This is an optimization exercise on Yosys and OpenROAD, whose aim is small area, not a production implementation.
Where RTL was checked, it was by simulation tests only, not by an equivalence proof against the original.
The series may have gaps, and a smaller design here may also do less where the tests do not look.
Function not checked in runs 1 to 3, 17 to 20 and 25: the RTL went through the layout flow alone.

==> run_1/power_grid.png <==
(2 px per um) Pins as bars on the die edge. Tap cells in gray.
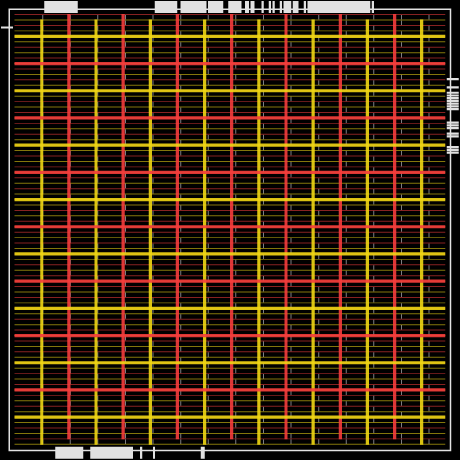
==> run_1/placement_by_type.png <==
(1.5 px per um)
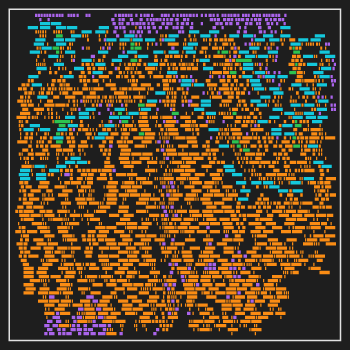
==> run_1/clk_routes.png <==
(2 px per um)
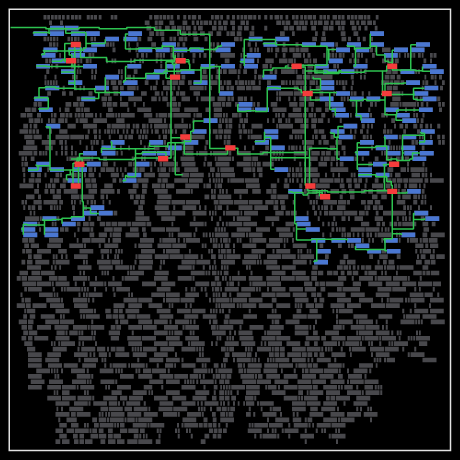
## flow/design.v in outline (module list and top-level ports)
// module top_level: 3786 lines
// module fa: 4 lines
// module ha: 4 lines
// module pn: 3 lines
// module pr: 3 lines
// module xr: 3 lines
// module xn: 3 lines
module top_level (
    input clk, reset,
    input logic signed [10:0] sig_modulated_fixed_real,
    input logic signed [10:0] sig_modulated_fixed_imag,
    input logic signed [10:0] demod_Lo_real,
    input logic signed [10:0] demod_Lo_imag,
    output logic signed [61:0] sig_demod_30_real,
    output logic signed [61:0] sig_demod_30_imag
);
  // ...
==> flow/flow/run.sh <==
#!/bin/bash
# The standard layout, with smaller port buffers: buffer_ports otherwise picks
# clkdlybuf4s50_1 for every port.
set -euo pipefail
export BUFFER_PORTS_ARGS="-buffer_cell sky130_fd_sc_hd__buf_2"
bash standard.sh > standard.log 2>&1
==> flow/standard.sh <==
#!/bin/bash
# synth_recipe.tcl (not shown) runs the flow's synth.tcl, then flattens the netlist and writes it again
# the make line also repeats each setting of config.mk as NAME=value (left out here)
make -C /OpenROAD-flow-scripts/flow DESIGN_CONFIG=/design/flow/config.mk WORK_HOME=/design/flow/orfs CLKGATE_MAP_FILE= SYNTH_SCRIPT=/design/flow/synth_recipe.tcl "${@:-finish}"
==> flow/config.mk <==
export PLATFORM = sky130hd
export DESIGN_NAME = top_level
export DESIGN_NICKNAME = top_level
export VERILOG_FILES = /design/flow/design.v
export SDC_FILE = /design/flow/constraint.sdc
export NUM_CORES = 4
export LEC_CHECK = 0
export CAP_MARGIN = 20
export CORE_MARGIN = 2
export CORE_UTILIZATION = 50
export CTS_BUF_LIST = sky130_fd_sc_hd__clkbuf_8
export GPL_TIMING_DRIVEN = 0
export SETUP_SLACK_MARGIN = 0.1
export SLEW_MARGIN = 20
export SYNTH_HIERARCHICAL = 1
export SYNTH_MINIMUM_KEEP_SIZE = 0
==> flow/constraint.sdc <==
create_clock -name core_clock -period 10.0 [get_ports {clk}]
set_input_delay 2.0000 -clock core_clock [delete_from_list [all_inputs] [get_ports {clk}]]
set_output_delay 2.0000 -clock core_clock [all_outputs]
set_load 0.01 [all_outputs]
==> flow_metrics.tcl, run 1 <==
set metrics [dict create \
    outcome "no timing/DRC/antenna violations" \
    multi_input_area_um2 19000 \
    initial_core_util_pct 50.4 \
    place_ws_ns -0.831 \
    clockBufferCount 17 \
    clk_share_pct 1.48 \
    busiest_layer "met2" \
    synth-seq-cells 167 \
    dieHeight_um 220 \
    cts_resized 66 \
    synth_top_area_share_pct 42.2 \
    use_met3_pct 6.38 \
    rr_worst_depth 35 \
    path_buf_inv 3 \
    io_pins 170 \
    finalInstanceArea_um2 26200 \
    drc_errors 0 \
    gr-usage-met2_pct 53.6 \
    ys.flop_type "dfxtp_1" \
    tap_cells 607 \
    gr-total-overflow 0 \
    wl_um 72600 \
    ctsHtreeMaxLevel 4 \
    cts.root.buffer_cell "clkbuf_8" \
    cts.sinks 167 \
    yosysTopAreaCell "fa_1" \
    worstHoldPathCells 2 \
    seq_cells 167 \
    clkTransAtPathRegs_ns 0.09 \
    drive_gt1_share_pct 14.4 \
    vias_per_cell 5.63 \
    critPathKind "input port to flop" \
    synth_compound_area_share_pct 6.36 \
    die_w_um 220 \
    synth_edf_count 0 \
    layout_commonest_cell "nand2_1" \
    dp_hpwl_um 55400 \
    routed.top_layer "met5" \
    wl_met2_um 35800 \
    seq_area_frac_synth_pct 14.3 \
    cts_setup_buffers 39 \
    yosysWarnings 7 \
    area_share_nonclk_buffers_pct 8.38 \
    final_cell_mix "nand2_1, fa_1, nor2_1" \
    grt_pass1_vias 20700 \
    rsz0062_at_grt "yes" \
    place_congestion 0.912 \
    synth_fa_ha_area_share_pct 49.9 \
    max_slew_margin_pct 33.0 \
    path_delay_family "adder cells" \
]
About power_grid.png:
VSS -> yellow
VDD -> red
met4 straps = 15
met1 rails = 80
Core ar.: 46300 um^2

About placement_by_type.png:
other buffers and delay cells -> purple  # cells 351, share of their area 8.6%
clock drivers and dummy loads -> green  # cells 32, share of their area 1.5%
combinational and other logic -> orange  # cells 2214, share of their area 77%
flops -> cyan  # cells 167, share of their area 13%
Rows: 79
Finished Core Util: 56.7%
sequential share of cell area: 12.7%

About clk_routes.png:
flip-flops -> blue  # count 167
clock wires -> green  # length 2310 um
clock drivers -> red  # count 17
routed clock nets = 18
Worst-Skew Late Latency: 0.50 ns
worst clock skew: 0.0197 ns

--- run 2 (diff from run 1) ---
--- a/flow/design.v
+++ b/flow/design.v
@@ -24,9 +24,10 @@
 wire [22:0] p_re, p_im;
 logic [28:0] acc_re, acc_im, out_re, out_im;
 logic [22:0] nxt_re, nxt_im;
-wire [28:0] base_re = last ? {{5{nxt_re[22]}}, nxt_re, 1'b0} : acc_re;
-wire [28:0] base_im = last ? {{5{nxt_im[22]}}, nxt_im, 1'b0} : acc_im;
-wire [28:0] acc_next_re, acc_next_im;
+logic fresh;
+wire [28:0] base_re = last ? {{5{nxt_re[22]}}, nxt_re, 1'b0} : fresh ? 29'd0 : acc_re;
+wire [28:0] base_im = last ? {{5{nxt_im[22]}}, nxt_im, 1'b0} : fresh ? 29'd0 : acc_im;
+wire [28:0] acc_next_re, acc_next_im, acc_nextn_re, acc_nextn_im;
 wire pp1;
 wire pp2;
 wire pp3;
@@ -3761,16 +3762,15 @@
 xr u_acc_next_im_27 (.a(Ip2023), .b(IG2121), .y(acc_next_im[27]));
 xr u_acc_next_im_28 (.a(Ip2025), .b(IG2083), .y(acc_next_im[28]));
 always_ff @(posedge clk) begin
+    fresh <= reset;
+    acc_re <= acc_next_re;
+    acc_im <= acc_next_im;
     if (reset) begin
         cnt <= 5'd0;
-        acc_re <= '0;
-        acc_im <= '0;
         out_re <= '0;
         out_im <= '0;
     end else begin
         cnt <= last ? 5'd0 : cnt + 5'd1;
-        acc_re <= acc_next_re;
-        acc_im <= acc_next_im;
         if (last) begin
             out_re <= acc_re;
             out_im <= acc_im;
==> flow/flow/run.sh (replaced) <==
#!/bin/bash
# The standard layout with smaller port buffers: buffer_ports otherwise picks
# clkdlybuf4s50_1 for every port. Outputs get buf_1 (from a hook run before
# global placement), inputs buf_4.
set -euo pipefail
export PRE_GLOBAL_PLACE_TCL="$(pwd)/flow/hook_out.tcl"
export BUFFER_PORTS_ARGS="-inputs -buffer_cell sky130_fd_sc_hd__buf_4"
bash standard.sh > standard.log 2>&1
==> flow/flow/hook_out.tcl (new file) <==
# buffer the outputs with the smallest buffer; global_place.tcl then buffers the inputs
buffer_ports -outputs -buffer_cell sky130_fd_sc_hd__buf_1
--- a/flow/config.mk
+++ b/flow/config.mk
@@ -9,7 +9,7 @@
 export CORE_MARGIN = 2
 export CORE_UTILIZATION = 50
 export CTS_BUF_LIST = sky130_fd_sc_hd__clkbuf_8
-export GPL_TIMING_DRIVEN = 0
+export GPL_TIMING_DRIVEN = 1
 export SETUP_SLACK_MARGIN = 0.1
 export SLEW_MARGIN = 20
 export SYNTH_HIERARCHICAL = 1
==> run_2/power_grid.png <==
(2 px per um) Pins as bars on the die edge. Tap cells in gray.
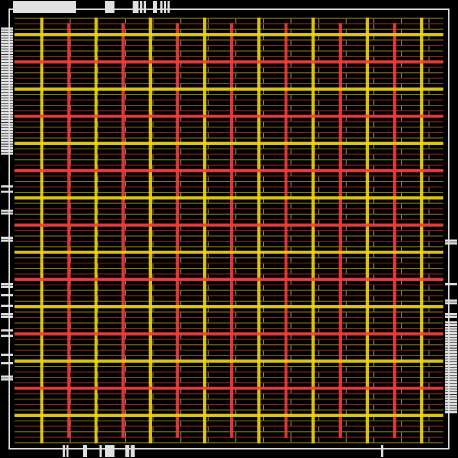
VSS -> yellow
VDD -> red
met4 straps = 15
signal pins = 170
rows = 78
met5 straps = 15
met1 rails = 79
Die Span X: 219 um

==> run_2/clk_routes.png <==
(2 px per um)
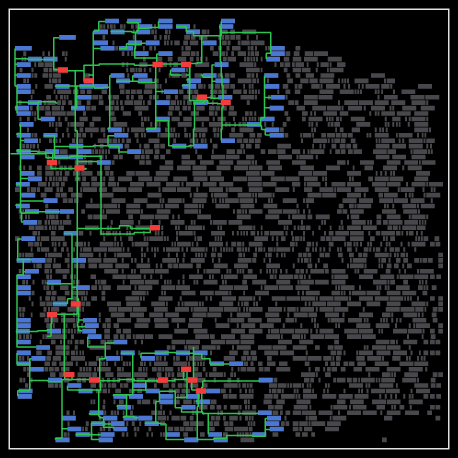
flip-flops -> blue  # count 168
clock drivers -> red  # count 17
clock wires -> green  # length 2360 um
routed clock nets = 18
worst clock skew: 0.0162 ns

==> run 2 against run 1 <==
  * Non-clock buffer count fell by 196
  * Register-to-register slack better by 0.07 ns
  * Worst setup slack got worse by 0.0028 ns
  * First-iteration DRC count is 22% higher
  * Routed wire length fell by 8.8%
  * Highest routed layer is now met4
==> flow_metrics.tcl, run 2 <==
set metrics [dict create \
    vias_per_cell 5.70 \
    setup_ws_ns 0.325 \
    tap_cells 600 \
    place_ws_ns -0.260 \
    max_slew_margin_pct 35.1 \
    use_met3_pct 6.49 \
    multi_input_area_um2 18600 \
    initial_core_util_pct 50.8 \
    synth-seq-cells 168 \
    cts.sinks 168 \
    io_pins 170 \
    critPathKind "input port to flop" \
    place_congestion 0.940 \
    seq_area_frac_synth_pct 14.5 \
    area_share_nonclk_buffers_pct 4.74 \
    clk_share_pct 1.68 \
    synth_fa_ha_area_share_pct 50.3 \
    dp_hpwl_um 52900 \
    clkTransAtPathRegs_ns 0.10 \
    routed.top_layer "met4" \
    coreArea_um2 45500 \
    seq_cells 168 \
    path_delay_family "adder cells" \
    drc_errors 0 \
    outcome "no timing/DRC/antenna violations" \
    ys.flop_type "dfxtp_1" \
    layout_commonest_cell "nand2_1" \
    synth_edf_count 0 \
    busiest_layer "met2" \
    cts.root.buffer_cell "clkbuf_8" \
    final_cell_mix "nand2_1, fa_1, nor2_1" \
    wl_um 66300 \
    rr_worst_depth 33 \
    rsz0062_at_grt "no" \
    yosysTopAreaCell "fa_1" \
    sh_seq_area_pct 13.6 \
    grt_pass1_vias 19200 \
    synth_top_area_share_pct 42.5 \
    fin_util_pct 54.6 \
    gr-total-overflow 0 \
    gr-usage-met2_pct 45.6 \
    drive_gt1_share_pct 8.44 \
    min_path_type "flop to flop" \
    cts_resized 0 \
    place_area_um2 24300 \
    path_buf_inv 2 \
    num_rows 78 \
    ctsHtreeMaxLevel 4 \
    yosysWarnings 7 \
    worstSkewPairLatency_ns 0.50 \
    clockBufferCount 17 \
]
==> run 3: too many edits to list; what changed since run 2 <==
flow/design.v: 3806 -> 3934 lines; modules unchanged: 6
  top_level: edited, 3786 -> 3914 lines
==> run_3/ir_drop.png <==
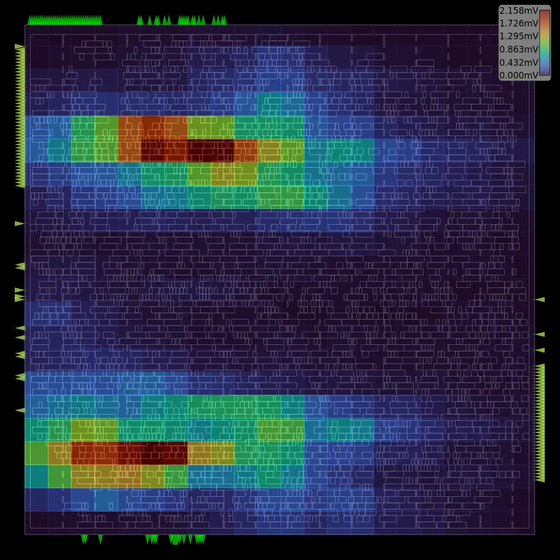

==> run_3/power_grid.png <==
(2 px per um) Pins as bars on the die edge. Tap cells in gray.
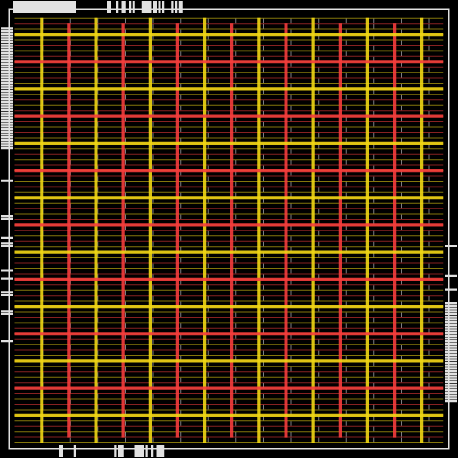
VDD -> red
VSS -> yellow
met5 straps = 15
signal pins = 170
rows = 78
met1 rails = 79
tap cells = 600
Core ar.: 45500 um^2
Die Span X: 219 um
die height: 219 um

==> run 3 against run 2 <==
  * Still clean
  * Routed wire length grew 1.2%
  * Non-clock buffer count grew 85
  * First-iteration DRC count shrank 21%
  * Clock-buffer cell count grew 1
  * Global-route usage grew 0.56 points
  * Cell area grew 3.0%
  * Maximum frequency grew 1.1%
  * Critical path type unchanged
  * Largest cell class unchanged
==> flow_metrics.tcl, run 3 <==
set metrics [dict create \
    outcome "no timing/DRC/antenna violations" \
    dp_hpwl_um 55100 \
    place_congestion 0.931 \
    clk_share_pct 1.46 \
    clkTransAtPathRegs_ns 0.10 \
    sh_seq_area_pct 13.2 \
    cts.root.buffer_cell "clkbuf_8" \
    gr-total-overflow 0 \
    cts_resized 0 \
    rr_worst_depth 31 \
    path_delay_family "adder cells" \
    layout_commonest_cell "nand2_1" \
    routed.top_layer "met4" \
    drc_errors 0 \
    final_cell_mix "nand2_1, fa_1, buf_4" \
    cts.sinks 168 \
    yosysTopAreaCell "fa_1" \
    area_share_nonclk_buffers_pct 7.57 \
    rsz0062_at_grt "no" \
    multi_input_area_um2 18700 \
    min_path_type "flop to flop" \
    synth_top_area_share_pct 42.5 \
    seq_cells 168 \
    max_slew_margin_pct 35.2 \
    num_rows 78 \
    setup_ws_ns 0.426 \
    critPathKind "input port to flop" \
    clockBufferCount 18 \
    place_area_um2 25100 \
    ys.flop_type "dfxtp_1" \
    worstHoldPathCells 2 \
    busiest_layer "met2" \
    io_pins 170 \
    ctsHtreeMaxLevel 4 \
    worstSkewPairLatency_ns 0.52 \
    wl_um 67000 \
    fin_util_pct 56.2 \
    vias_per_cell 5.58 \
    finalInstanceArea_um2 25600 \
    synth_edf_count 0 \
    seq_area_frac_synth_pct 14.6 \
    grt_pass1_vias 19400 \
    yosysWarnings 7 \
    gr-usage-met2_pct 46.0 \
    synth_fa_ha_area_share_pct 50.3 \
    drive_gt1_share_pct 11.7 \
]
==> run 4: too many edits to list; what changed since run 3 <==
flow/design.v: 3934 -> 3404 lines; modules unchanged: 2
  top_level: edited, 3914 -> 3396 lines
  removed: pn, pr, xr, xn
==> flow/run.sh (new file) <==
#!/bin/bash
# synth_recipe.tcl (not shown) runs the flow's synth.tcl, then flattens the netlist and writes it again
# the make line also repeats each setting of config.mk as NAME=value (left out here)
make -C /OpenROAD-flow-scripts/flow DESIGN_CONFIG=/design/flow/config.mk WORK_HOME=/design/flow/orfs CLKGATE_MAP_FILE= SYNTH_SCRIPT=/design/flow/synth_recipe.tcl finish
--- a/flow/config.mk
+++ b/flow/config.mk
@@ -9,7 +9,4 @@
 export CORE_MARGIN = 2
 export CORE_UTILIZATION = 50
-export CTS_BUF_LIST = sky130_fd_sc_hd__clkbuf_8
-export GPL_TIMING_DRIVEN = 1
-export SETUP_SLACK_MARGIN = 0.1
 export SLEW_MARGIN = 20
 export SYNTH_HIERARCHICAL = 1
removed: flow/flow/run.sh
removed: flow/flow/hook_out.tcl
removed: flow/standard.sh
==> run 4 against run 3 <==
  * Area after synthesis is 8.0% higher
  * Still clean on timing, DRC and antenna
  * Critical path type unchanged
  * Flip-flop and latch count is 1 lower
  * Critical path depth is 3 lower
  * Cell count is 14% higher
==> flow_metrics.tcl, run 4 <==
set metrics [dict create \
    initial_core_util_pct 50.8 \
    yosysTopAreaCell "fa_1" \
    gr-total-overflow 0 \
    num_rows 81 \
    dp_hpwl_um 55700 \
    io_pins 170 \
    routed.top_layer "met4" \
    area_share_nonclk_buffers_pct 14.5 \
    tap_cells 664 \
    yosysWarnings 7 \
    use_met3_pct 4.16 \
    ctsHtreeMaxLevel 4 \
    synth_top_area_share_pct 35.6 \
    place_ws_ns -0.445 \
    cts.sinks 167 \
    synth-seq-cells 167 \
    min_path_type "flop to flop" \
    cts_setup_buffers 0 \
    seq_cells 167 \
    worstHoldPathCells 2 \
    fin_util_pct 60.7 \
    die_w_um 227 \
    outcome "no timing/DRC/antenna violations" \
]
==> run_4/wires.png <==
(2 px per um) Only two layers are drawn.
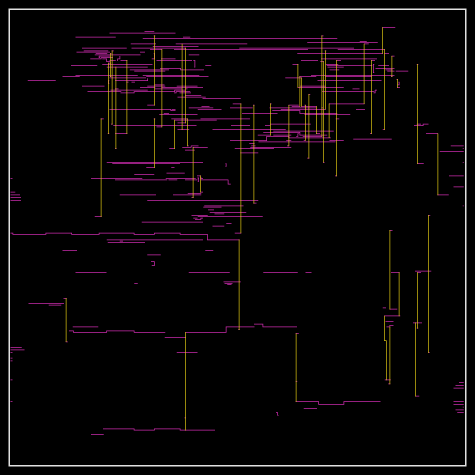
metal 4 -> yellow  # wire length 1530 um
metal 3 -> magenta  # wire length 3330 um
GRT Overall Usage: 27.8%
vias: 19700

==> run_4/clk_routes.png <==
(2 px per um)
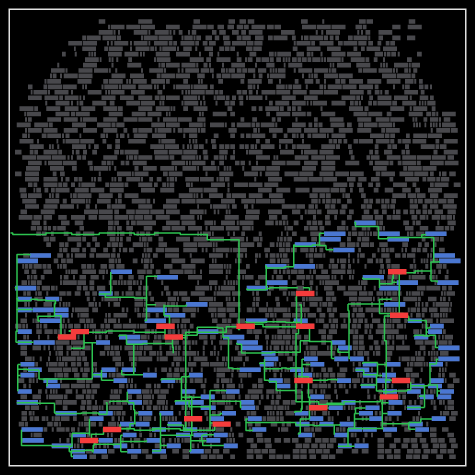
clock wires -> green  # length 2520 um
flip-flops -> blue  # count 167
clock drivers -> red  # count 17
routed clock nets = 18
Worst-Skew Late Latency: 0.45 ns
worst clock skew: 0.00877 ns

--- run 5 (diff from run 4) ---
--- a/flow/config.mk
+++ b/flow/config.mk
@@ -8,6 +8,7 @@
 export CAP_MARGIN = 20
 export CORE_MARGIN = 2
 export CORE_UTILIZATION = 50
+export GPL_TIMING_DRIVEN = 0
 export SLEW_MARGIN = 20
 export SYNTH_HIERARCHICAL = 1
 export SYNTH_MINIMUM_KEEP_SIZE = 0
==> run_5/placement_by_type.png <==
(1.5 px per um)
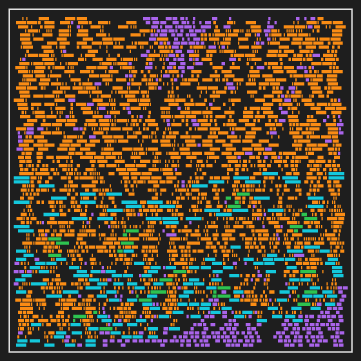
flops -> cyan  # cells 167, share of their area 13%
other buffers and delay cells -> purple  # cells 421, share of their area 13%
clock drivers and dummy loads -> green  # cells 32, share of their area 2.1%
combinational and other logic -> orange  # cells 2311, share of their area 72%
post-route cell area: 29400 um^2
Rows: 81
Finished Core Util: 59.9%

==> run 5 against run 4 <==
  * Critical endpoint unchanged
  * Worst setup slack worse by 0.094 ns
  * Cell area down 1.4%
  * Register-to-register slack worse by 1.5 ns
  * Clock-buffer cell count up 1
  * Highest routed layer unchanged
  * First-iteration DRC count up 45%
  * Die area unchanged
==> flow_metrics.tcl, run 5 <==
set metrics [dict create \
    outcome "no timing/DRC/antenna violations" \
    area_share_nonclk_buffers_pct 12.5 \
    seq_area_frac_synth_pct 15.2 \
    initial_core_util_pct 50.8 \
    multi_input_area_um2 20100 \
    sh_seq_area_pct 12.9 \
    critPathKind "input port to flop" \
    clockBufferCount 18 \
    final_cell_mix "nand2_1, fa_1, and2_1" \
    seq_cells 167 \
    grtUsageTotal_pct 31.6 \
    setup_ws_ns 0.210 \
    max_slew_margin_pct 33.8 \
    dp_hpwl_um 63600 \
    finClkSkew_ns 0.0158 \
    yosysWarnings 7 \
    io_pins 170 \
    gr-usage-met2_pct 51.2 \
    busiest_layer "met2" \
    wl_um 79800 \
    cts_resized 306 \
    clk_share_pct 2.07 \
    routed.top_layer "met4" \
    ctsHtreeMaxLevel 4 \
    yosysTopAreaCell "fa_1" \
    synth-seq-cells 167 \
    worstHoldPathCells 2 \
    die_w_um 227 \
]
==> run_5/power_grid.png <==
(2 px per um) Pins as bars on the die edge. Tap cells in gray.
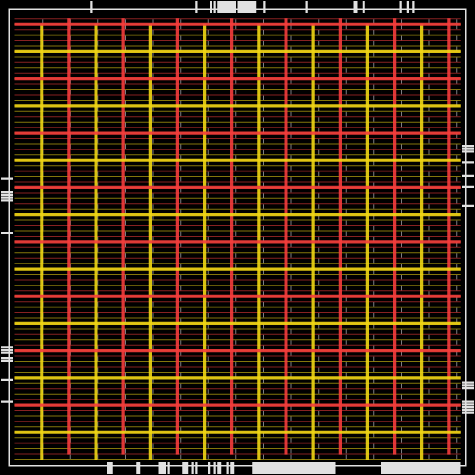
VDD -> red
VSS -> yellow
met5 straps = 16
met4 straps = 16
Core ar.: 49200 um^2
die height: 227 um

--- run 6 (diff from run 5) ---
==> flow/flow/run.sh (new file) <==
#!/bin/bash
# The standard layout, with smaller port buffers: buffer_ports otherwise picks
# clkdlybuf4s50_1 for every port.
set -euo pipefail
export BUFFER_PORTS_ARGS="-buffer_cell sky130_fd_sc_hd__buf_2"
bash standard.sh > standard.log 2>&1
==> flow/standard.sh (new file) <==
#!/bin/bash
# synth_recipe.tcl (not shown) runs the flow's synth.tcl, then flattens the netlist and writes it again
# the make line also repeats each setting of config.mk as NAME=value (left out here)
make -C /OpenROAD-flow-scripts/flow DESIGN_CONFIG=/design/flow/config.mk WORK_HOME=/design/flow/orfs CLKGATE_MAP_FILE= SYNTH_SCRIPT=/design/flow/synth_recipe.tcl "${@:-finish}"
--- a/flow/config.mk
+++ b/flow/config.mk
@@ -9,6 +9,7 @@
 export CORE_MARGIN = 2
 export CORE_UTILIZATION = 50
 export GPL_TIMING_DRIVEN = 0
+export SETUP_SLACK_MARGIN = 0.2
 export SLEW_MARGIN = 20
 export SYNTH_HIERARCHICAL = 1
 export SYNTH_MINIMUM_KEEP_SIZE = 0
removed: flow/run.sh
==> run_6/clk_routes.png <==
(2 px per um)
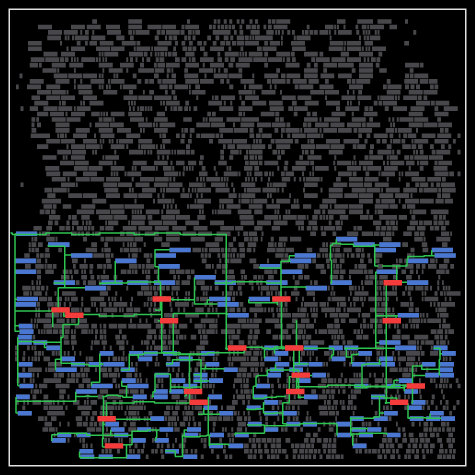
clock drivers -> red  # count 17
flip-flops -> blue  # count 167
clock wires -> green  # length 2440 um
routed clock nets = 18
worst clock skew: 0.0113 ns

==> run_6/ir_drop.png <==
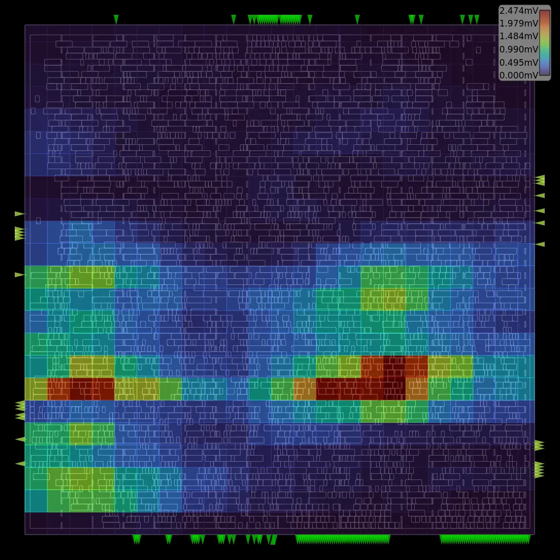

==> run 6 against run 5 <==
  * Still clean
  * Flip-flop and latch count stayed put
  * Non-clock buffer count is 19 lower
  * First-iteration DRC count decreased by 3.2%
  * Core utilization shrank 2.3 points
  * Hold slack better by 0.0014 ns
  * Critical path type unchanged
  * Critical endpoint is now acc_im[27]
  * Largest cell class unchanged
==> flow_metrics.tcl, run 6 <==
set metrics [dict create \
    sh_seq_area_pct 13.4 \
    cts.sinks 167 \
    vias_per_cell 5.53 \
    grt_pass1_vias 20500 \
    cts_resized 153 \
    coreArea_um2 49200 \
    area_share_nonclk_buffers_pct 9.08 \
    max_slew_margin_pct 33.8 \
    gr-usage-met2_pct 49.1 \
    synth_compound_area_share_pct 7.32 \
    outcome "no timing/DRC/antenna violations" \
    worstHoldPathCells 2 \
    initial_core_util_pct 50.8 \
    wl_met2_um 36300 \
    layout_commonest_cell "nand2_1" \
    clkTransAtPathRegs_ns 0.07 \
    multi_input_area_um2 20100 \
    gr-total-overflow 0 \
    place_ws_ns -1.86 \
    place_area_um2 26700 \
    via_count 19800 \
    ys.flop_type "dfxtp_1" \
    tap_cells 664 \
    ctsHtreeMaxLevel 4 \
    fin_util_pct 57.6 \
    rr_worst_depth 18 \
    drive_gt1_share_pct 15.6 \
    dp_hpwl_um 62000 \
    synth_edf_count 46 \
    synth-seq-cells 167 \
    synth_top_area_share_pct 35.6 \
    yosysTopAreaCell "fa_1" \
    seq_cells 167 \
    finalInstanceArea_um2 28300 \
]
--- run 7 (diff from run 6) ---
==> flow/flow/run.sh (replaced) <==
#!/bin/bash
# The standard layout, with smaller port buffers: buffer_ports otherwise picks
# clkdlybuf4s50_1 for every port.
set -euo pipefail
export BUFFER_PORTS_ARGS="-buffer_cell sky130_fd_sc_hd__buf_1"
bash standard.sh > standard.log 2>&1
==> run 7 against run 6 <==
  * Core utilization is 0.071 points higher
  * Die area stayed put
  * Register-to-register slack worse by 0.19 ns
  * Synthesized cell count stayed put
  * First-iteration DRC count is 7.4% lower
  * Clock-buffer cell count is 1 lower
  * Flip-flop and latch count stayed put
  * Area after synthesis stayed put
  * Maximum frequency is 0.28% higher
  * Highest routed layer is now met4
==> flow_metrics.tcl, run 7 <==
set metrics [dict create \
    final_cell_mix "nand2_1, fa_1, and2_1" \
    synth_fa_ha_area_share_pct 46.8 \
    synth_edf_count 46 \
    multi_input_area_um2 20100 \
    vias_per_cell 5.56 \
    wl_um 76800 \
    drive_gt1_share_pct 11.1 \
    busiest_layer "met2" \
    drc_errors 0 \
    tap_cells 664 \
    clockBufferCount 21 \
    cts.sinks 167 \
    seq_cells 167 \
    io_pins 170 \
    die_w_um 227 \
    worstHoldPathCells 2 \
    setup_ws_ns 0.423 \
    cts.root.buffer_cell "clkbuf_16" \
    clk_share_pct 2.06 \
    yosysTopAreaCell "fa_1" \
    seq_area_frac_synth_pct 15.2 \
    layout_commonest_cell "nand2_1" \
    dieHeight_um 227 \
    use_met3_pct 6.09 \
    grtUsageTotal_pct 30.3 \
    max_slew_margin_pct 27.9 \
    coreArea_um2 49200 \
    synth_compound_area_share_pct 7.32 \
    finClkSkew_ns 0.0164 \
    ctsHtreeMaxLevel 4 \
    via_count 19900 \
    gr-usage-met2_pct 48.8 \
    outcome "no timing/DRC/antenna violations" \
    grt_pass1_vias 20600 \
    routed.top_layer "met4" \
    min_path_type "flop to flop" \
    gr-total-overflow 0 \
    dp_hpwl_um 61900 \
    place_area_um2 26500 \
    num_rows 81 \
    path_delay_family "adder cells" \
]
==> run_7/placement_by_type.png <==
(1.5 px per um)
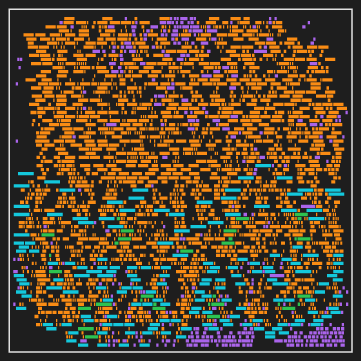
clock drivers and dummy loads -> green  # cells 32, share of their area 2.1%
flops -> cyan  # cells 167, share of their area 14%
other buffers and delay cells -> purple  # cells 404, share of their area 9.5%
combinational and other logic -> orange  # cells 2311, share of their area 75%
post-route cell area: 28300 um^2
Finished Core Util: 57.7%
sequential share of cell area: 13.4%

==> run_7/clk_routes.png <==
(2 px per um)
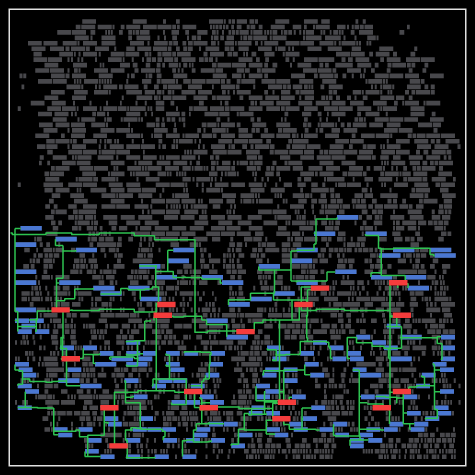
clock drivers -> red  # count 17
flip-flops -> blue  # count 167
clock wires -> green  # length 2450 um
routed clock nets = 18
Worst-Skew Late Latency: 0.46 ns

--- run 8 (diff from run 7) ---
==> flow/flow/run.sh (replaced) <==
#!/bin/bash
# The standard layout, with smaller port buffers: buffer_ports otherwise picks
# clkdlybuf4s50_1 for every port.
set -euo pipefail
export BUFFER_PORTS_ARGS="-buffer_cell sky130_fd_sc_hd__buf_2"
bash standard.sh > standard.log 2>&1
--- a/flow/config.mk
+++ b/flow/config.mk
@@ -8,8 +8,9 @@
 export CAP_MARGIN = 20
 export CORE_MARGIN = 2
 export CORE_UTILIZATION = 50
+export CTS_BUF_LIST = sky130_fd_sc_hd__clkbuf_8
 export GPL_TIMING_DRIVEN = 0
-export SETUP_SLACK_MARGIN = 0.2
+export SETUP_SLACK_MARGIN = 0.1
 export SLEW_MARGIN = 20
 export SYNTH_HIERARCHICAL = 1
 export SYNTH_MINIMUM_KEEP_SIZE = 0
==> run_8/wires.png <==
(2 px per um) Only two layers are drawn.
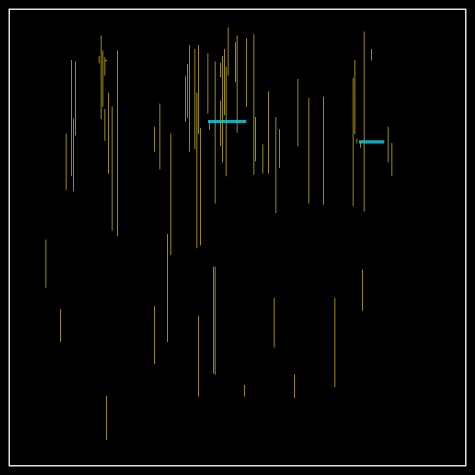
metal 5 -> cyan  # wire length 28.5 um
metal 4 -> yellow  # wire length 2270 um
GRT Overall Usage: 30.5%
vias: 19700
wire per inst: 21.5 um
drt total wl: 76600 um

==> run 8 against run 7 <==
  * Via count decreased by 0.99%
  * First-iteration DRC count up 5.5%
  * Still clean
  * Synthesized cell count did not move
  * Flip-flop and latch count is the same
  * Clock-buffer cell count fell by 2
  * Non-clock buffer count down 9
  * Critical path type unchanged
  * Largest cell class unchanged
  * Core utilization fell by 1.1 points
  * Cell area down 1.9%
  * Critical path depth increased by 2
==> flow_metrics.tcl, run 8 <==
set metrics [dict create \
    use_met3_pct 6.94 \
    dp_hpwl_um 62000 \
    place_ws_ns -1.86 \
    gr-usage-met2_pct 48.7 \
    multi_input_area_um2 20000 \
    routed.top_layer "met5" \
    synth_compound_area_share_pct 7.32 \
    finalInstanceArea_um2 27800 \
    initial_core_util_pct 50.8 \
    synth_edf_count 46 \
    final_cell_mix "nand2_1, fa_1, and2_1" \
    cts_setup_buffers 2 \
    io_pins 170 \
    grt_pass1_vias 20300 \
    worstSkewPairLatency_ns 0.50 \
    die_w_um 227 \
    vias_per_cell 5.53 \
    setup_ws_ns 0.244 \
    yosysTopAreaCell "fa_1" \
    drc_errors 0 \
    place_congestion 0.975 \
    cts.root.buffer_cell "clkbuf_8" \
    seq_cells 167 \
    synth_top_area_share_pct 35.6 \
    tap_cells 664 \
    sh_seq_area_pct 13.7 \
    wl_met2_um 35900 \
    cts_resized 113 \
    dieHeight_um 227 \
    rr_worst_depth 18 \
    finClkSkew_ns 0.0144 \
    outcome "no timing/DRC/antenna violations" \
    ctsHtreeMaxLevel 4 \
    path_buf_inv 2 \
    area_share_nonclk_buffers_pct 8.42 \
    cts.sinks 167 \
    yosysWarnings 7 \
    seq_area_frac_synth_pct 15.2 \
    rsz0062_at_grt "no" \
    worstHoldPathCells 2 \
    fin_util_pct 56.6 \
    gr-total-overflow 0 \
    path_delay_family "adder cells" \
    clk_share_pct 1.45 \
    synth_fa_ha_area_share_pct 46.8 \
    critPathKind "input port to flop" \
    place_area_um2 26700 \
    clkTransAtPathRegs_ns 0.09 \
    num_rows 81 \
]
==> run_8/ir_drop.png <==
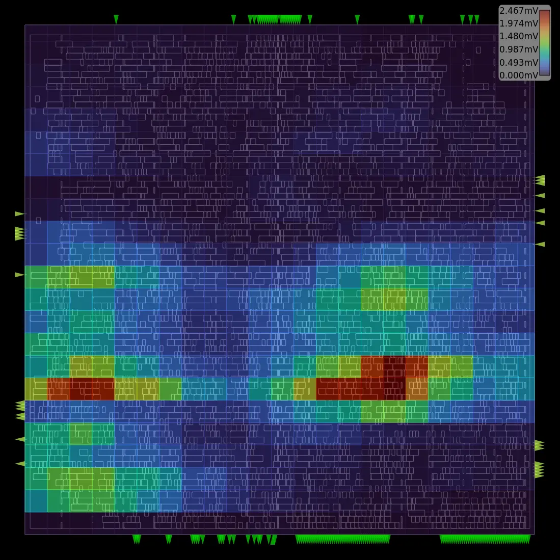

--- run 9 (diff from run 8) ---
--- a/flow/config.mk
+++ b/flow/config.mk
@@ -8,7 +8,7 @@
 export CAP_MARGIN = 20
 export CORE_MARGIN = 2
 export CORE_UTILIZATION = 50
-export CTS_BUF_LIST = sky130_fd_sc_hd__clkbuf_8
+export CTS_BUF_LIST = sky130_fd_sc_hd__clkbuf_2 sky130_fd_sc_hd__clkbuf_4 sky130_fd_sc_hd__clkbuf_8
 export GPL_TIMING_DRIVEN = 0
 export SETUP_SLACK_MARGIN = 0.1
 export SLEW_MARGIN = 20
==> run 9 against run 8 <==
  * First-iteration DRC count rose by 0.51%
  * Highest routed layer unchanged
  * Area after synthesis did not move
  * Cell count did not move
  * Still clean
==> flow_metrics.tcl, run 9 <==
set metrics [dict create \
    worstHoldPathCells 2 \
    synth_top_area_share_pct 35.6 \
    cts_setup_buffers 2 \
    setup_ws_ns 0.273 \
    cts_resized 113 \
    clockBufferCount 21 \
    clkTransAtPathRegs_ns 0.09 \
    cts.root.buffer_cell "clkbuf_8" \
    dieHeight_um 227 \
    grt_pass1_vias 20300 \
    drive_gt1_share_pct 14.9 \
    synth-seq-cells 167 \
    die_w_um 227 \
    gr-usage-met2_pct 48.7 \
    rsz0062_at_grt "no" \
    dp_hpwl_um 62000 \
    seq_area_frac_synth_pct 15.2 \
    critPathKind "input port to flop" \
    routed.top_layer "met5" \
    place_area_um2 26700 \
    initial_core_util_pct 50.8 \
    max_slew_margin_pct 28.9 \
    multi_input_area_um2 20000 \
    finClkSkew_ns 0.0144 \
    rr_worst_depth 18 \
    gr-total-overflow 0 \
    wl_um 76500 \
    yosysWarnings 7 \
    place_ws_ns -1.86 \
    busiest_layer "met2" \
    num_rows 81 \
    synth_compound_area_share_pct 7.32 \
    io_pins 170 \
    tap_cells 664 \
    clk_share_pct 1.48 \
    path_buf_inv 2 \
    synth_edf_count 46 \
    ctsHtreeMaxLevel 4 \
    layout_commonest_cell "nand2_1" \
    outcome "no timing/DRC/antenna violations" \
    synth_fa_ha_area_share_pct 46.8 \
    cts.sinks 167 \
    min_path_type "flop to flop" \
    final_cell_mix "nand2_1, fa_1, and2_1" \
    yosysTopAreaCell "fa_1" \
]
==> run_9/placement_by_type.png <==
(1.5 px per um)
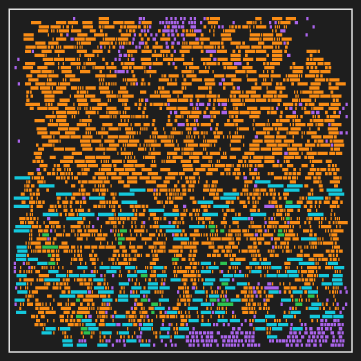
other buffers and delay cells -> purple  # cells 395, share of their area 8.7%
flops -> cyan  # cells 167, share of their area 14%
clock drivers and dummy loads -> green  # cells 32, share of their area 1.5%
combinational and other logic -> orange  # cells 2311, share of their area 76%
sequential share of cell area: 13.7%
post-route cell area: 27800 um^2
Finished Core Util: 56.6%

==> run_9/wires.png <==
(2 px per um) Only two layers are drawn.
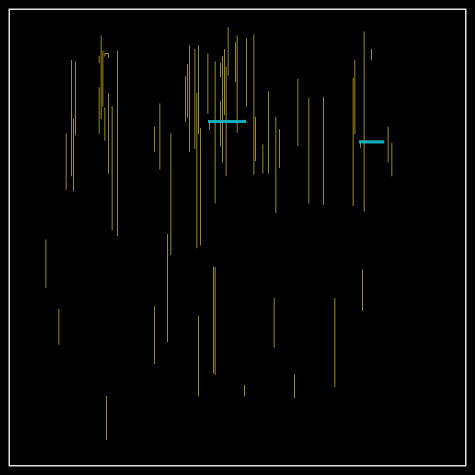
metal 5 -> cyan  # wire length 28.5 um
metal 4 -> yellow  # wire length 2290 um
vias: 19700
wire per inst: 21.4 um

## Run 10: large edit since run 9, in outline
flow/design.v: 3404 -> 3024 lines; modules unchanged: 2
  top_level: edited, 3396 -> 3016 lines
--- a/flow/config.mk
+++ b/flow/config.mk
@@ -9,5 +9,5 @@
 export CORE_MARGIN = 2
 export CORE_UTILIZATION = 50
-export CTS_BUF_LIST = sky130_fd_sc_hd__clkbuf_2 sky130_fd_sc_hd__clkbuf_4 sky130_fd_sc_hd__clkbuf_8
+export CTS_BUF_LIST = sky130_fd_sc_hd__clkbuf_8
 export GPL_TIMING_DRIVEN = 0
 export SETUP_SLACK_MARGIN = 0.1
==> run_10/power_grid.png <==
(2 px per um) Pins as bars on the die edge. Tap cells in gray.
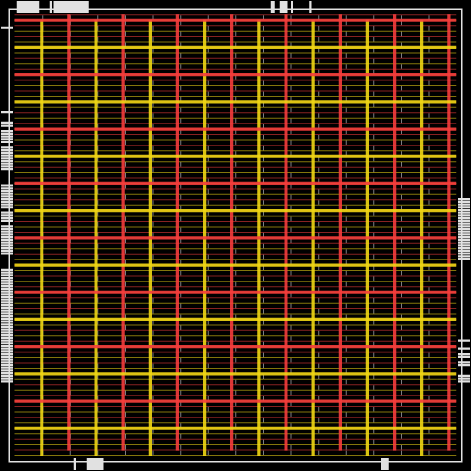
VDD -> red
VSS -> yellow
met1 rails = 82
signal pins = 170
rows = 81
met5 straps = 16
met4 straps = 16
Die Span X: 225 um
Core ar.: 48600 um^2
die height: 225 um

==> run_10/ir_drop.png <==
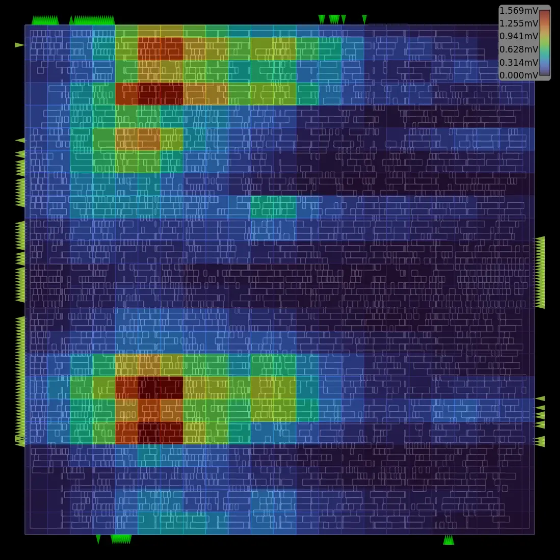

==> run 10 against run 9 <==
  * Highest routed layer unchanged
  * Clock skew shrank 0.0033 ns
  * Global-route usage grew 2.5 points
  * Worst setup slack lost 0.063 ns
  * Largest cell class unchanged
  * Die area shrank 1.7%
==> flow_metrics.tcl, run 10 <==
set metrics [dict create \
    final_cell_mix "nand2_1, fa_1, and2_1" \
    wl_met2_um 36500 \
    routed.top_layer "met5" \
    max_slew_margin_pct 48.3 \
    finClkSkew_ns 0.0111 \
    synth_fa_ha_area_share_pct 48.5 \
    grtUsageTotal_pct 33.0 \
    worstSkewPairLatency_ns 0.51 \
    path_delay_family "adder cells" \
    critPathKind "input port to flop" \
    fin_util_pct 55.5 \
    busiest_layer "met2" \
    clk_share_pct 1.37 \
    min_path_type "flop to flop" \
    place_ws_ns -0.929 \
    multi_input_area_um2 19400 \
    gr-usage-met2_pct 52.2 \
    synth_compound_area_share_pct 7.81 \
    gr-total-overflow 0 \
    worstHoldPathCells 2 \
    rsz0062_at_grt "yes" \
    ctsHtreeMaxLevel 4 \
    layout_commonest_cell "nand2_1" \
    cts.root.buffer_cell "clkbuf_8" \
    wl_um 81000 \
    clockBufferCount 18 \
    io_pins 170 \
    clkTransAtPathRegs_ns 0.10 \
    vias_per_cell 5.69 \
    yosysTopAreaCell "fa_1" \
    yosysWarnings 7 \
    seq_area_frac_synth_pct 15.5 \
    initial_core_util_pct 50.4 \
    drive_gt1_share_pct 14.8 \
    cts.sinks 167 \
    via_count 19500 \
    wl_per_cell_um 23.6 \
    path_buf_inv 2 \
    sh_seq_area_pct 14.1 \
    synth-seq-cells 167 \
    synth_top_area_share_pct 40.1 \
    ys.flop_type "dfxtp_1" \
    synth_edf_count 46 \
    tap_cells 622 \
    place_area_um2 26200 \
    cts_resized 79 \
    dp_hpwl_um 66600 \
    outcome "no timing/DRC/antenna violations" \
    finalInstanceArea_um2 27000 \
]
--- run 11 (diff from run 10) ---
--- a/flow/design.v
+++ b/flow/design.v
@@ -3006,10 +3006,8 @@
     end
 end
 always_ff @(posedge clk) begin
-    if (is27 || fold) begin
-        nxt_re <= p_re;
-        nxt_im <= p_im;
-    end
+    nxt_re <= p_re;
+    nxt_im <= p_im;
 end
 assign sig_demod_30_real = {{33{out_re[28]}}, out_re};
 assign sig_demod_30_imag = {{33{out_im[28]}}, out_im};
==> run_11/placement_by_type.png <==
(1.5 px per um)
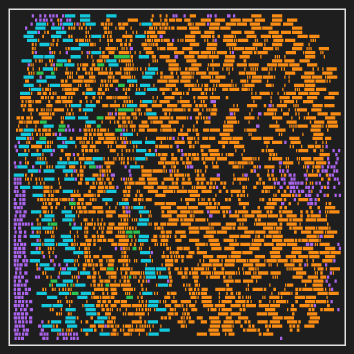
clock drivers and dummy loads -> green  # cells 31, share of their area 1.5%
combinational and other logic -> orange  # cells 2207, share of their area 77%
flops -> cyan  # cells 167, share of their area 13%
other buffers and delay cells -> purple  # cells 384, share of their area 8.2%
Rows: 80
Finished Core Util: 55.3%
post-route cell area: 26300 um^2
sequential share of cell area: 12.7%

==> run_11/wires.png <==
(2 px per um) Only two layers are drawn.
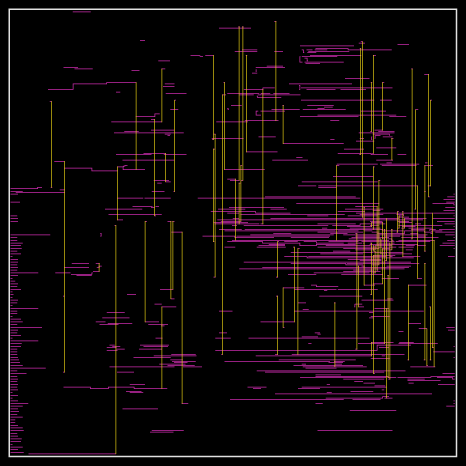
metal 3 -> magenta  # wire length 6670 um
metal 4 -> yellow  # wire length 3200 um
drt total wl: 79700 um
GRT Overall Usage: 33.2%
vias: 19400

==> run 11 against run 10 <==
  * Via count decreased by 0.77%
  * Area after synthesis decreased by 2.3%
  * Non-clock buffer count decreased by 12
  * Sequential share of layout area decreased by 1.4 points
  * Clock skew increased by 0.0046 ns
  * Core utilization decreased by 0.26 points
  * Still clean on timing, DRC and antenna
  * Clock-buffer cell count increased by 1
==> flow_metrics.tcl, run 11 <==
set metrics [dict create \
    worstSkewPairLatency_ns 0.50 \
    gr-total-overflow 0 \
    synth_top_area_share_pct 41.0 \
    busiest_layer "met2" \
    clkTransAtPathRegs_ns 0.09 \
    cts.root.buffer_cell "clkbuf_8" \
    setup_ws_ns 0.331 \
    max_slew_margin_pct 31.3 \
    use_met3_pct 7.40 \
    synth_fa_ha_area_share_pct 49.6 \
    synth-seq-cells 167 \
    ys.flop_type "dfxtp_1" \
    place_congestion 0.964 \
    cts_setup_buffers 1 \
    seq_cells 167 \
    clockBufferCount 19 \
    path_delay_family "adder cells" \
    yosysTopAreaCell "fa_1" \
    rsz0062_at_grt "yes" \
    place_area_um2 25600 \
    routed.top_layer "met4" \
    cts_resized 40 \
    wl_per_cell_um 23.4 \
    cts.sinks 167 \
    outcome "no timing/DRC/antenna violations" \
]
--- run 12 (diff from run 11) ---
--- a/flow/config.mk
+++ b/flow/config.mk
@@ -10,7 +10,7 @@
 export CORE_UTILIZATION = 50
 export CTS_BUF_LIST = sky130_fd_sc_hd__clkbuf_8
 export GPL_TIMING_DRIVEN = 0
-export SETUP_SLACK_MARGIN = 0.1
+export SETUP_SLACK_MARGIN = 0.2
 export SLEW_MARGIN = 20
 export SYNTH_HIERARCHICAL = 1
 export SYNTH_MINIMUM_KEEP_SIZE = 0
==> run 12 against run 11 <==
  * Still clean on timing, DRC and antenna
  * Sequential share of layout area down 0.068 points
  * Die area unchanged
  * Clock-buffer cell count unchanged
  * First-iteration DRC count rose by 2.9%
  * Flip-flop and latch count did not move
  * Cell count grew 0.15%
  * Global-route usage barely moved
  * Critical endpoint unchanged
==> flow_metrics.tcl, run 12 <==
set metrics [dict create \
    yosysTopAreaCell "fa_1" \
    critPathKind "input port to flop" \
    io_pins 170 \
    busiest_layer "met2" \
    synth_compound_area_share_pct 7.40 \
    synth_top_area_share_pct 41.0 \
    outcome "no timing/DRC/antenna violations" \
    grt_pass1_vias 20500 \
    seq_area_frac_synth_pct 14.0 \
    fin_util_pct 55.6 \
    num_rows 80 \
    cts_resized 68 \
    place_area_um2 25600 \
    synth_edf_count 0 \
    worstHoldPathCells 2 \
    seq_cells 167 \
    cts_setup_buffers 2 \
    drc_errors 0 \
    wl_met2_um 35900 \
    place_congestion 0.964 \
    ys.flop_type "dfxtp_1" \
    tap_cells 615 \
    finClkSkew_ns 0.0169 \
    synth-seq-cells 167 \
    area_share_nonclk_buffers_pct 8.44 \
    wl_um 80200 \
    ctsHtreeMaxLevel 4 \
    gr-usage-met2_pct 51.9 \
    path_buf_inv 2 \
    rr_worst_depth 31 \
    sh_seq_area_pct 12.7 \
    dp_hpwl_um 65100 \
    via_count 19500 \
    gr-total-overflow 0 \
    max_slew_margin_pct 31.3 \
    synth_fa_ha_area_share_pct 49.6 \
    worstSkewPairLatency_ns 0.50 \
    setup_ws_ns 0.374 \
    path_delay_family "adder cells" \
]
==> run_12/ir_drop.png <==
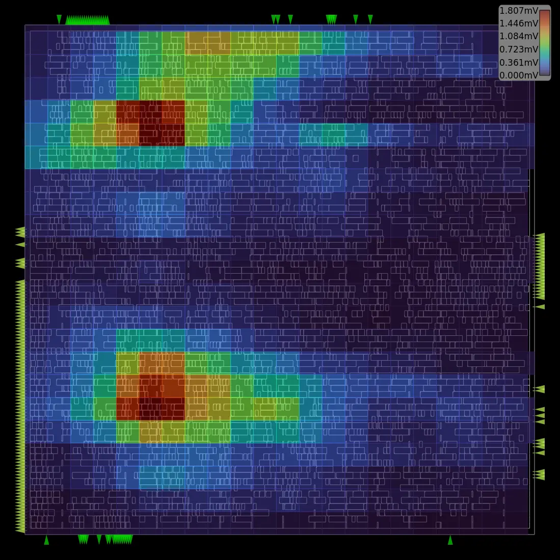

==> run_12/power_grid.png <==
(2 px per um) Pins as bars on the die edge. Tap cells in gray.
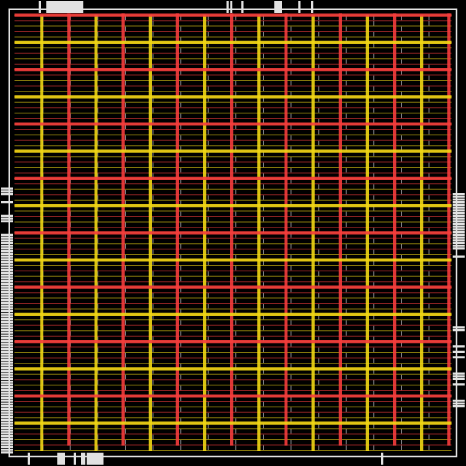
VDD -> red
VSS -> yellow
met5 straps = 16
met1 rails = 81
met4 straps = 16
Core ar.: 47500 um^2
die height: 223 um
Die Span X: 223 um

==> run_12/clk_routes.png <==
(2 px per um)
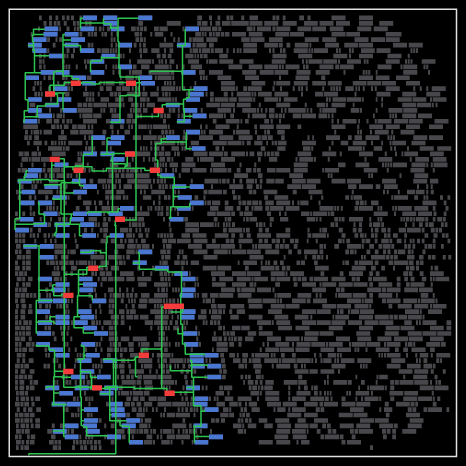

==> run 13: too many edits to list; what changed since run 12 <==
flow/design.v: 3022 -> 4008 lines; modules unchanged: 2
  top_level: edited, 3014 -> 3988 lines
  pn: new, 3 lines
  pr: new, 3 lines
  xr: new, 3 lines
  xn: new, 3 lines
==> module xn as of run 13 <==
module xn (input a, b, output y);
assign y = ~(a ^ b);
endmodule
==> module pn as of run 13 <==
module pn (input a, b, output y);
assign y = ~(a & b);
endmodule
==> module pr as of run 13 <==
module pr (input a, b, output y);
assign y = ~(a | b);
endmodule
==> module xr as of run 13 <==
module xr (input a, b, output y);
assign y = a ^ b;
endmodule
==> flow/flow/run.sh (replaced) <==
#!/bin/bash
# The standard layout with smaller port buffers: buffer_ports otherwise picks
# clkdlybuf4s50_1 for every port. Outputs get buf_1 (from a hook run before
# global placement), inputs buf_4.
set -euo pipefail
export PRE_GLOBAL_PLACE_TCL="$(pwd)/flow/hook_out.tcl"
export BUFFER_PORTS_ARGS="-inputs -buffer_cell sky130_fd_sc_hd__buf_4"
bash standard.sh > standard.log 2>&1
==> flow/flow/hook_out.tcl (new file) <==
# buffer the outputs with the smallest buffer; global_place.tcl then buffers the inputs
buffer_ports -outputs -buffer_cell sky130_fd_sc_hd__buf_1
--- a/flow/config.mk
+++ b/flow/config.mk
@@ -11,5 +11,5 @@
 export CTS_BUF_LIST = sky130_fd_sc_hd__clkbuf_8
 export GPL_TIMING_DRIVEN = 0
-export SETUP_SLACK_MARGIN = 0.2
+export SETUP_SLACK_MARGIN = 0.1
 export SLEW_MARGIN = 20
 export SYNTH_HIERARCHICAL = 1
==> run_13/clk_routes.png <==
(2 px per um)
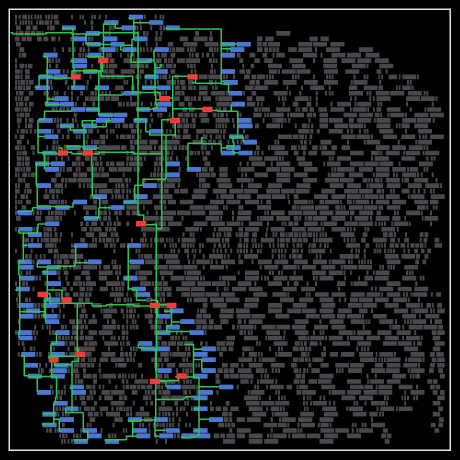
flip-flops -> blue  # count 167
clock wires -> green  # length 2260 um
clock drivers -> red  # count 17
routed clock nets = 18
Worst-Skew Late Latency: 0.50 ns

==> run 13 against run 12 <==
  * Still clean
  * Hold slack worse by 0.0059 ns
  * Sequential share of layout area increased by 0.26 points
==> flow_metrics.tcl, run 13 <==
set metrics [dict create \
    synth_compound_area_share_pct 7.83 \
    routed.top_layer "met4" \
    coreArea_um2 46300 \
    path_buf_inv 3 \
    finalInstanceArea_um2 25900 \
    synth_edf_count 0 \
    sh_seq_area_pct 12.9 \
    rsz0062_at_grt "yes" \
    cts_resized 15 \
    outcome "no timing/DRC/antenna violations" \
    wl_um 71400 \
    synth-seq-cells 167 \
    grtUsageTotal_pct 30.6 \
    grt_pass1_vias 19900 \
    finClkSkew_ns 0.0176 \
    setup_ws_ns 0.369 \
    dieHeight_um 220 \
    clk_share_pct 1.47 \
    seq_area_frac_synth_pct 14.4 \
    use_met3_pct 6.50 \
    io_pins 170 \
    seq_cells 167 \
    yosysTopAreaCell "fa_1" \
    clockBufferCount 18 \
]
==> run_13/ir_drop.png <==
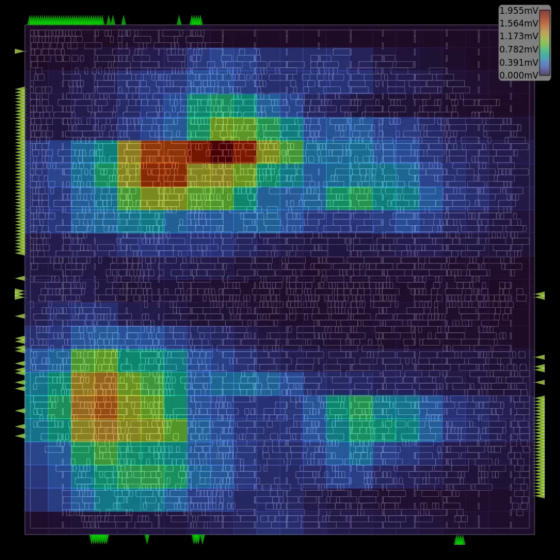

--- run 14 (diff from run 13) ---
--- a/flow/config.mk
+++ b/flow/config.mk
@@ -9,7 +9,7 @@
 export CORE_MARGIN = 2
 export CORE_UTILIZATION = 50
 export CTS_BUF_LIST = sky130_fd_sc_hd__clkbuf_8
-export GPL_TIMING_DRIVEN = 0
+export GPL_TIMING_DRIVEN = 1
 export SETUP_SLACK_MARGIN = 0.1
 export SLEW_MARGIN = 20
 export SYNTH_HIERARCHICAL = 1
==> run_14/power_grid.png <==
(2 px per um) Pins as bars on the die edge. Tap cells in gray.
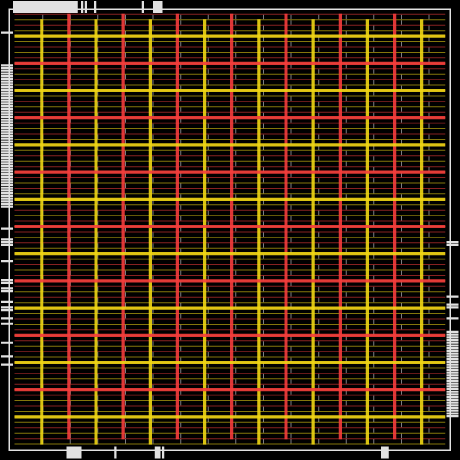
VDD -> red
VSS -> yellow
met5 straps = 15
signal pins = 170
met4 straps = 15
met1 rails = 80
Core ar.: 46300 um^2

==> run_14/ir_drop.png <==
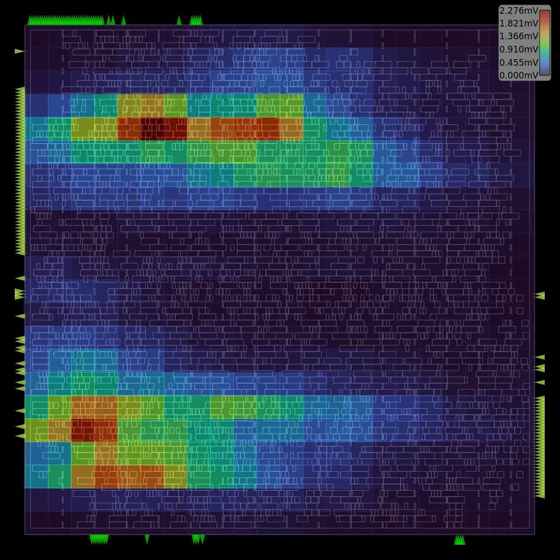

==> run 14 against run 13 <==
  * Still clean
  * Clock skew shrank 0.0016 ns
  * Cell area shrank 1.7%
  * Non-clock buffer count shrank 135
  * Via count shrank 5.3%
  * Global-route usage shrank 0.85 points
  * Clock-buffer cell count grew 1
  * Flip-flop and latch count is the same
  * Maximum frequency grew 1.4%
  * Register-to-register slack gained 0.40 ns
  * Core utilization shrank 0.95 points
==> flow_metrics.tcl, run 14 <==
set metrics [dict create \
    num_rows 79 \
    grt_pass1_vias 19600 \
    sh_seq_area_pct 13.2 \
    gr-total-overflow 0 \
    cts_setup_buffers 0 \
    clk_share_pct 1.74 \
    drc_errors 0 \
    outcome "no timing/DRC/antenna violations" \
    synth_top_area_share_pct 42.2 \
    place_area_um2 25000 \
    wl_per_cell_um 20.6 \
    yosysWarnings 7 \
    tap_cells 607 \
    die_w_um 220 \
    place_ws_ns -0.0356 \
    max_slew_margin_pct 35.1 \
    multi_input_area_um2 18800 \
    vias_per_cell 5.55 \
    synth_compound_area_share_pct 7.83 \
    wl_met2_um 29900 \
    min_path_type "flop to flop" \
    gr-usage-met2_pct 45.7 \
    worstHoldPathCells 2 \
    use_met3_pct 5.41 \
    initial_core_util_pct 50.3 \
    worstSkewPairLatency_ns 0.51 \
    busiest_layer "met2" \
    routed.top_layer "met4" \
    path_buf_inv 4 \
    finClkSkew_ns 0.0160 \
    synth_fa_ha_area_share_pct 50.0 \
    clkTransAtPathRegs_ns 0.08 \
    via_count 18000 \
    final_cell_mix "nand2_1, fa_1, nor2_1" \
    finalInstanceArea_um2 25400 \
    fin_util_pct 55.0 \
]
==> run_14/wires.png <==
(2 px per um) Only two layers are drawn.
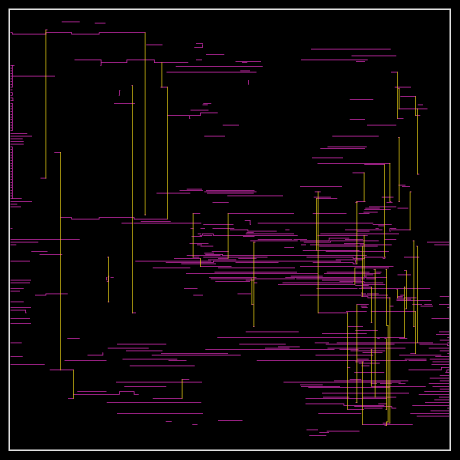

--- run 15 (diff from run 14) ---
--- a/flow/config.mk
+++ b/flow/config.mk
@@ -10,7 +10,7 @@
 export CORE_UTILIZATION = 50
 export CTS_BUF_LIST = sky130_fd_sc_hd__clkbuf_8
 export GPL_TIMING_DRIVEN = 1
-export SETUP_SLACK_MARGIN = 0.1
+export SETUP_SLACK_MARGIN = 0.03
 export SLEW_MARGIN = 20
 export SYNTH_HIERARCHICAL = 1
 export SYNTH_MINIMUM_KEEP_SIZE = 0
==> run_15/wires.png <==
(2 px per um) Only two layers are drawn.
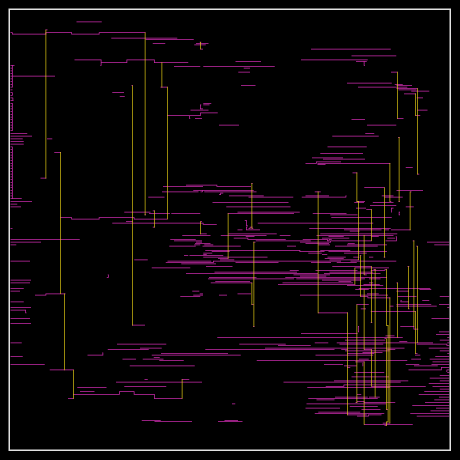
metal 3 -> magenta  # wire length 5480 um
metal 4 -> yellow  # wire length 1570 um
drt total wl: 66800 um
vias: 18100
wire per inst: 20.6 um

==> run_15/ir_drop.png <==
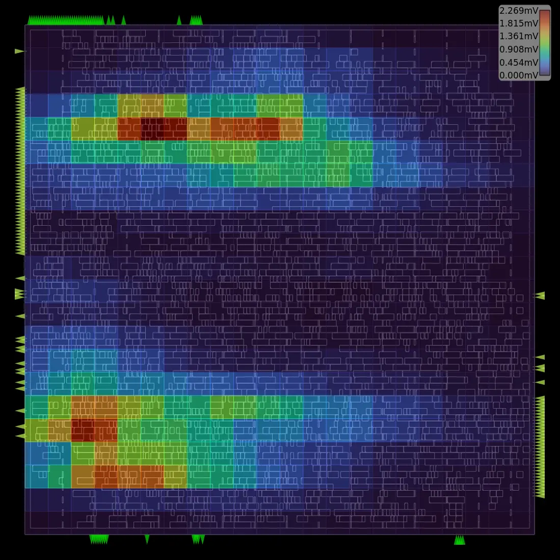

==> run 15 against run 14 <==
  * Register-to-register slack worse by 0.03 ns
  * Global-route usage unchanged
  * Clock skew fell by 0.00073 ns
  * Critical path depth did not move
  * Largest cell class unchanged
  * Synthesized cell count did not move
  * Still clean
  * Flip-flop and latch count stayed put
  * Cell area is essentially flat
  * Via count up 0.36%
  * Highest routed layer unchanged
  * Hold slack hardly changed
==> flow_metrics.tcl, run 15 <==
set metrics [dict create \
    synth_compound_area_share_pct 7.83 \
    place_ws_ns -0.0356 \
    gr-usage-met2_pct 45.7 \
    dr_wl_met3_um 5480 \
    critPathKind "input port to flop" \
    clockBufferCount 19 \
    rr_worst_depth 31 \
    layout_commonest_cell "nand2_1" \
    area_share_nonclk_buffers_pct 6.48 \
    yosysWarnings 7 \
    rsz0062_at_grt "no" \
    seq_cells 167 \
    busiest_layer "met2" \
    coreArea_um2 46300 \
    yosysTopAreaCell "fa_1" \
    use_met3_pct 5.41 \
    clk_share_pct 1.74 \
    seq_area_frac_synth_pct 14.4 \
    num_rows 79 \
    place_area_um2 25000 \
    ys.flop_type "dfxtp_1" \
    cts_setup_buffers 0 \
    place_congestion 0.942 \
    wl_met2_um 29900 \
    initial_core_util_pct 50.3 \
    drc_errors 0 \
    dieHeight_um 220 \
    vias_per_cell 5.57 \
    synth_edf_count 0 \
    worstHoldPathCells 2 \
    path_delay_family "adder cells" \
    num-multi-input-gates 2105 \
    cts.sinks 167 \
    final_cell_mix "nand2_1, fa_1, nor2_1" \
    fin_util_pct 55.0 \
    die_w_um 220 \
    sh_seq_area_pct 13.2 \
    path_buf_inv 3 \
    setup_ws_ns 0.452 \
    ctsHtreeMaxLevel 4 \
    grt_pass1_vias 19600 \
    grtUsageTotal_pct 29.7 \
    finClkSkew_ns 0.0153 \
    synth_top_area_share_pct 42.2 \
    synth-seq-cells 167 \
    tap_cells 607 \
    worstSkewPairLatency_ns 0.51 \
    cts.root.buffer_cell "clkbuf_8" \
    outcome "no timing/DRC/antenna violations" \
    finalInstanceArea_um2 25400 \
    multi_input_area_um2 18700 \
]
--- run 16 (diff from run 15) ---
--- a/flow/config.mk
+++ b/flow/config.mk
@@ -9,8 +9,10 @@
 export CORE_MARGIN = 2
 export CORE_UTILIZATION = 50
 export CTS_BUF_LIST = sky130_fd_sc_hd__clkbuf_8
+export CTS_CLUSTER_DIAMETER = 100
+export CTS_CLUSTER_SIZE = 30
 export GPL_TIMING_DRIVEN = 1
-export SETUP_SLACK_MARGIN = 0.03
+export SETUP_SLACK_MARGIN = 0.1
 export SLEW_MARGIN = 20
 export SYNTH_HIERARCHICAL = 1
 export SYNTH_MINIMUM_KEEP_SIZE = 0
==> run_16/clk_routes.png <==
(2 px per um)
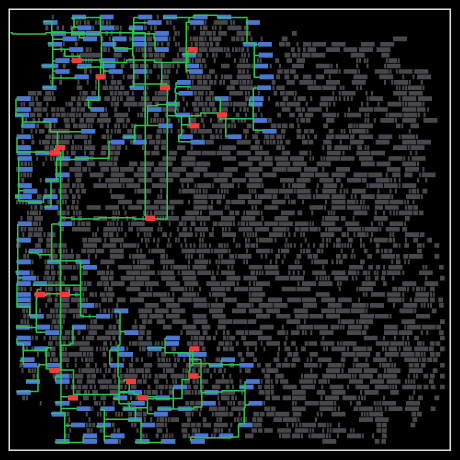
clock drivers -> red  # count 17
flip-flops -> blue  # count 167
clock wires -> green  # length 2350 um
routed clock nets = 18
Worst-Skew Late Latency: 0.51 ns
worst clock skew: 0.0160 ns

==> run 16 against run 15 <==
  * Core utilization hardly changed
  * Non-clock buffer count unchanged
  * Global-route usage unchanged
  * Highest routed layer unchanged
  * Die area unchanged
  * Still clean on timing, DRC and antenna
  * Sequential share of layout area barely moved
==> flow_metrics.tcl, run 16 <==
set metrics [dict create \
    synth_compound_area_share_pct 7.83 \
    wl_met2_um 29900 \
    drc_errors 0 \
    critPathKind "input port to flop" \
    min_path_type "flop to flop" \
    gr-usage-met2_pct 45.7 \
    synth_edf_count 0 \
    synth-seq-cells 167 \
    seq_area_frac_synth_pct 14.4 \
    tap_cells 607 \
    via_count 18000 \
    outcome "no timing/DRC/antenna violations" \
    max_slew_margin_pct 35.1 \
    synth_fa_ha_area_share_pct 50.0 \
    layout_commonest_cell "nand2_1" \
    vias_per_cell 5.55 \
    wl_per_cell_um 20.6 \
    dieHeight_um 220 \
    setup_ws_ns 0.498 \
    routed.top_layer "met4" \
    dp_hpwl_um 54800 \
    cts.root.buffer_cell "clkbuf_8" \
    grtUsageTotal_pct 29.7 \
    place_ws_ns -0.0356 \
    ctsHtreeMaxLevel 4 \
    wl_um 66900 \
    coreArea_um2 46300 \
]
==> run_16/placement_by_type.png <==
(1.5 px per um)
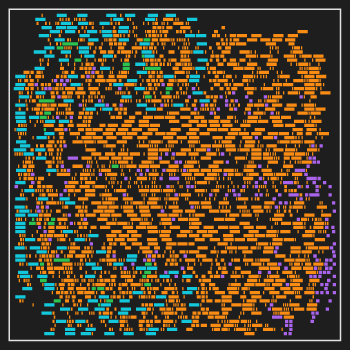
clock drivers and dummy loads -> green  # cells 32, share of their area 1.8%
flops -> cyan  # cells 167, share of their area 14%
other buffers and delay cells -> purple  # cells 206, share of their area 6.7%
combinational and other logic -> orange  # cells 2231, share of their area 78%
sequential share of cell area: 13.2%
post-route cell area: 25400 um^2

--- run 17 (diff from run 16) ---
--- a/flow/design.v
+++ b/flow/design.v
@@ -26,7 +26,7 @@
 logic [22:0] nxt_re, nxt_im;
 wire [28:0] base_re = last ? {{5{nxt_re[22]}}, nxt_re, 1'b0} : acc_re;
 wire [28:0] base_im = last ? {{5{nxt_im[22]}}, nxt_im, 1'b0} : acc_im;
-wire [28:0] acc_next_re, acc_next_im, acc_nextn_re, acc_nextn_im;
+wire [28:0] acc_next_re, acc_next_im;
 wire pp1;
 wire pp2;
 wire pp3;
@@ -3709,36 +3709,35 @@
 assign RP1974 = RP1950 & RP1944;
 assign RG1975 = RG1951 | (RP1952 & RG1943);
 assign RP1976 = RP1952 & RP1944;
-assign acc_nextn_re[0] = ~Rp1791;
-xn u_acc_nextn_re_1 (.a(Rp1793), .b(Rg1792), .y(acc_nextn_re[1]));
-xn u_acc_nextn_re_2 (.a(Rp1795), .b(RG1849), .y(acc_nextn_re[2]));
-xn u_acc_nextn_re_3 (.a(Rp1797), .b(RG1877), .y(acc_nextn_re[3]));
-xn u_acc_nextn_re_4 (.a(Rp1799), .b(RG1879), .y(acc_nextn_re[4]));
-xn u_acc_nextn_re_5 (.a(Rp1801), .b(RG1905), .y(acc_nextn_re[5]));
-xn u_acc_nextn_re_6 (.a(Rp1803), .b(RG1907), .y(acc_nextn_re[6]));
-xn u_acc_nextn_re_7 (.a(Rp1805), .b(RG1909), .y(acc_nextn_re[7]));
-xn u_acc_nextn_re_8 (.a(Rp1807), .b(RG1911), .y(acc_nextn_re[8]));
-xn u_acc_nextn_re_9 (.a(Rp1809), .b(RG1929), .y(acc_nextn_re[9]));
-xn u_acc_nextn_re_10 (.a(Rp1811), .b(RG1931), .y(acc_nextn_re[10]));
-xn u_acc_nextn_re_11 (.a(Rp1813), .b(RG1933), .y(acc_nextn_re[11]));
-xn u_acc_nextn_re_12 (.a(Rp1815), .b(RG1935), .y(acc_nextn_re[12]));
-xn u_acc_nextn_re_13 (.a(Rp1817), .b(RG1937), .y(acc_nextn_re[13]));
-xn u_acc_nextn_re_14 (.a(Rp1819), .b(RG1939), .y(acc_nextn_re[14]));
-xn u_acc_nextn_re_15 (.a(Rp1821), .b(RG1941), .y(acc_nextn_re[15]));
-xn u_acc_nextn_re_16 (.a(Rp1823), .b(RG1943), .y(acc_nextn_re[16]));
-xn u_acc_nextn_re_17 (.a(Rp1825), .b(RG1953), .y(acc_nextn_re[17]));
-xn u_acc_nextn_re_18 (.a(Rp1827), .b(RG1955), .y(acc_nextn_re[18]));
-xn u_acc_nextn_re_19 (.a(Rp1829), .b(RG1957), .y(acc_nextn_re[19]));
-xn u_acc_nextn_re_20 (.a(Rp1831), .b(RG1959), .y(acc_nextn_re[20]));
-xn u_acc_nextn_re_21 (.a(Rp1833), .b(RG1961), .y(acc_nextn_re[21]));
-xn u_acc_nextn_re_22 (.a(Rp1835), .b(RG1963), .y(acc_nextn_re[22]));
-xn u_acc_nextn_re_23 (.a(Rp1837), .b(RG1965), .y(acc_nextn_re[23]));
-xn u_acc_nextn_re_24 (.a(Rp1839), .b(RG1967), .y(acc_nextn_re[24]));
-xn u_acc_nextn_re_25 (.a(Rp1841), .b(RG1969), .y(acc_nextn_re[25]));
-xn u_acc_nextn_re_26 (.a(Rp1843), .b(RG1971), .y(acc_nextn_re[26]));
-xn u_acc_nextn_re_27 (.a(Rp1845), .b(RG1973), .y(acc_nextn_re[27]));
-xn u_acc_nextn_re_28 (.a(Rp1847), .b(RG1975), .y(acc_nextn_re[28]));
-assign acc_next_re = ~acc_nextn_re;
+assign acc_next_re[0] = Rp1791;
+xr u_acc_next_re_1 (.a(Rp1793), .b(Rg1792), .y(acc_next_re[1]));
+xr u_acc_next_re_2 (.a(Rp1795), .b(RG1849), .y(acc_next_re[2]));
+xr u_acc_next_re_3 (.a(Rp1797), .b(RG1877), .y(acc_next_re[3]));
+xr u_acc_next_re_4 (.a(Rp1799), .b(RG1879), .y(acc_next_re[4]));
+xr u_acc_next_re_5 (.a(Rp1801), .b(RG1905), .y(acc_next_re[5]));
+xr u_acc_next_re_6 (.a(Rp1803), .b(RG1907), .y(acc_next_re[6]));
+xr u_acc_next_re_7 (.a(Rp1805), .b(RG1909), .y(acc_next_re[7]));
+xr u_acc_next_re_8 (.a(Rp1807), .b(RG1911), .y(acc_next_re[8]));
+xr u_acc_next_re_9 (.a(Rp1809), .b(RG1929), .y(acc_next_re[9]));
+xr u_acc_next_re_10 (.a(Rp1811), .b(RG1931), .y(acc_next_re[10]));
+xr u_acc_next_re_11 (.a(Rp1813), .b(RG1933), .y(acc_next_re[11]));
+xr u_acc_next_re_12 (.a(Rp1815), .b(RG1935), .y(acc_next_re[12]));
+xr u_acc_next_re_13 (.a(Rp1817), .b(RG1937), .y(acc_next_re[13]));
+xr u_acc_next_re_14 (.a(Rp1819), .b(RG1939), .y(acc_next_re[14]));
+xr u_acc_next_re_15 (.a(Rp1821), .b(RG1941), .y(acc_next_re[15]));
+xr u_acc_next_re_16 (.a(Rp1823), .b(RG1943), .y(acc_next_re[16]));
+xr u_acc_next_re_17 (.a(Rp1825), .b(RG1953), .y(acc_next_re[17]));
+xr u_acc_next_re_18 (.a(Rp1827), .b(RG1955), .y(acc_next_re[18]));
+xr u_acc_next_re_19 (.a(Rp1829), .b(RG1957), .y(acc_next_re[19]));
+xr u_acc_next_re_20 (.a(Rp1831), .b(RG1959), .y(acc_next_re[20]));
+xr u_acc_next_re_21 (.a(Rp1833), .b(RG1961), .y(acc_next_re[21]));
+xr u_acc_next_re_22 (.a(Rp1835), .b(RG1963), .y(acc_next_re[22]));
+xr u_acc_next_re_23 (.a(Rp1837), .b(RG1965), .y(acc_next_re[23]));
+xr u_acc_next_re_24 (.a(Rp1839), .b(RG1967), .y(acc_next_re[24]));
+xr u_acc_next_re_25 (.a(Rp1841), .b(RG1969), .y(acc_next_re[25]));
+xr u_acc_next_re_26 (.a(Rp1843), .b(RG1971), .y(acc_next_re[26]));
+xr u_acc_next_re_27 (.a(Rp1845), .b(RG1973), .y(acc_next_re[27]));
+xr u_acc_next_re_28 (.a(Rp1847), .b(RG1975), .y(acc_next_re[28]));
 assign Is1977 = ~(base_im[22]);
 assign Ic1978 = base_im[22];
 assign Is1979 = ~(base_im[23]);
@@ -3932,36 +3931,35 @@
 assign IP2220 = IP2196 & IP2190;
 assign IG2221 = IG2197 | (IP2198 & IG2189);
 assign IP2222 = IP2198 & IP2190;
-assign acc_nextn_im[0] = ~Ip2037;
-xn u_acc_nextn_im_1 (.a(Ip2039), .b(Ig2038), .y(acc_nextn_im[1]));
-xn u_acc_nextn_im_2 (.a(Ip2041), .b(IG2095), .y(acc_nextn_im[2]));
-xn u_acc_nextn_im_3 (.a(Ip2043), .b(IG2123), .y(acc_nextn_im[3]));
-xn u_acc_nextn_im_4 (.a(Ip2045), .b(IG2125), .y(acc_nextn_im[4]));
-xn u_acc_nextn_im_5 (.a(Ip2047), .b(IG2151), .y(acc_nextn_im[5]));
-xn u_acc_nextn_im_6 (.a(Ip2049), .b(IG2153), .y(acc_nextn_im[6]));
-xn u_acc_nextn_im_7 (.a(Ip2051), .b(IG2155), .y(acc_nextn_im[7]));
-xn u_acc_nextn_im_8 (.a(Ip2053), .b(IG2157), .y(acc_nextn_im[8]));
-xn u_acc_nextn_im_9 (.a(Ip2055), .b(IG2175), .y(acc_nextn_im[9]));
-xn u_acc_nextn_im_10 (.a(Ip2057), .b(IG2177), .y(acc_nextn_im[10]));
-xn u_acc_nextn_im_11 (.a(Ip2059), .b(IG2179), .y(acc_nextn_im[11]));
-xn u_acc_nextn_im_12 (.a(Ip2061), .b(IG2181), .y(acc_nextn_im[12]));
-xn u_acc_nextn_im_13 (.a(Ip2063), .b(IG2183), .y(acc_nextn_im[13]));
-xn u_acc_nextn_im_14 (.a(Ip2065), .b(IG2185), .y(acc_nextn_im[14]));
-xn u_acc_nextn_im_15 (.a(Ip2067), .b(IG2187), .y(acc_nextn_im[15]));
-xn u_acc_nextn_im_16 (.a(Ip2069), .b(IG2189), .y(acc_nextn_im[16]));
-xn u_acc_nextn_im_17 (.a(Ip2071), .b(IG2199), .y(acc_nextn_im[17]));
-xn u_acc_nextn_im_18 (.a(Ip2073), .b(IG2201), .y(acc_nextn_im[18]));
-xn u_acc_nextn_im_19 (.a(Ip2075), .b(IG2203), .y(acc_nextn_im[19]));
-xn u_acc_nextn_im_20 (.a(Ip2077), .b(IG2205), .y(acc_nextn_im[20]));
-xn u_acc_nextn_im_21 (.a(Ip2079), .b(IG2207), .y(acc_nextn_im[21]));
-xn u_acc_nextn_im_22 (.a(Ip2081), .b(IG2209), .y(acc_nextn_im[22]));
-xn u_acc_nextn_im_23 (.a(Ip2083), .b(IG2211), .y(acc_nextn_im[23]));
-xn u_acc_nextn_im_24 (.a(Ip2085), .b(IG2213), .y(acc_nextn_im[24]));
-xn u_acc_nextn_im_25 (.a(Ip2087), .b(IG2215), .y(acc_nextn_im[25]));
-xn u_acc_nextn_im_26 (.a(Ip2089), .b(IG2217), .y(acc_nextn_im[26]));
-xn u_acc_nextn_im_27 (.a(Ip2091), .b(IG2219), .y(acc_nextn_im[27]));
-xn u_acc_nextn_im_28 (.a(Ip2093), .b(IG2221), .y(acc_nextn_im[28]));
-assign acc_next_im = ~acc_nextn_im;
+assign acc_next_im[0] = Ip2037;
+xr u_acc_next_im_1 (.a(Ip2039), .b(Ig2038), .y(acc_next_im[1]));
+xr u_acc_next_im_2 (.a(Ip2041), .b(IG2095), .y(acc_next_im[2]));
+xr u_acc_next_im_3 (.a(Ip2043), .b(IG2123), .y(acc_next_im[3]));
+xr u_acc_next_im_4 (.a(Ip2045), .b(IG2125), .y(acc_next_im[4]));
+xr u_acc_next_im_5 (.a(Ip2047), .b(IG2151), .y(acc_next_im[5]));
+xr u_acc_next_im_6 (.a(Ip2049), .b(IG2153), .y(acc_next_im[6]));
+xr u_acc_next_im_7 (.a(Ip2051), .b(IG2155), .y(acc_next_im[7]));
+xr u_acc_next_im_8 (.a(Ip2053), .b(IG2157), .y(acc_next_im[8]));
+xr u_acc_next_im_9 (.a(Ip2055), .b(IG2175), .y(acc_next_im[9]));
+xr u_acc_next_im_10 (.a(Ip2057), .b(IG2177), .y(acc_next_im[10]));
+xr u_acc_next_im_11 (.a(Ip2059), .b(IG2179), .y(acc_next_im[11]));
+xr u_acc_next_im_12 (.a(Ip2061), .b(IG2181), .y(acc_next_im[12]));
+xr u_acc_next_im_13 (.a(Ip2063), .b(IG2183), .y(acc_next_im[13]));
+xr u_acc_next_im_14 (.a(Ip2065), .b(IG2185), .y(acc_next_im[14]));
+xr u_acc_next_im_15 (.a(Ip2067), .b(IG2187), .y(acc_next_im[15]));
+xr u_acc_next_im_16 (.a(Ip2069), .b(IG2189), .y(acc_next_im[16]));
+xr u_acc_next_im_17 (.a(Ip2071), .b(IG2199), .y(acc_next_im[17]));
+xr u_acc_next_im_18 (.a(Ip2073), .b(IG2201), .y(acc_next_im[18]));
+xr u_acc_next_im_19 (.a(Ip2075), .b(IG2203), .y(acc_next_im[19]));
+xr u_acc_next_im_20 (.a(Ip2077), .b(IG2205), .y(acc_next_im[20]));
+xr u_acc_next_im_21 (.a(Ip2079), .b(IG2207), .y(acc_next_im[21]));
+xr u_acc_next_im_22 (.a(Ip2081), .b(IG2209), .y(acc_next_im[22]));
+xr u_acc_next_im_23 (.a(Ip2083), .b(IG2211), .y(acc_next_im[23]));
+xr u_acc_next_im_24 (.a(Ip2085), .b(IG2213), .y(acc_next_im[24]));
+xr u_acc_next_im_25 (.a(Ip2087), .b(IG2215), .y(acc_next_im[25]));
+xr u_acc_next_im_26 (.a(Ip2089), .b(IG2217), .y(acc_next_im[26]));
+xr u_acc_next_im_27 (.a(Ip2091), .b(IG2219), .y(acc_next_im[27]));
+xr u_acc_next_im_28 (.a(Ip2093), .b(IG2221), .y(acc_next_im[28]));
 always_ff @(posedge clk) begin
     if (reset) begin
         cnt <= 5'd0;
==> flow/flow/run.sh (replaced) <==
#!/bin/bash
# The standard layout, with smaller port buffers: buffer_ports otherwise picks
# clkdlybuf4s50_1 for every port.
set -euo pipefail
export BUFFER_PORTS_ARGS="-buffer_cell sky130_fd_sc_hd__buf_2"
bash standard.sh > standard.log 2>&1
--- a/flow/config.mk
+++ b/flow/config.mk
@@ -9,9 +9,7 @@
 export CORE_MARGIN = 2
 export CORE_UTILIZATION = 50
 export CTS_BUF_LIST = sky130_fd_sc_hd__clkbuf_8
-export CTS_CLUSTER_DIAMETER = 100
-export CTS_CLUSTER_SIZE = 30
-export GPL_TIMING_DRIVEN = 1
+export GPL_TIMING_DRIVEN = 0
 export SETUP_SLACK_MARGIN = 0.1
 export SLEW_MARGIN = 20
 export SYNTH_HIERARCHICAL = 1
removed: flow/flow/hook_out.tcl
==> run_17/wires.png <==
(2 px per um) Only two layers are drawn.
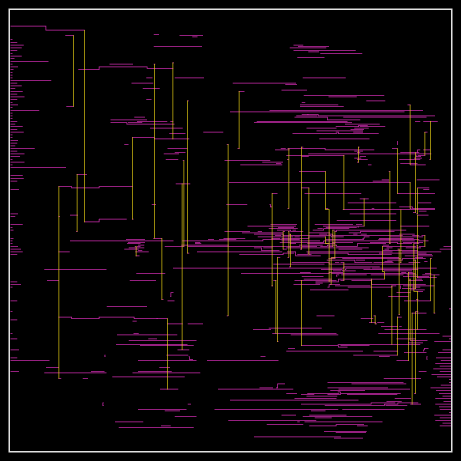
metal 4 -> yellow  # wire length 1890 um
metal 3 -> magenta  # wire length 6670 um
GRT Overall Usage: 31.2%
wire per inst: 21.8 um
vias: 19100
drt total wl: 74200 um

==> run_17/placement_by_type.png <==
(1.5 px per um)
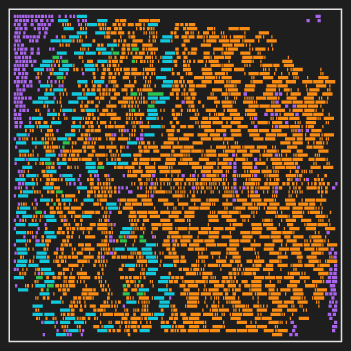
clock drivers and dummy loads -> green  # cells 30, share of their area 1.3%
other buffers and delay cells -> purple  # cells 349, share of their area 8.3%
flops -> cyan  # cells 167, share of their area 13%
combinational and other logic -> orange  # cells 2248, share of their area 77%
Core ar.: 46500 um^2
Rows: 79

==> run 17 against run 16 <==
  * Routed wire length grew 11%
  * Register-to-register slack lost 0.44 ns
  * Critical path depth shrank 3
  * Via count grew 6.4%
  * Worst setup slack lost 0.20 ns
  * Die area grew 0.72%
  * Non-clock buffer count grew 143
  * Critical endpoint is now acc_im[28]
==> flow_metrics.tcl, run 17 <==
set metrics [dict create \
    path_buf_inv 2 \
    synth_fa_ha_area_share_pct 49.6 \
    synth_compound_area_share_pct 7.64 \
    seq_area_frac_synth_pct 14.3 \
    gr-total-overflow 0 \
    cts.root.buffer_cell "clkbuf_8" \
    place_area_um2 25000 \
    synth_top_area_share_pct 41.9 \
    synth_edf_count 0 \
    num-multi-input-gates 2114 \
    drive_gt1_share_pct 14.4 \
    multi_input_area_um2 19100 \
    dieHeight_um 221 \
    cts_setup_buffers 0 \
    vias_per_cell 5.63 \
    use_met3_pct 6.25 \
    tap_cells 607 \
    critPathKind "input port to flop" \
    area_share_nonclk_buffers_pct 8.06 \
    place_ws_ns -0.628 \
    seq_cells 167 \
    yosysWarnings 7 \
    yosysTopAreaCell "fa_1" \
    outcome "no timing/DRC/antenna violations" \
    path_delay_family "adder cells" \
    worstHoldPathCells 2 \
    place_congestion 0.913 \
    dp_hpwl_um 56200 \
    layout_commonest_cell "nand2_1" \
    clockBufferCount 18 \
    busiest_layer "met2" \
    grt_pass1_vias 19800 \
    ctsHtreeMaxLevel 4 \
    drc_errors 0 \
    routed.top_layer "met4" \
    setup_ws_ns 0.300 \
    sh_seq_area_pct 12.8 \
    max_slew_margin_pct 49.4 \
    initial_core_util_pct 50.5 \
    synth-seq-cells 167 \
    clk_share_pct 1.30 \
    min_path_type "flop to flop" \
    ys.flop_type "dfxtp_1" \
    wl_met2_um 33200 \
    final_cell_mix "nand2_1, fa_1, nor2_1" \
    fin_util_pct 56.4 \
    cts_resized 16 \
    worstSkewPairLatency_ns 0.49 \
    rr_worst_depth 33 \
]
--- run 18 (diff from run 17) ---
==> flow/flow/run.sh (replaced) <==
#!/bin/bash
# The standard layout with smaller port buffers: buffer_ports otherwise picks
# clkdlybuf4s50_1 for every port. Outputs get buf_1 (from a hook run before
# global placement), inputs buf_2.
set -euo pipefail
export PRE_GLOBAL_PLACE_TCL="$(pwd)/flow/hook_out.tcl"
export BUFFER_PORTS_ARGS="-inputs -buffer_cell sky130_fd_sc_hd__buf_2"
bash standard.sh > standard.log 2>&1
==> flow/flow/hook_out.tcl (new file) <==
# buffer the outputs with the smallest buffer; global_place.tcl then buffers the inputs
buffer_ports -outputs -buffer_cell sky130_fd_sc_hd__buf_1
==> run 18 against run 17 <==
  * Die area unchanged
  * Global-route usage down 0.25 points
  * Critical path depth grew 2
  * Register-to-register slack improved by 0.03 ns
  * Largest cell class unchanged
==> flow_metrics.tcl, run 18 <==
set metrics [dict create \
    outcome "no timing/DRC/antenna violations" \
    synth_compound_area_share_pct 7.64 \
    max_slew_margin_pct 28.5 \
    num-multi-input-gates 2114 \
    layout_commonest_cell "nand2_1" \
    initial_core_util_pct 50.5 \
    cts_resized 16 \
    rsz0062_at_grt "yes" \
    vias_per_cell 5.59 \
    clockBufferCount 20 \
    dr_wl_met3_um 6520 \
    worstSkewPairLatency_ns 0.51 \
    die_w_um 221 \
    cts.root.buffer_cell "clkbuf_8" \
    finalInstanceArea_um2 26100 \
    dp_hpwl_um 55600 \
    tap_cells 607 \
    seq_cells 167 \
    finClkSkew_ns 0.0165 \
    gr-usage-met2_pct 48.6 \
    path_delay_family "adder cells" \
    synth_fa_ha_area_share_pct 49.6 \
    fin_util_pct 56.3 \
]
==> run_18/wires.png <==
(2 px per um) Only two layers are drawn.
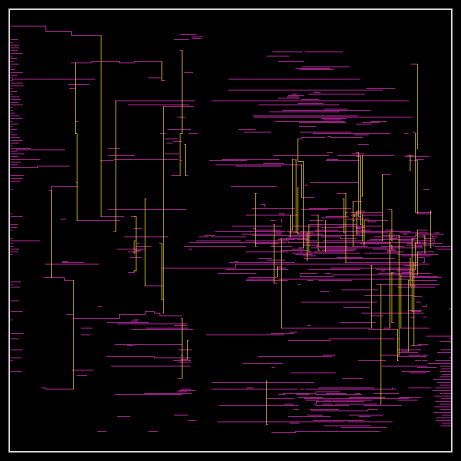
metal 3 -> magenta  # wire length 6520 um
metal 4 -> yellow  # wire length 1860 um
vias: 19000
drt total wl: 72900 um
wire per inst: 21.4 um
GRT Overall Usage: 30.9%

==> run_18/ir_drop.png <==
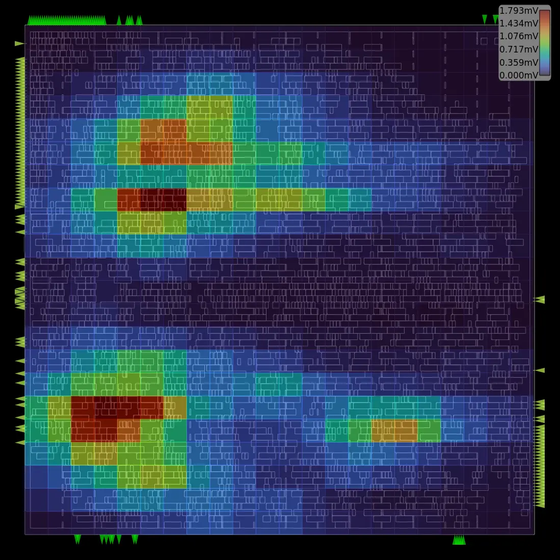

--- run 19 (diff from run 18) ---
==> flow/flow/run.sh (replaced) <==
#!/bin/bash
# The standard layout with smaller port buffers: buffer_ports otherwise picks
# clkdlybuf4s50_1 for every port. Outputs get buf_1 (from a hook run before
# global placement), inputs buf_4.
set -euo pipefail
export PRE_GLOBAL_PLACE_TCL="$(pwd)/flow/hook_out.tcl"
export BUFFER_PORTS_ARGS="-inputs -buffer_cell sky130_fd_sc_hd__buf_4"
bash standard.sh > standard.log 2>&1
==> run_19/ir_drop.png <==
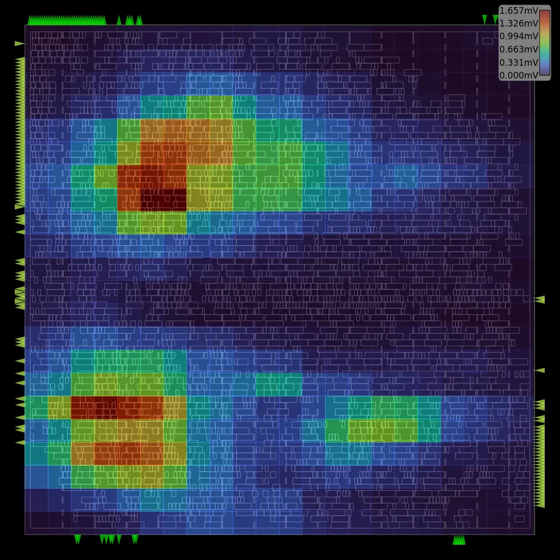

==> run_19/clk_routes.png <==
(2 px per um)
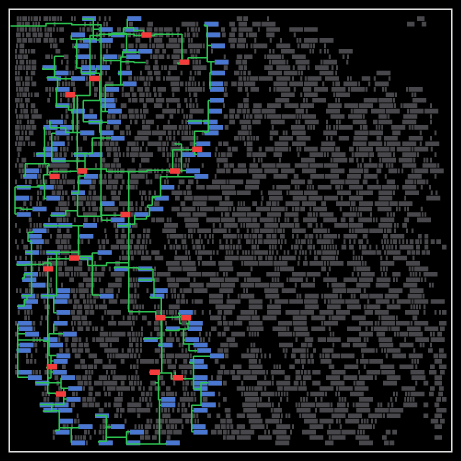
clock wires -> green  # length 2160 um
clock drivers -> red  # count 17
flip-flops -> blue  # count 167
routed clock nets = 18
worst clock skew: 0.0192 ns

==> run 19 against run 18 <==
  * First-iteration DRC count rose by 1.4%
  * Synthesized cell count did not move
  * Die area did not move
  * Clock-buffer cell count fell by 2
  * Highest routed layer unchanged
  * Via count rose by 0.22%
  * Area after synthesis did not move
  * Hold slack got worse by 0.0023 ns
  * Critical path depth rose by 1
==> flow_metrics.tcl, run 19 <==
set metrics [dict create \
    synth_fa_ha_area_share_pct 49.6 \
    min_path_type "flop to flop" \
    grtUsageTotal_pct 31.0 \
    io_pins 170 \
    wl_met2_um 33200 \
    critPathKind "input port to flop" \
    rr_worst_depth 35 \
    wl_per_cell_um 21.5 \
    via_count 19100 \
    clockBufferCount 18 \
    path_delay_family "adder cells" \
    multi_input_area_um2 19000 \
    cts_resized 1 \
    vias_per_cell 5.60 \
    wl_um 73200 \
    initial_core_util_pct 50.5 \
    yosysWarnings 7 \
    busiest_layer "met2" \
    synth_top_area_share_pct 41.9 \
    max_slew_margin_pct 51.4 \
    dr_wl_met3_um 6480 \
    path_buf_inv 3 \
    num-multi-input-gates 2114 \
    place_area_um2 25000 \
    die_w_um 221 \
    area_share_nonclk_buffers_pct 7.80 \
    gr-total-overflow 0 \
    yosysTopAreaCell "fa_1" \
    tap_cells 607 \
    synth-seq-cells 167 \
    seq_cells 167 \
    place_ws_ns -0.568 \
    rsz0062_at_grt "yes" \
    cts_setup_buffers 0 \
    grt_pass1_vias 19700 \
    worstHoldPathCells 2 \
    gr-usage-met2_pct 49.1 \
    final_cell_mix "nand2_1, fa_1, nor2_1" \
    fin_util_pct 56.2 \
    sh_seq_area_pct 12.8 \
    setup_ws_ns 0.369 \
    worstSkewPairLatency_ns 0.51 \
    drc_errors 0 \
    coreArea_um2 46500 \
    num_rows 79 \
    synth_compound_area_share_pct 7.64 \
    outcome "no timing/DRC/antenna violations" \
    dieHeight_um 221 \
    use_met3_pct 6.31 \
    clk_share_pct 1.50 \
    ys.flop_type "dfxtp_1" \
    cts.root.buffer_cell "clkbuf_8" \
]
--- run 20 (diff from run 19) ---
--- a/flow/config.mk
+++ b/flow/config.mk
@@ -10,7 +10,7 @@
 export CORE_UTILIZATION = 50
 export CTS_BUF_LIST = sky130_fd_sc_hd__clkbuf_8
 export GPL_TIMING_DRIVEN = 0
-export SETUP_SLACK_MARGIN = 0.1
+export SETUP_SLACK_MARGIN = 0.03
 export SLEW_MARGIN = 20
 export SYNTH_HIERARCHICAL = 1
 export SYNTH_MINIMUM_KEEP_SIZE = 0
==> run 20 against run 19 <==
  * Still clean on timing, DRC and antenna
  * Worst setup slack got worse by 0.11 ns
  * Sequential share of layout area barely moved
  * Area after synthesis did not move
  * Core utilization fell by 0.094 points
  * Die area did not move
  * Critical path type unchanged
  * Critical endpoint unchanged
==> flow_metrics.tcl, run 20 <==
set metrics [dict create \
    synth_top_area_share_pct 41.9 \
    clockBufferCount 18 \
    gr-total-overflow 0 \
    seq_cells 167 \
    clkTransAtPathRegs_ns 0.10 \
    synth-seq-cells 167 \
    area_share_nonclk_buffers_pct 7.79 \
    cts_resized 1 \
    ys.flop_type "dfxtp_1" \
    place_ws_ns -0.568 \
    grtUsageTotal_pct 31.0 \
    seq_area_frac_synth_pct 14.3 \
    num_rows 79 \
    multi_input_area_um2 19000 \
    path_buf_inv 4 \
    ctsHtreeMaxLevel 4 \
    rr_worst_depth 34 \
    synth_fa_ha_area_share_pct 49.6 \
    busiest_layer "met2" \
    synth_edf_count 0 \
    final_cell_mix "nand2_1, fa_1, nor2_1" \
    via_count 19100 \
    die_w_um 221 \
    outcome "no timing/DRC/antenna violations" \
    drc_errors 0 \
    initial_core_util_pct 50.5 \
    worstHoldPathCells 2 \
    drive_gt1_share_pct 9.59 \
    cts.root.buffer_cell "clkbuf_8" \
    dieHeight_um 221 \
]
==> run_20/placement_by_type.png <==
(1.5 px per um)
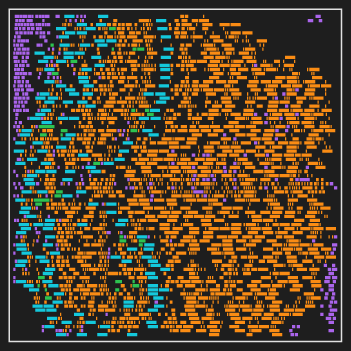
other buffers and delay cells -> purple  # cells 347, share of their area 8.0%
flops -> cyan  # cells 167, share of their area 13%
combinational and other logic -> orange  # cells 2248, share of their area 77%
clock drivers and dummy loads -> green  # cells 32, share of their area 1.5%
post-route cell area: 26100 um^2
sequential share of cell area: 12.8%
Finished Core Util: 56.1%

==> run_20/ir_drop.png <==
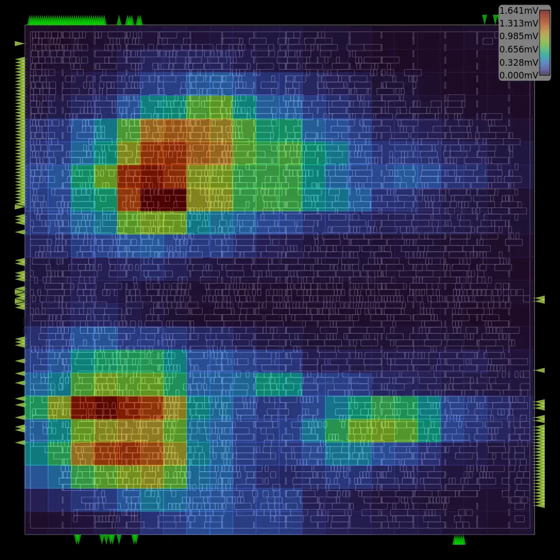

--- run 21 (diff from run 20) ---
--- a/flow/design.v
+++ b/flow/design.v
@@ -24,9 +24,10 @@
 wire [22:0] p_re, p_im;
 logic [28:0] acc_re, acc_im, out_re, out_im;
 logic [22:0] nxt_re, nxt_im;
-wire [28:0] base_re = last ? {{5{nxt_re[22]}}, nxt_re, 1'b0} : acc_re;
-wire [28:0] base_im = last ? {{5{nxt_im[22]}}, nxt_im, 1'b0} : acc_im;
-wire [28:0] acc_next_re, acc_next_im;
+logic fresh;
+wire [28:0] base_re = last ? {{5{nxt_re[22]}}, nxt_re, 1'b0} : fresh ? 29'd0 : acc_re;
+wire [28:0] base_im = last ? {{5{nxt_im[22]}}, nxt_im, 1'b0} : fresh ? 29'd0 : acc_im;
+wire [28:0] acc_next_re, acc_next_im, acc_nextn_re, acc_nextn_im;
 wire pp1;
 wire pp2;
 wire pp3;
@@ -3961,16 +3962,15 @@
 xr u_acc_next_im_27 (.a(Ip2091), .b(IG2219), .y(acc_next_im[27]));
 xr u_acc_next_im_28 (.a(Ip2093), .b(IG2221), .y(acc_next_im[28]));
 always_ff @(posedge clk) begin
+    fresh <= reset;
+    acc_re <= acc_next_re;
+    acc_im <= acc_next_im;
     if (reset) begin
         cnt <= 5'd0;
-        acc_re <= '0;
-        acc_im <= '0;
         out_re <= '0;
         out_im <= '0;
     end else begin
         cnt <= last ? 5'd0 : cnt + 5'd1;
-        acc_re <= acc_next_re;
-        acc_im <= acc_next_im;
         if (last) begin
             out_re <= acc_re;
             out_im <= acc_im;
--- a/flow/config.mk
+++ b/flow/config.mk
@@ -7,10 +7,10 @@
 export LEC_CHECK = 0
 export CAP_MARGIN = 20
 export CORE_MARGIN = 2
-export CORE_UTILIZATION = 50
+export CORE_UTILIZATION = 60
 export CTS_BUF_LIST = sky130_fd_sc_hd__clkbuf_8
-export GPL_TIMING_DRIVEN = 0
-export SETUP_SLACK_MARGIN = 0.03
+export GPL_TIMING_DRIVEN = 1
+export SETUP_SLACK_MARGIN = 0.1
 export SLEW_MARGIN = 20
 export SYNTH_HIERARCHICAL = 1
 export SYNTH_MINIMUM_KEEP_SIZE = 0
==> run_21/ir_drop.png <==
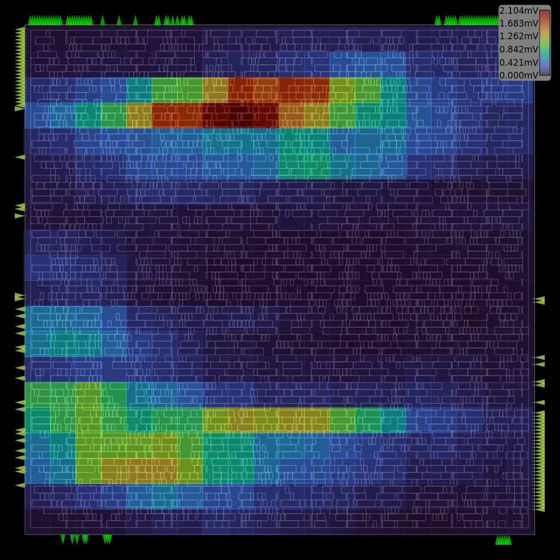

==> run 21 against run 20 <==
  * Critical path type unchanged
  * Still clean
  * Worst setup slack better by 0.29 ns
  * Area after synthesis shrank 1.1%
  * Cell area shrank 6.2%
==> flow_metrics.tcl, run 21 <==
set metrics [dict create \
    outcome "no timing/DRC/antenna violations" \
    min_path_type "flop to flop" \
    place_congestion 0.937 \
    rr_worst_depth 29 \
    synth-seq-cells 168 \
    max_slew_margin_pct 33.2 \
    num_rows 72 \
    busiest_layer "met2" \
    finalInstanceArea_um2 24500 \
    seq_area_frac_synth_pct 14.5 \
    final_cell_mix "nand2_1, fa_1, nor2_1" \
    setup_ws_ns 0.546 \
    worstSkewPairLatency_ns 0.50 \
    grt_pass1_vias 19600 \
    dr_wl_met3_um 5990 \
    clockBufferCount 17 \
    synth_top_area_share_pct 42.4 \
    num-multi-input-gates 2051 \
    worstHoldPathCells 2 \
    place_area_um2 24000 \
    dp_hpwl_um 51800 \
    io_pins 170 \
    sh_seq_area_pct 13.8 \
    dieHeight_um 201 \
    cts_resized 0 \
    rsz0062_at_grt "yes" \
    die_w_um 201 \
    cts.sinks 168 \
    path_delay_family "adder cells" \
    yosysWarnings 7 \
    coreArea_um2 38400 \
]
==> run_21/wires.png <==
(2 px per um) Only two layers are drawn.
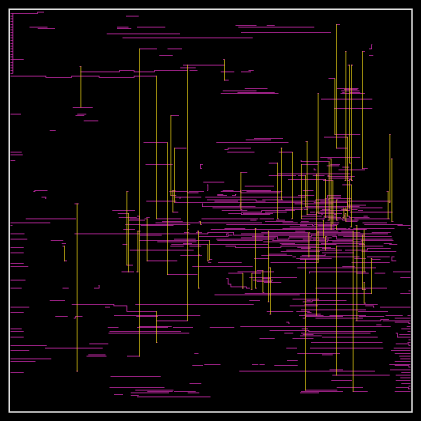
metal 4 -> yellow  # wire length 2200 um
metal 3 -> magenta  # wire length 5990 um
drt total wl: 65400 um
vias: 17900
GRT Overall Usage: 34.5%
wire per inst: 21.7 um

==> run_21/placement_by_type.png <==
(2 px per um)
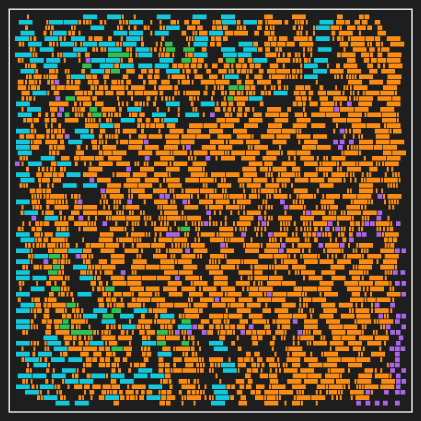

--- run 22 (diff from run 21) ---
--- a/flow/config.mk
+++ b/flow/config.mk
@@ -7,7 +7,7 @@
 export LEC_CHECK = 0
 export CAP_MARGIN = 20
 export CORE_MARGIN = 2
-export CORE_UTILIZATION = 60
+export CORE_UTILIZATION = 45
 export CTS_BUF_LIST = sky130_fd_sc_hd__clkbuf_8
 export GPL_TIMING_DRIVEN = 1
 export SETUP_SLACK_MARGIN = 0.1
==> run_22/placement_by_type.png <==
(1.5 px per um)
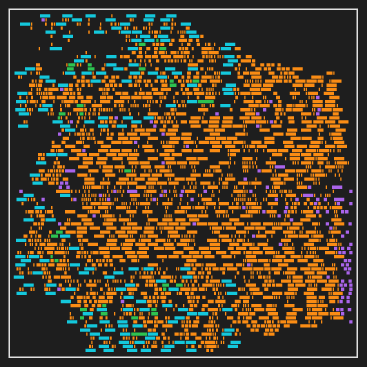
clock drivers and dummy loads -> green  # cells 32, share of their area 1.7%
flops -> cyan  # cells 168, share of their area 14%
combinational and other logic -> orange  # cells 2178, share of their area 80%
other buffers and delay cells -> purple  # cells 112, share of their area 3.8%
Rows: 83
sequential share of cell area: 13.7%

==> run 22 against run 21 <==
  * Die area rose by 33%
  * Global-route usage fell by 8.0 points
  * Clock-buffer cell count rose by 2
  * First-iteration DRC count is 6.3% lower
  * Non-clock buffer count is 3 lower
  * Core utilization shrank 15 points
  * Routed wire length is 3.9% higher
  * Critical endpoint is now acc_re[28]
  * Largest cell class unchanged
  * Highest routed layer unchanged
==> flow_metrics.tcl, run 22 <==
set metrics [dict create \
    cts.root.buffer_cell "clkbuf_8" \
    outcome "no timing/DRC/antenna violations" \
    place_congestion 0.891 \
    grt_pass1_vias 19400 \
    yosysTopAreaCell "fa_1" \
    initial_core_util_pct 45.4 \
    dieHeight_um 231 \
    place_ws_ns 0.0348 \
    finalInstanceArea_um2 24700 \
    drive_gt1_share_pct 6.55 \
    use_met3_pct 5.18 \
    wl_met2_um 31300 \
    area_share_nonclk_buffers_pct 3.71 \
    synth_top_area_share_pct 42.4 \
    die_w_um 231 \
    synth-seq-cells 168 \
    worstSkewPairLatency_ns 0.51 \
    routed.top_layer "met4" \
    worstHoldPathCells 2 \
    layout_commonest_cell "nand2_1" \
    wl_um 68000 \
    grtUsageTotal_pct 26.5 \
    dp_hpwl_um 52900 \
    place_area_um2 24200 \
    gr-total-overflow 0 \
    synth_edf_count 0 \
    multi_input_area_um2 18600 \
    coreArea_um2 51100 \
    cts.sinks 168 \
    clkTransAtPathRegs_ns 0.10 \
    path_delay_family "adder cells" \
    gr-usage-met2_pct 42.0 \
    seq_cells 168 \
    tap_cells 680 \
    wl_per_cell_um 21.4 \
    setup_ws_ns 0.453 \
    path_buf_inv 3 \
    io_pins 170 \
    cts_setup_buffers 0 \
]
==> run_22/ir_drop.png <==
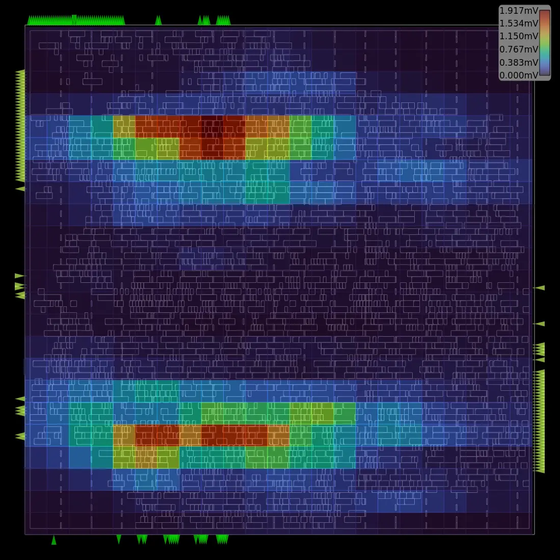

--- run 23 (diff from run 22) ---
--- a/flow/config.mk
+++ b/flow/config.mk
@@ -7,7 +7,7 @@
 export LEC_CHECK = 0
 export CAP_MARGIN = 20
 export CORE_MARGIN = 2
-export CORE_UTILIZATION = 45
+export CORE_UTILIZATION = 50
 export CTS_BUF_LIST = sky130_fd_sc_hd__clkbuf_8
 export GPL_TIMING_DRIVEN = 1
 export SETUP_SLACK_MARGIN = 0.1
==> run_23/clk_routes.png <==
(2 px per um)
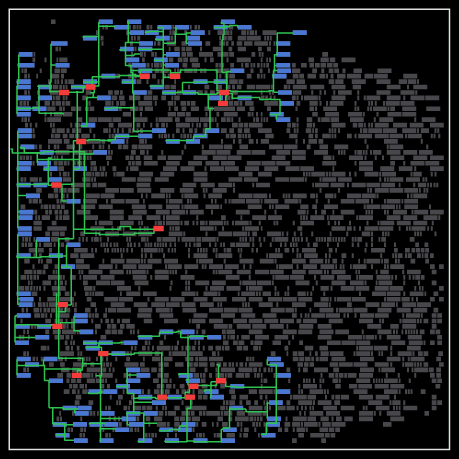
clock wires -> green  # length 2360 um
clock drivers -> red  # count 17
flip-flops -> blue  # count 168
routed clock nets = 18
worst clock skew: 0.0194 ns

==> run_23/power_grid.png <==
(2 px per um) Pins as bars on the die edge. Tap cells in gray.
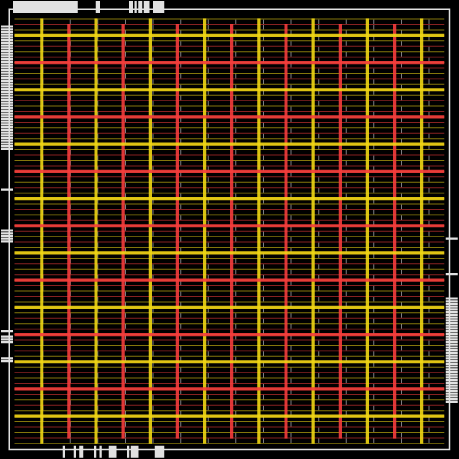
VDD -> red
VSS -> yellow
rows = 78
met4 straps = 15
met5 straps = 15
signal pins = 170
Die Span X: 219 um

==> run 23 against run 22 <==
  * Critical path type unchanged
  * Via count is 1.7% lower
  * Largest cell class unchanged
  * Non-clock buffer count is 9 lower
  * Cell area is 1.0% lower
  * Register-to-register slack hardly changed
  * Clock-buffer cell count is 2 higher
  * Flip-flop and latch count stayed put
  * Area after synthesis stayed put
==> flow_metrics.tcl, run 23 <==
set metrics [dict create \
    dp_hpwl_um 51000 \
    rsz0062_at_grt "no" \
    via_count 17600 \
    path_delay_family "adder cells" \
    outcome "no timing/DRC/antenna violations" \
    cts.sinks 168 \
    cts_setup_buffers 0 \
    synth_fa_ha_area_share_pct 50.1 \
    critPathKind "input port to flop" \
    final_cell_mix "nand2_1, fa_1, nor2_1" \
    ctsHtreeMaxLevel 4 \
    yosysWarnings 7 \
    worstHoldPathCells 2 \
    io_pins 170 \
    path_buf_inv 2 \
    num-multi-input-gates 2051 \
    worstSkewPairLatency_ns 0.50 \
    dr_wl_met3_um 5800 \
    cts.root.buffer_cell "clkbuf_8" \
    synth_edf_count 0 \
    use_met3_pct 6.36 \
    gr-total-overflow 0 \
    wl_met2_um 29800 \
    finalInstanceArea_um2 24400 \
    num_rows 78 \
    place_ws_ns 0.164 \
    cts_resized 0 \
    multi_input_area_um2 18600 \
    synth_compound_area_share_pct 6.45 \
    tap_cells 600 \
    ys.flop_type "dfxtp_1" \
    place_congestion 0.910 \
    grt_pass1_vias 19300 \
    sh_seq_area_pct 13.8 \
    routed.top_layer "met4" \
    wl_um 65900 \
    fin_util_pct 53.6 \
    max_slew_margin_pct 35.6 \
    gr-usage-met2_pct 45.3 \
    drc_errors 0 \
    busiest_layer "met2" \
]
==> run_23/wires.png <==
(2 px per um) Only two layers are drawn.
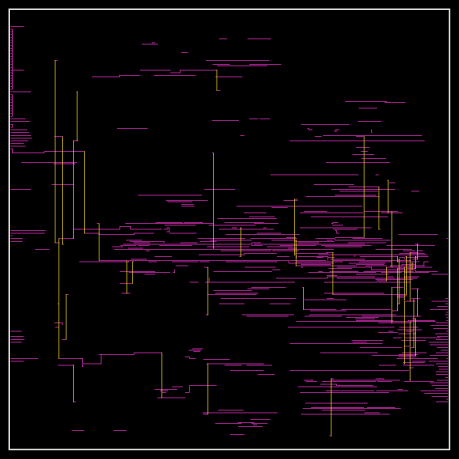

--- run 24 (diff from run 23) ---
==> flow/flow/run.sh (replaced) <==
#!/bin/bash
# The standard layout with smaller port buffers: buffer_ports otherwise picks
# clkdlybuf4s50_1 for every port. Outputs get buf_1 (from a hook run before
# global placement), inputs buf_2.
set -euo pipefail
export PRE_GLOBAL_PLACE_TCL="$(pwd)/flow/hook_out.tcl"
export BUFFER_PORTS_ARGS="-inputs -buffer_cell sky130_fd_sc_hd__buf_2"
bash standard.sh > standard.log 2>&1
==> run_24/wires.png <==
(2 px per um) Only two layers are drawn.
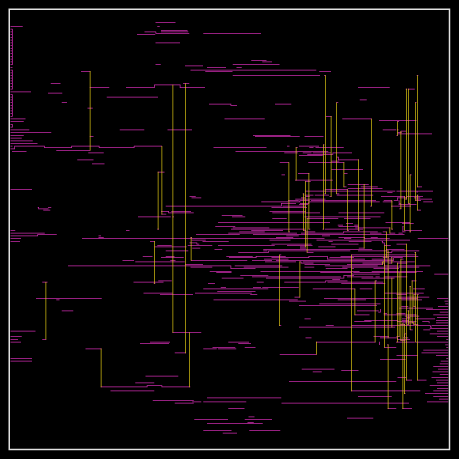
metal 4 -> yellow  # wire length 2020 um
metal 3 -> magenta  # wire length 5760 um
GRT Overall Usage: 29.5%
drt total wl: 66900 um
wire per inst: 21.4 um

==> run 24 against run 23 <==
  * Still clean
  * Critical path depth increased by 2
  * Clock skew shrank 0.0045 ns
  * Via count is 2.2% higher
  * Global-route usage rose by 0.26 points
  * Flip-flop and latch count is the same
  * Worst setup slack lost 0.063 ns
  * Cell count grew 1.5%
  * Highest routed layer unchanged
==> flow_metrics.tcl, run 24 <==
set metrics [dict create \
    rsz0062_at_grt "no" \
    use_met3_pct 6.75 \
    final_cell_mix "nand2_1, fa_1, nor2_1" \
    io_pins 170 \
    cts_setup_buffers 0 \
    dp_hpwl_um 53200 \
    rr_worst_depth 30 \
    wl_met2_um 29600 \
    setup_ws_ns 0.539 \
    fin_util_pct 54.1 \
    busiest_layer "met2" \
    tap_cells 600 \
    finClkSkew_ns 0.0148 \
    synth-seq-cells 168 \
    critPathKind "input port to flop" \
    num-multi-input-gates 2051 \
    grt_pass1_vias 19400 \
    seq_area_frac_synth_pct 14.5 \
    cts.sinks 168 \
    gr-usage-met2_pct 44.7 \
    synth_compound_area_share_pct 6.45 \
    multi_input_area_um2 18600 \
    via_count 18000 \
    sh_seq_area_pct 13.7 \
    worstHoldPathCells 2 \
    clkTransAtPathRegs_ns 0.09 \
    yosysTopAreaCell "fa_1" \
    synth_top_area_share_pct 42.4 \
    clockBufferCount 20 \
    path_delay_family "adder cells" \
    ctsHtreeMaxLevel 4 \
    area_share_nonclk_buffers_pct 4.24 \
    outcome "no timing/DRC/antenna violations" \
]
==> run_24/ir_drop.png <==
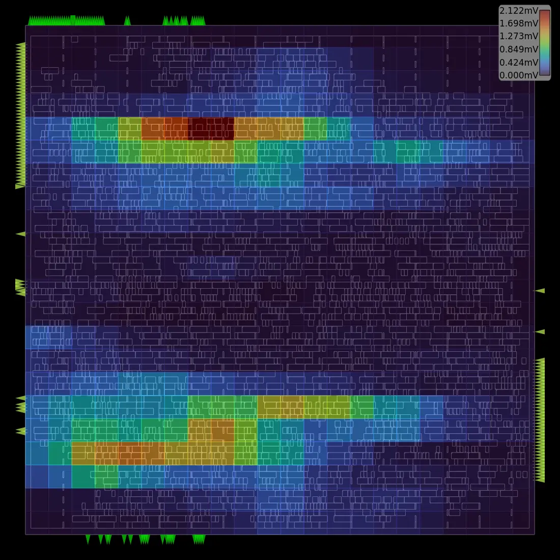

==> run_24/placement_by_type.png <==
(1.5 px per um)
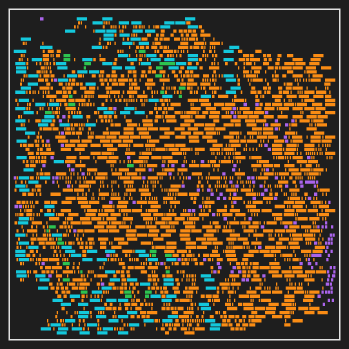

## Run 25: large edit since run 24, in outline
flow/design.v: 4006 -> 4000 lines; modules unchanged: 4
  top_level: edited, 3986 -> 3986 lines
  removed: xr, xn
==> flow/flow/run.sh (replaced) <==
#!/bin/bash
# The standard layout with smaller port buffers: buffer_ports otherwise picks
# clkdlybuf4s50_1 for every port. Outputs get buf_1 (from a hook run before
# global placement), inputs buf_4.
set -euo pipefail
export PRE_GLOBAL_PLACE_TCL="$(pwd)/flow/hook_out.tcl"
export BUFFER_PORTS_ARGS="-inputs -buffer_cell sky130_fd_sc_hd__buf_4"
bash standard.sh > standard.log 2>&1
==> run_25/placement_by_type.png <==
(1.5 px per um)
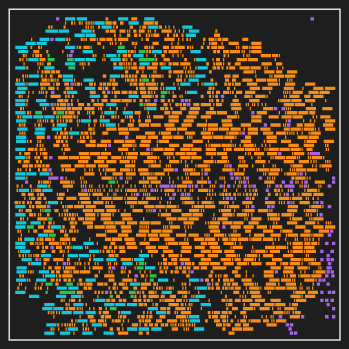
combinational and other logic -> orange  # cells 2194, share of their area 80%
flops -> cyan  # cells 168, share of their area 14%
clock drivers and dummy loads -> green  # cells 32, share of their area 1.7%
other buffers and delay cells -> purple  # cells 136, share of their area 4.5%
post-route cell area: 24700 um^2
Finished Core Util: 54.3%
Core ar.: 45600 um^2

==> run_25/wires.png <==
(2 px per um) Only two layers are drawn.
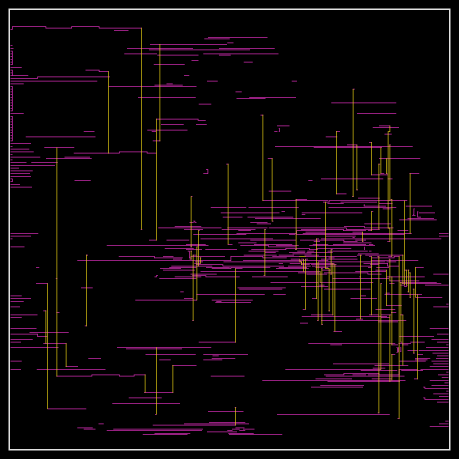
metal 4 -> yellow  # wire length 2060 um
metal 3 -> magenta  # wire length 6030 um
drt total wl: 67200 um
wire per inst: 21.5 um

==> run 25 against run 24 <==
  * Routed wire length is 0.44% higher
  * Hold slack worse by 0.0035 ns
  * Critical path type unchanged
  * Largest cell class unchanged
==> flow_metrics.tcl, run 25 <==
set metrics [dict create \
    outcome "no timing/DRC/antenna violations" \
    synth-seq-cells 168 \
    drc_errors 0 \
    gr-usage-met2_pct 45.9 \
    seq_area_frac_synth_pct 14.5 \
    layout_commonest_cell "nand2_1" \
    cts_resized 0 \
    dp_hpwl_um 53500 \
    dieHeight_um 219 \
    synth_compound_area_share_pct 6.72 \
    clkTransAtPathRegs_ns 0.09 \
    dr_wl_met3_um 6030 \
    rr_worst_depth 33 \
    die_w_um 219 \
    synth_top_area_share_pct 42.3 \
    critPathKind "input port to flop" \
    clockBufferCount 19 \
    worstHoldPathCells 2 \
    clk_share_pct 1.64 \
    seq_cells 168 \
    place_ws_ns -0.0405 \
    num_rows 78 \
    rsz0062_at_grt "no" \
    max_slew_margin_pct 34.9 \
    cts.root.buffer_cell "clkbuf_8" \
]

separate check: timing with driven ports:
In the flow no input, the clock included, has a driving cell. The finished layouts below were timed again as built, in two steps.
Step 1 (the two cells are an assumption about what drives the block):
set clk [get_ports {clk}]
set_driving_cell -lib_cell sky130_fd_sc_hd__clkbuf_16 $clk
set_driving_cell -lib_cell sky130_fd_sc_hd__buf_2 [delete_from_list [all_inputs] $clk]
Step 2 moves the port delays by t, midway between the first and last clock arrival at a register: inputs arrive t later, outputs are due t later. That takes back most of the time a late clock gives input paths.
Three values: ideal, step 1, step 2; two values: the first two.
run	t (ns)	slack for setup (ns)	cell pins on the clock port's net
run 1	0.537	0.328 / 0.320 / -0.217	1
run 2	0.532	0.325 / 0.332 / -0.200	1
run 3	0.564	0.426 / 0.449 / -0.115	1
run 4	0.502	0.304 / 0.320 / -0.182	1
run 5	0.501	0.210 / 0.242 / -0.259	1
run 6	0.495	0.396 / 0.408 / -0.088	1
run 7	0.499	0.423 / 0.455 / -0.044	1
run 8	0.542	0.244 / 0.268 / -0.274	1
run 9	0.542	0.273 / 0.296 / -0.246	1
run 10	0.545	0.210 / 0.230 / -0.315	1
run 11	0.534	0.331 / 0.349 / -0.185	1
run 12	0.536	0.374 / 0.392 / -0.144	1
run 13	0.538	0.369 / 0.391 / -0.147	1
run 14	0.548	0.498 / 0.512 / -0.036	1
run 15	0.549	0.452 / 0.468 / -0.081	1
run 16	0.548	0.498 / 0.512 / -0.036	1
run 17	0.526	0.300 / 0.319 / -0.207	1
run 18	0.546	0.383 / 0.407 / -0.139	1
run 19	0.550	0.369 / 0.379 / -0.171	1
run 20	0.551	0.258 / 0.268 / -0.283	1
run 21	0.540	0.546 / 0.564 / 0.023	1
run 22	0.546	0.453 / 0.481 / -0.066	1
run 23	0.529	0.602 / 0.617 / 0.088	1
run 24	0.526	0.539 / 0.556 / 0.030	1
run 25	0.548	0.490 / 0.505 / -0.043	1
With both steps, setup timing fails in 22 of these runs, where it was met with ideal ports. The setup slack of run 1, which loses most, moves by -0.008 ns with the drivers and by -0.545 ns with both steps.
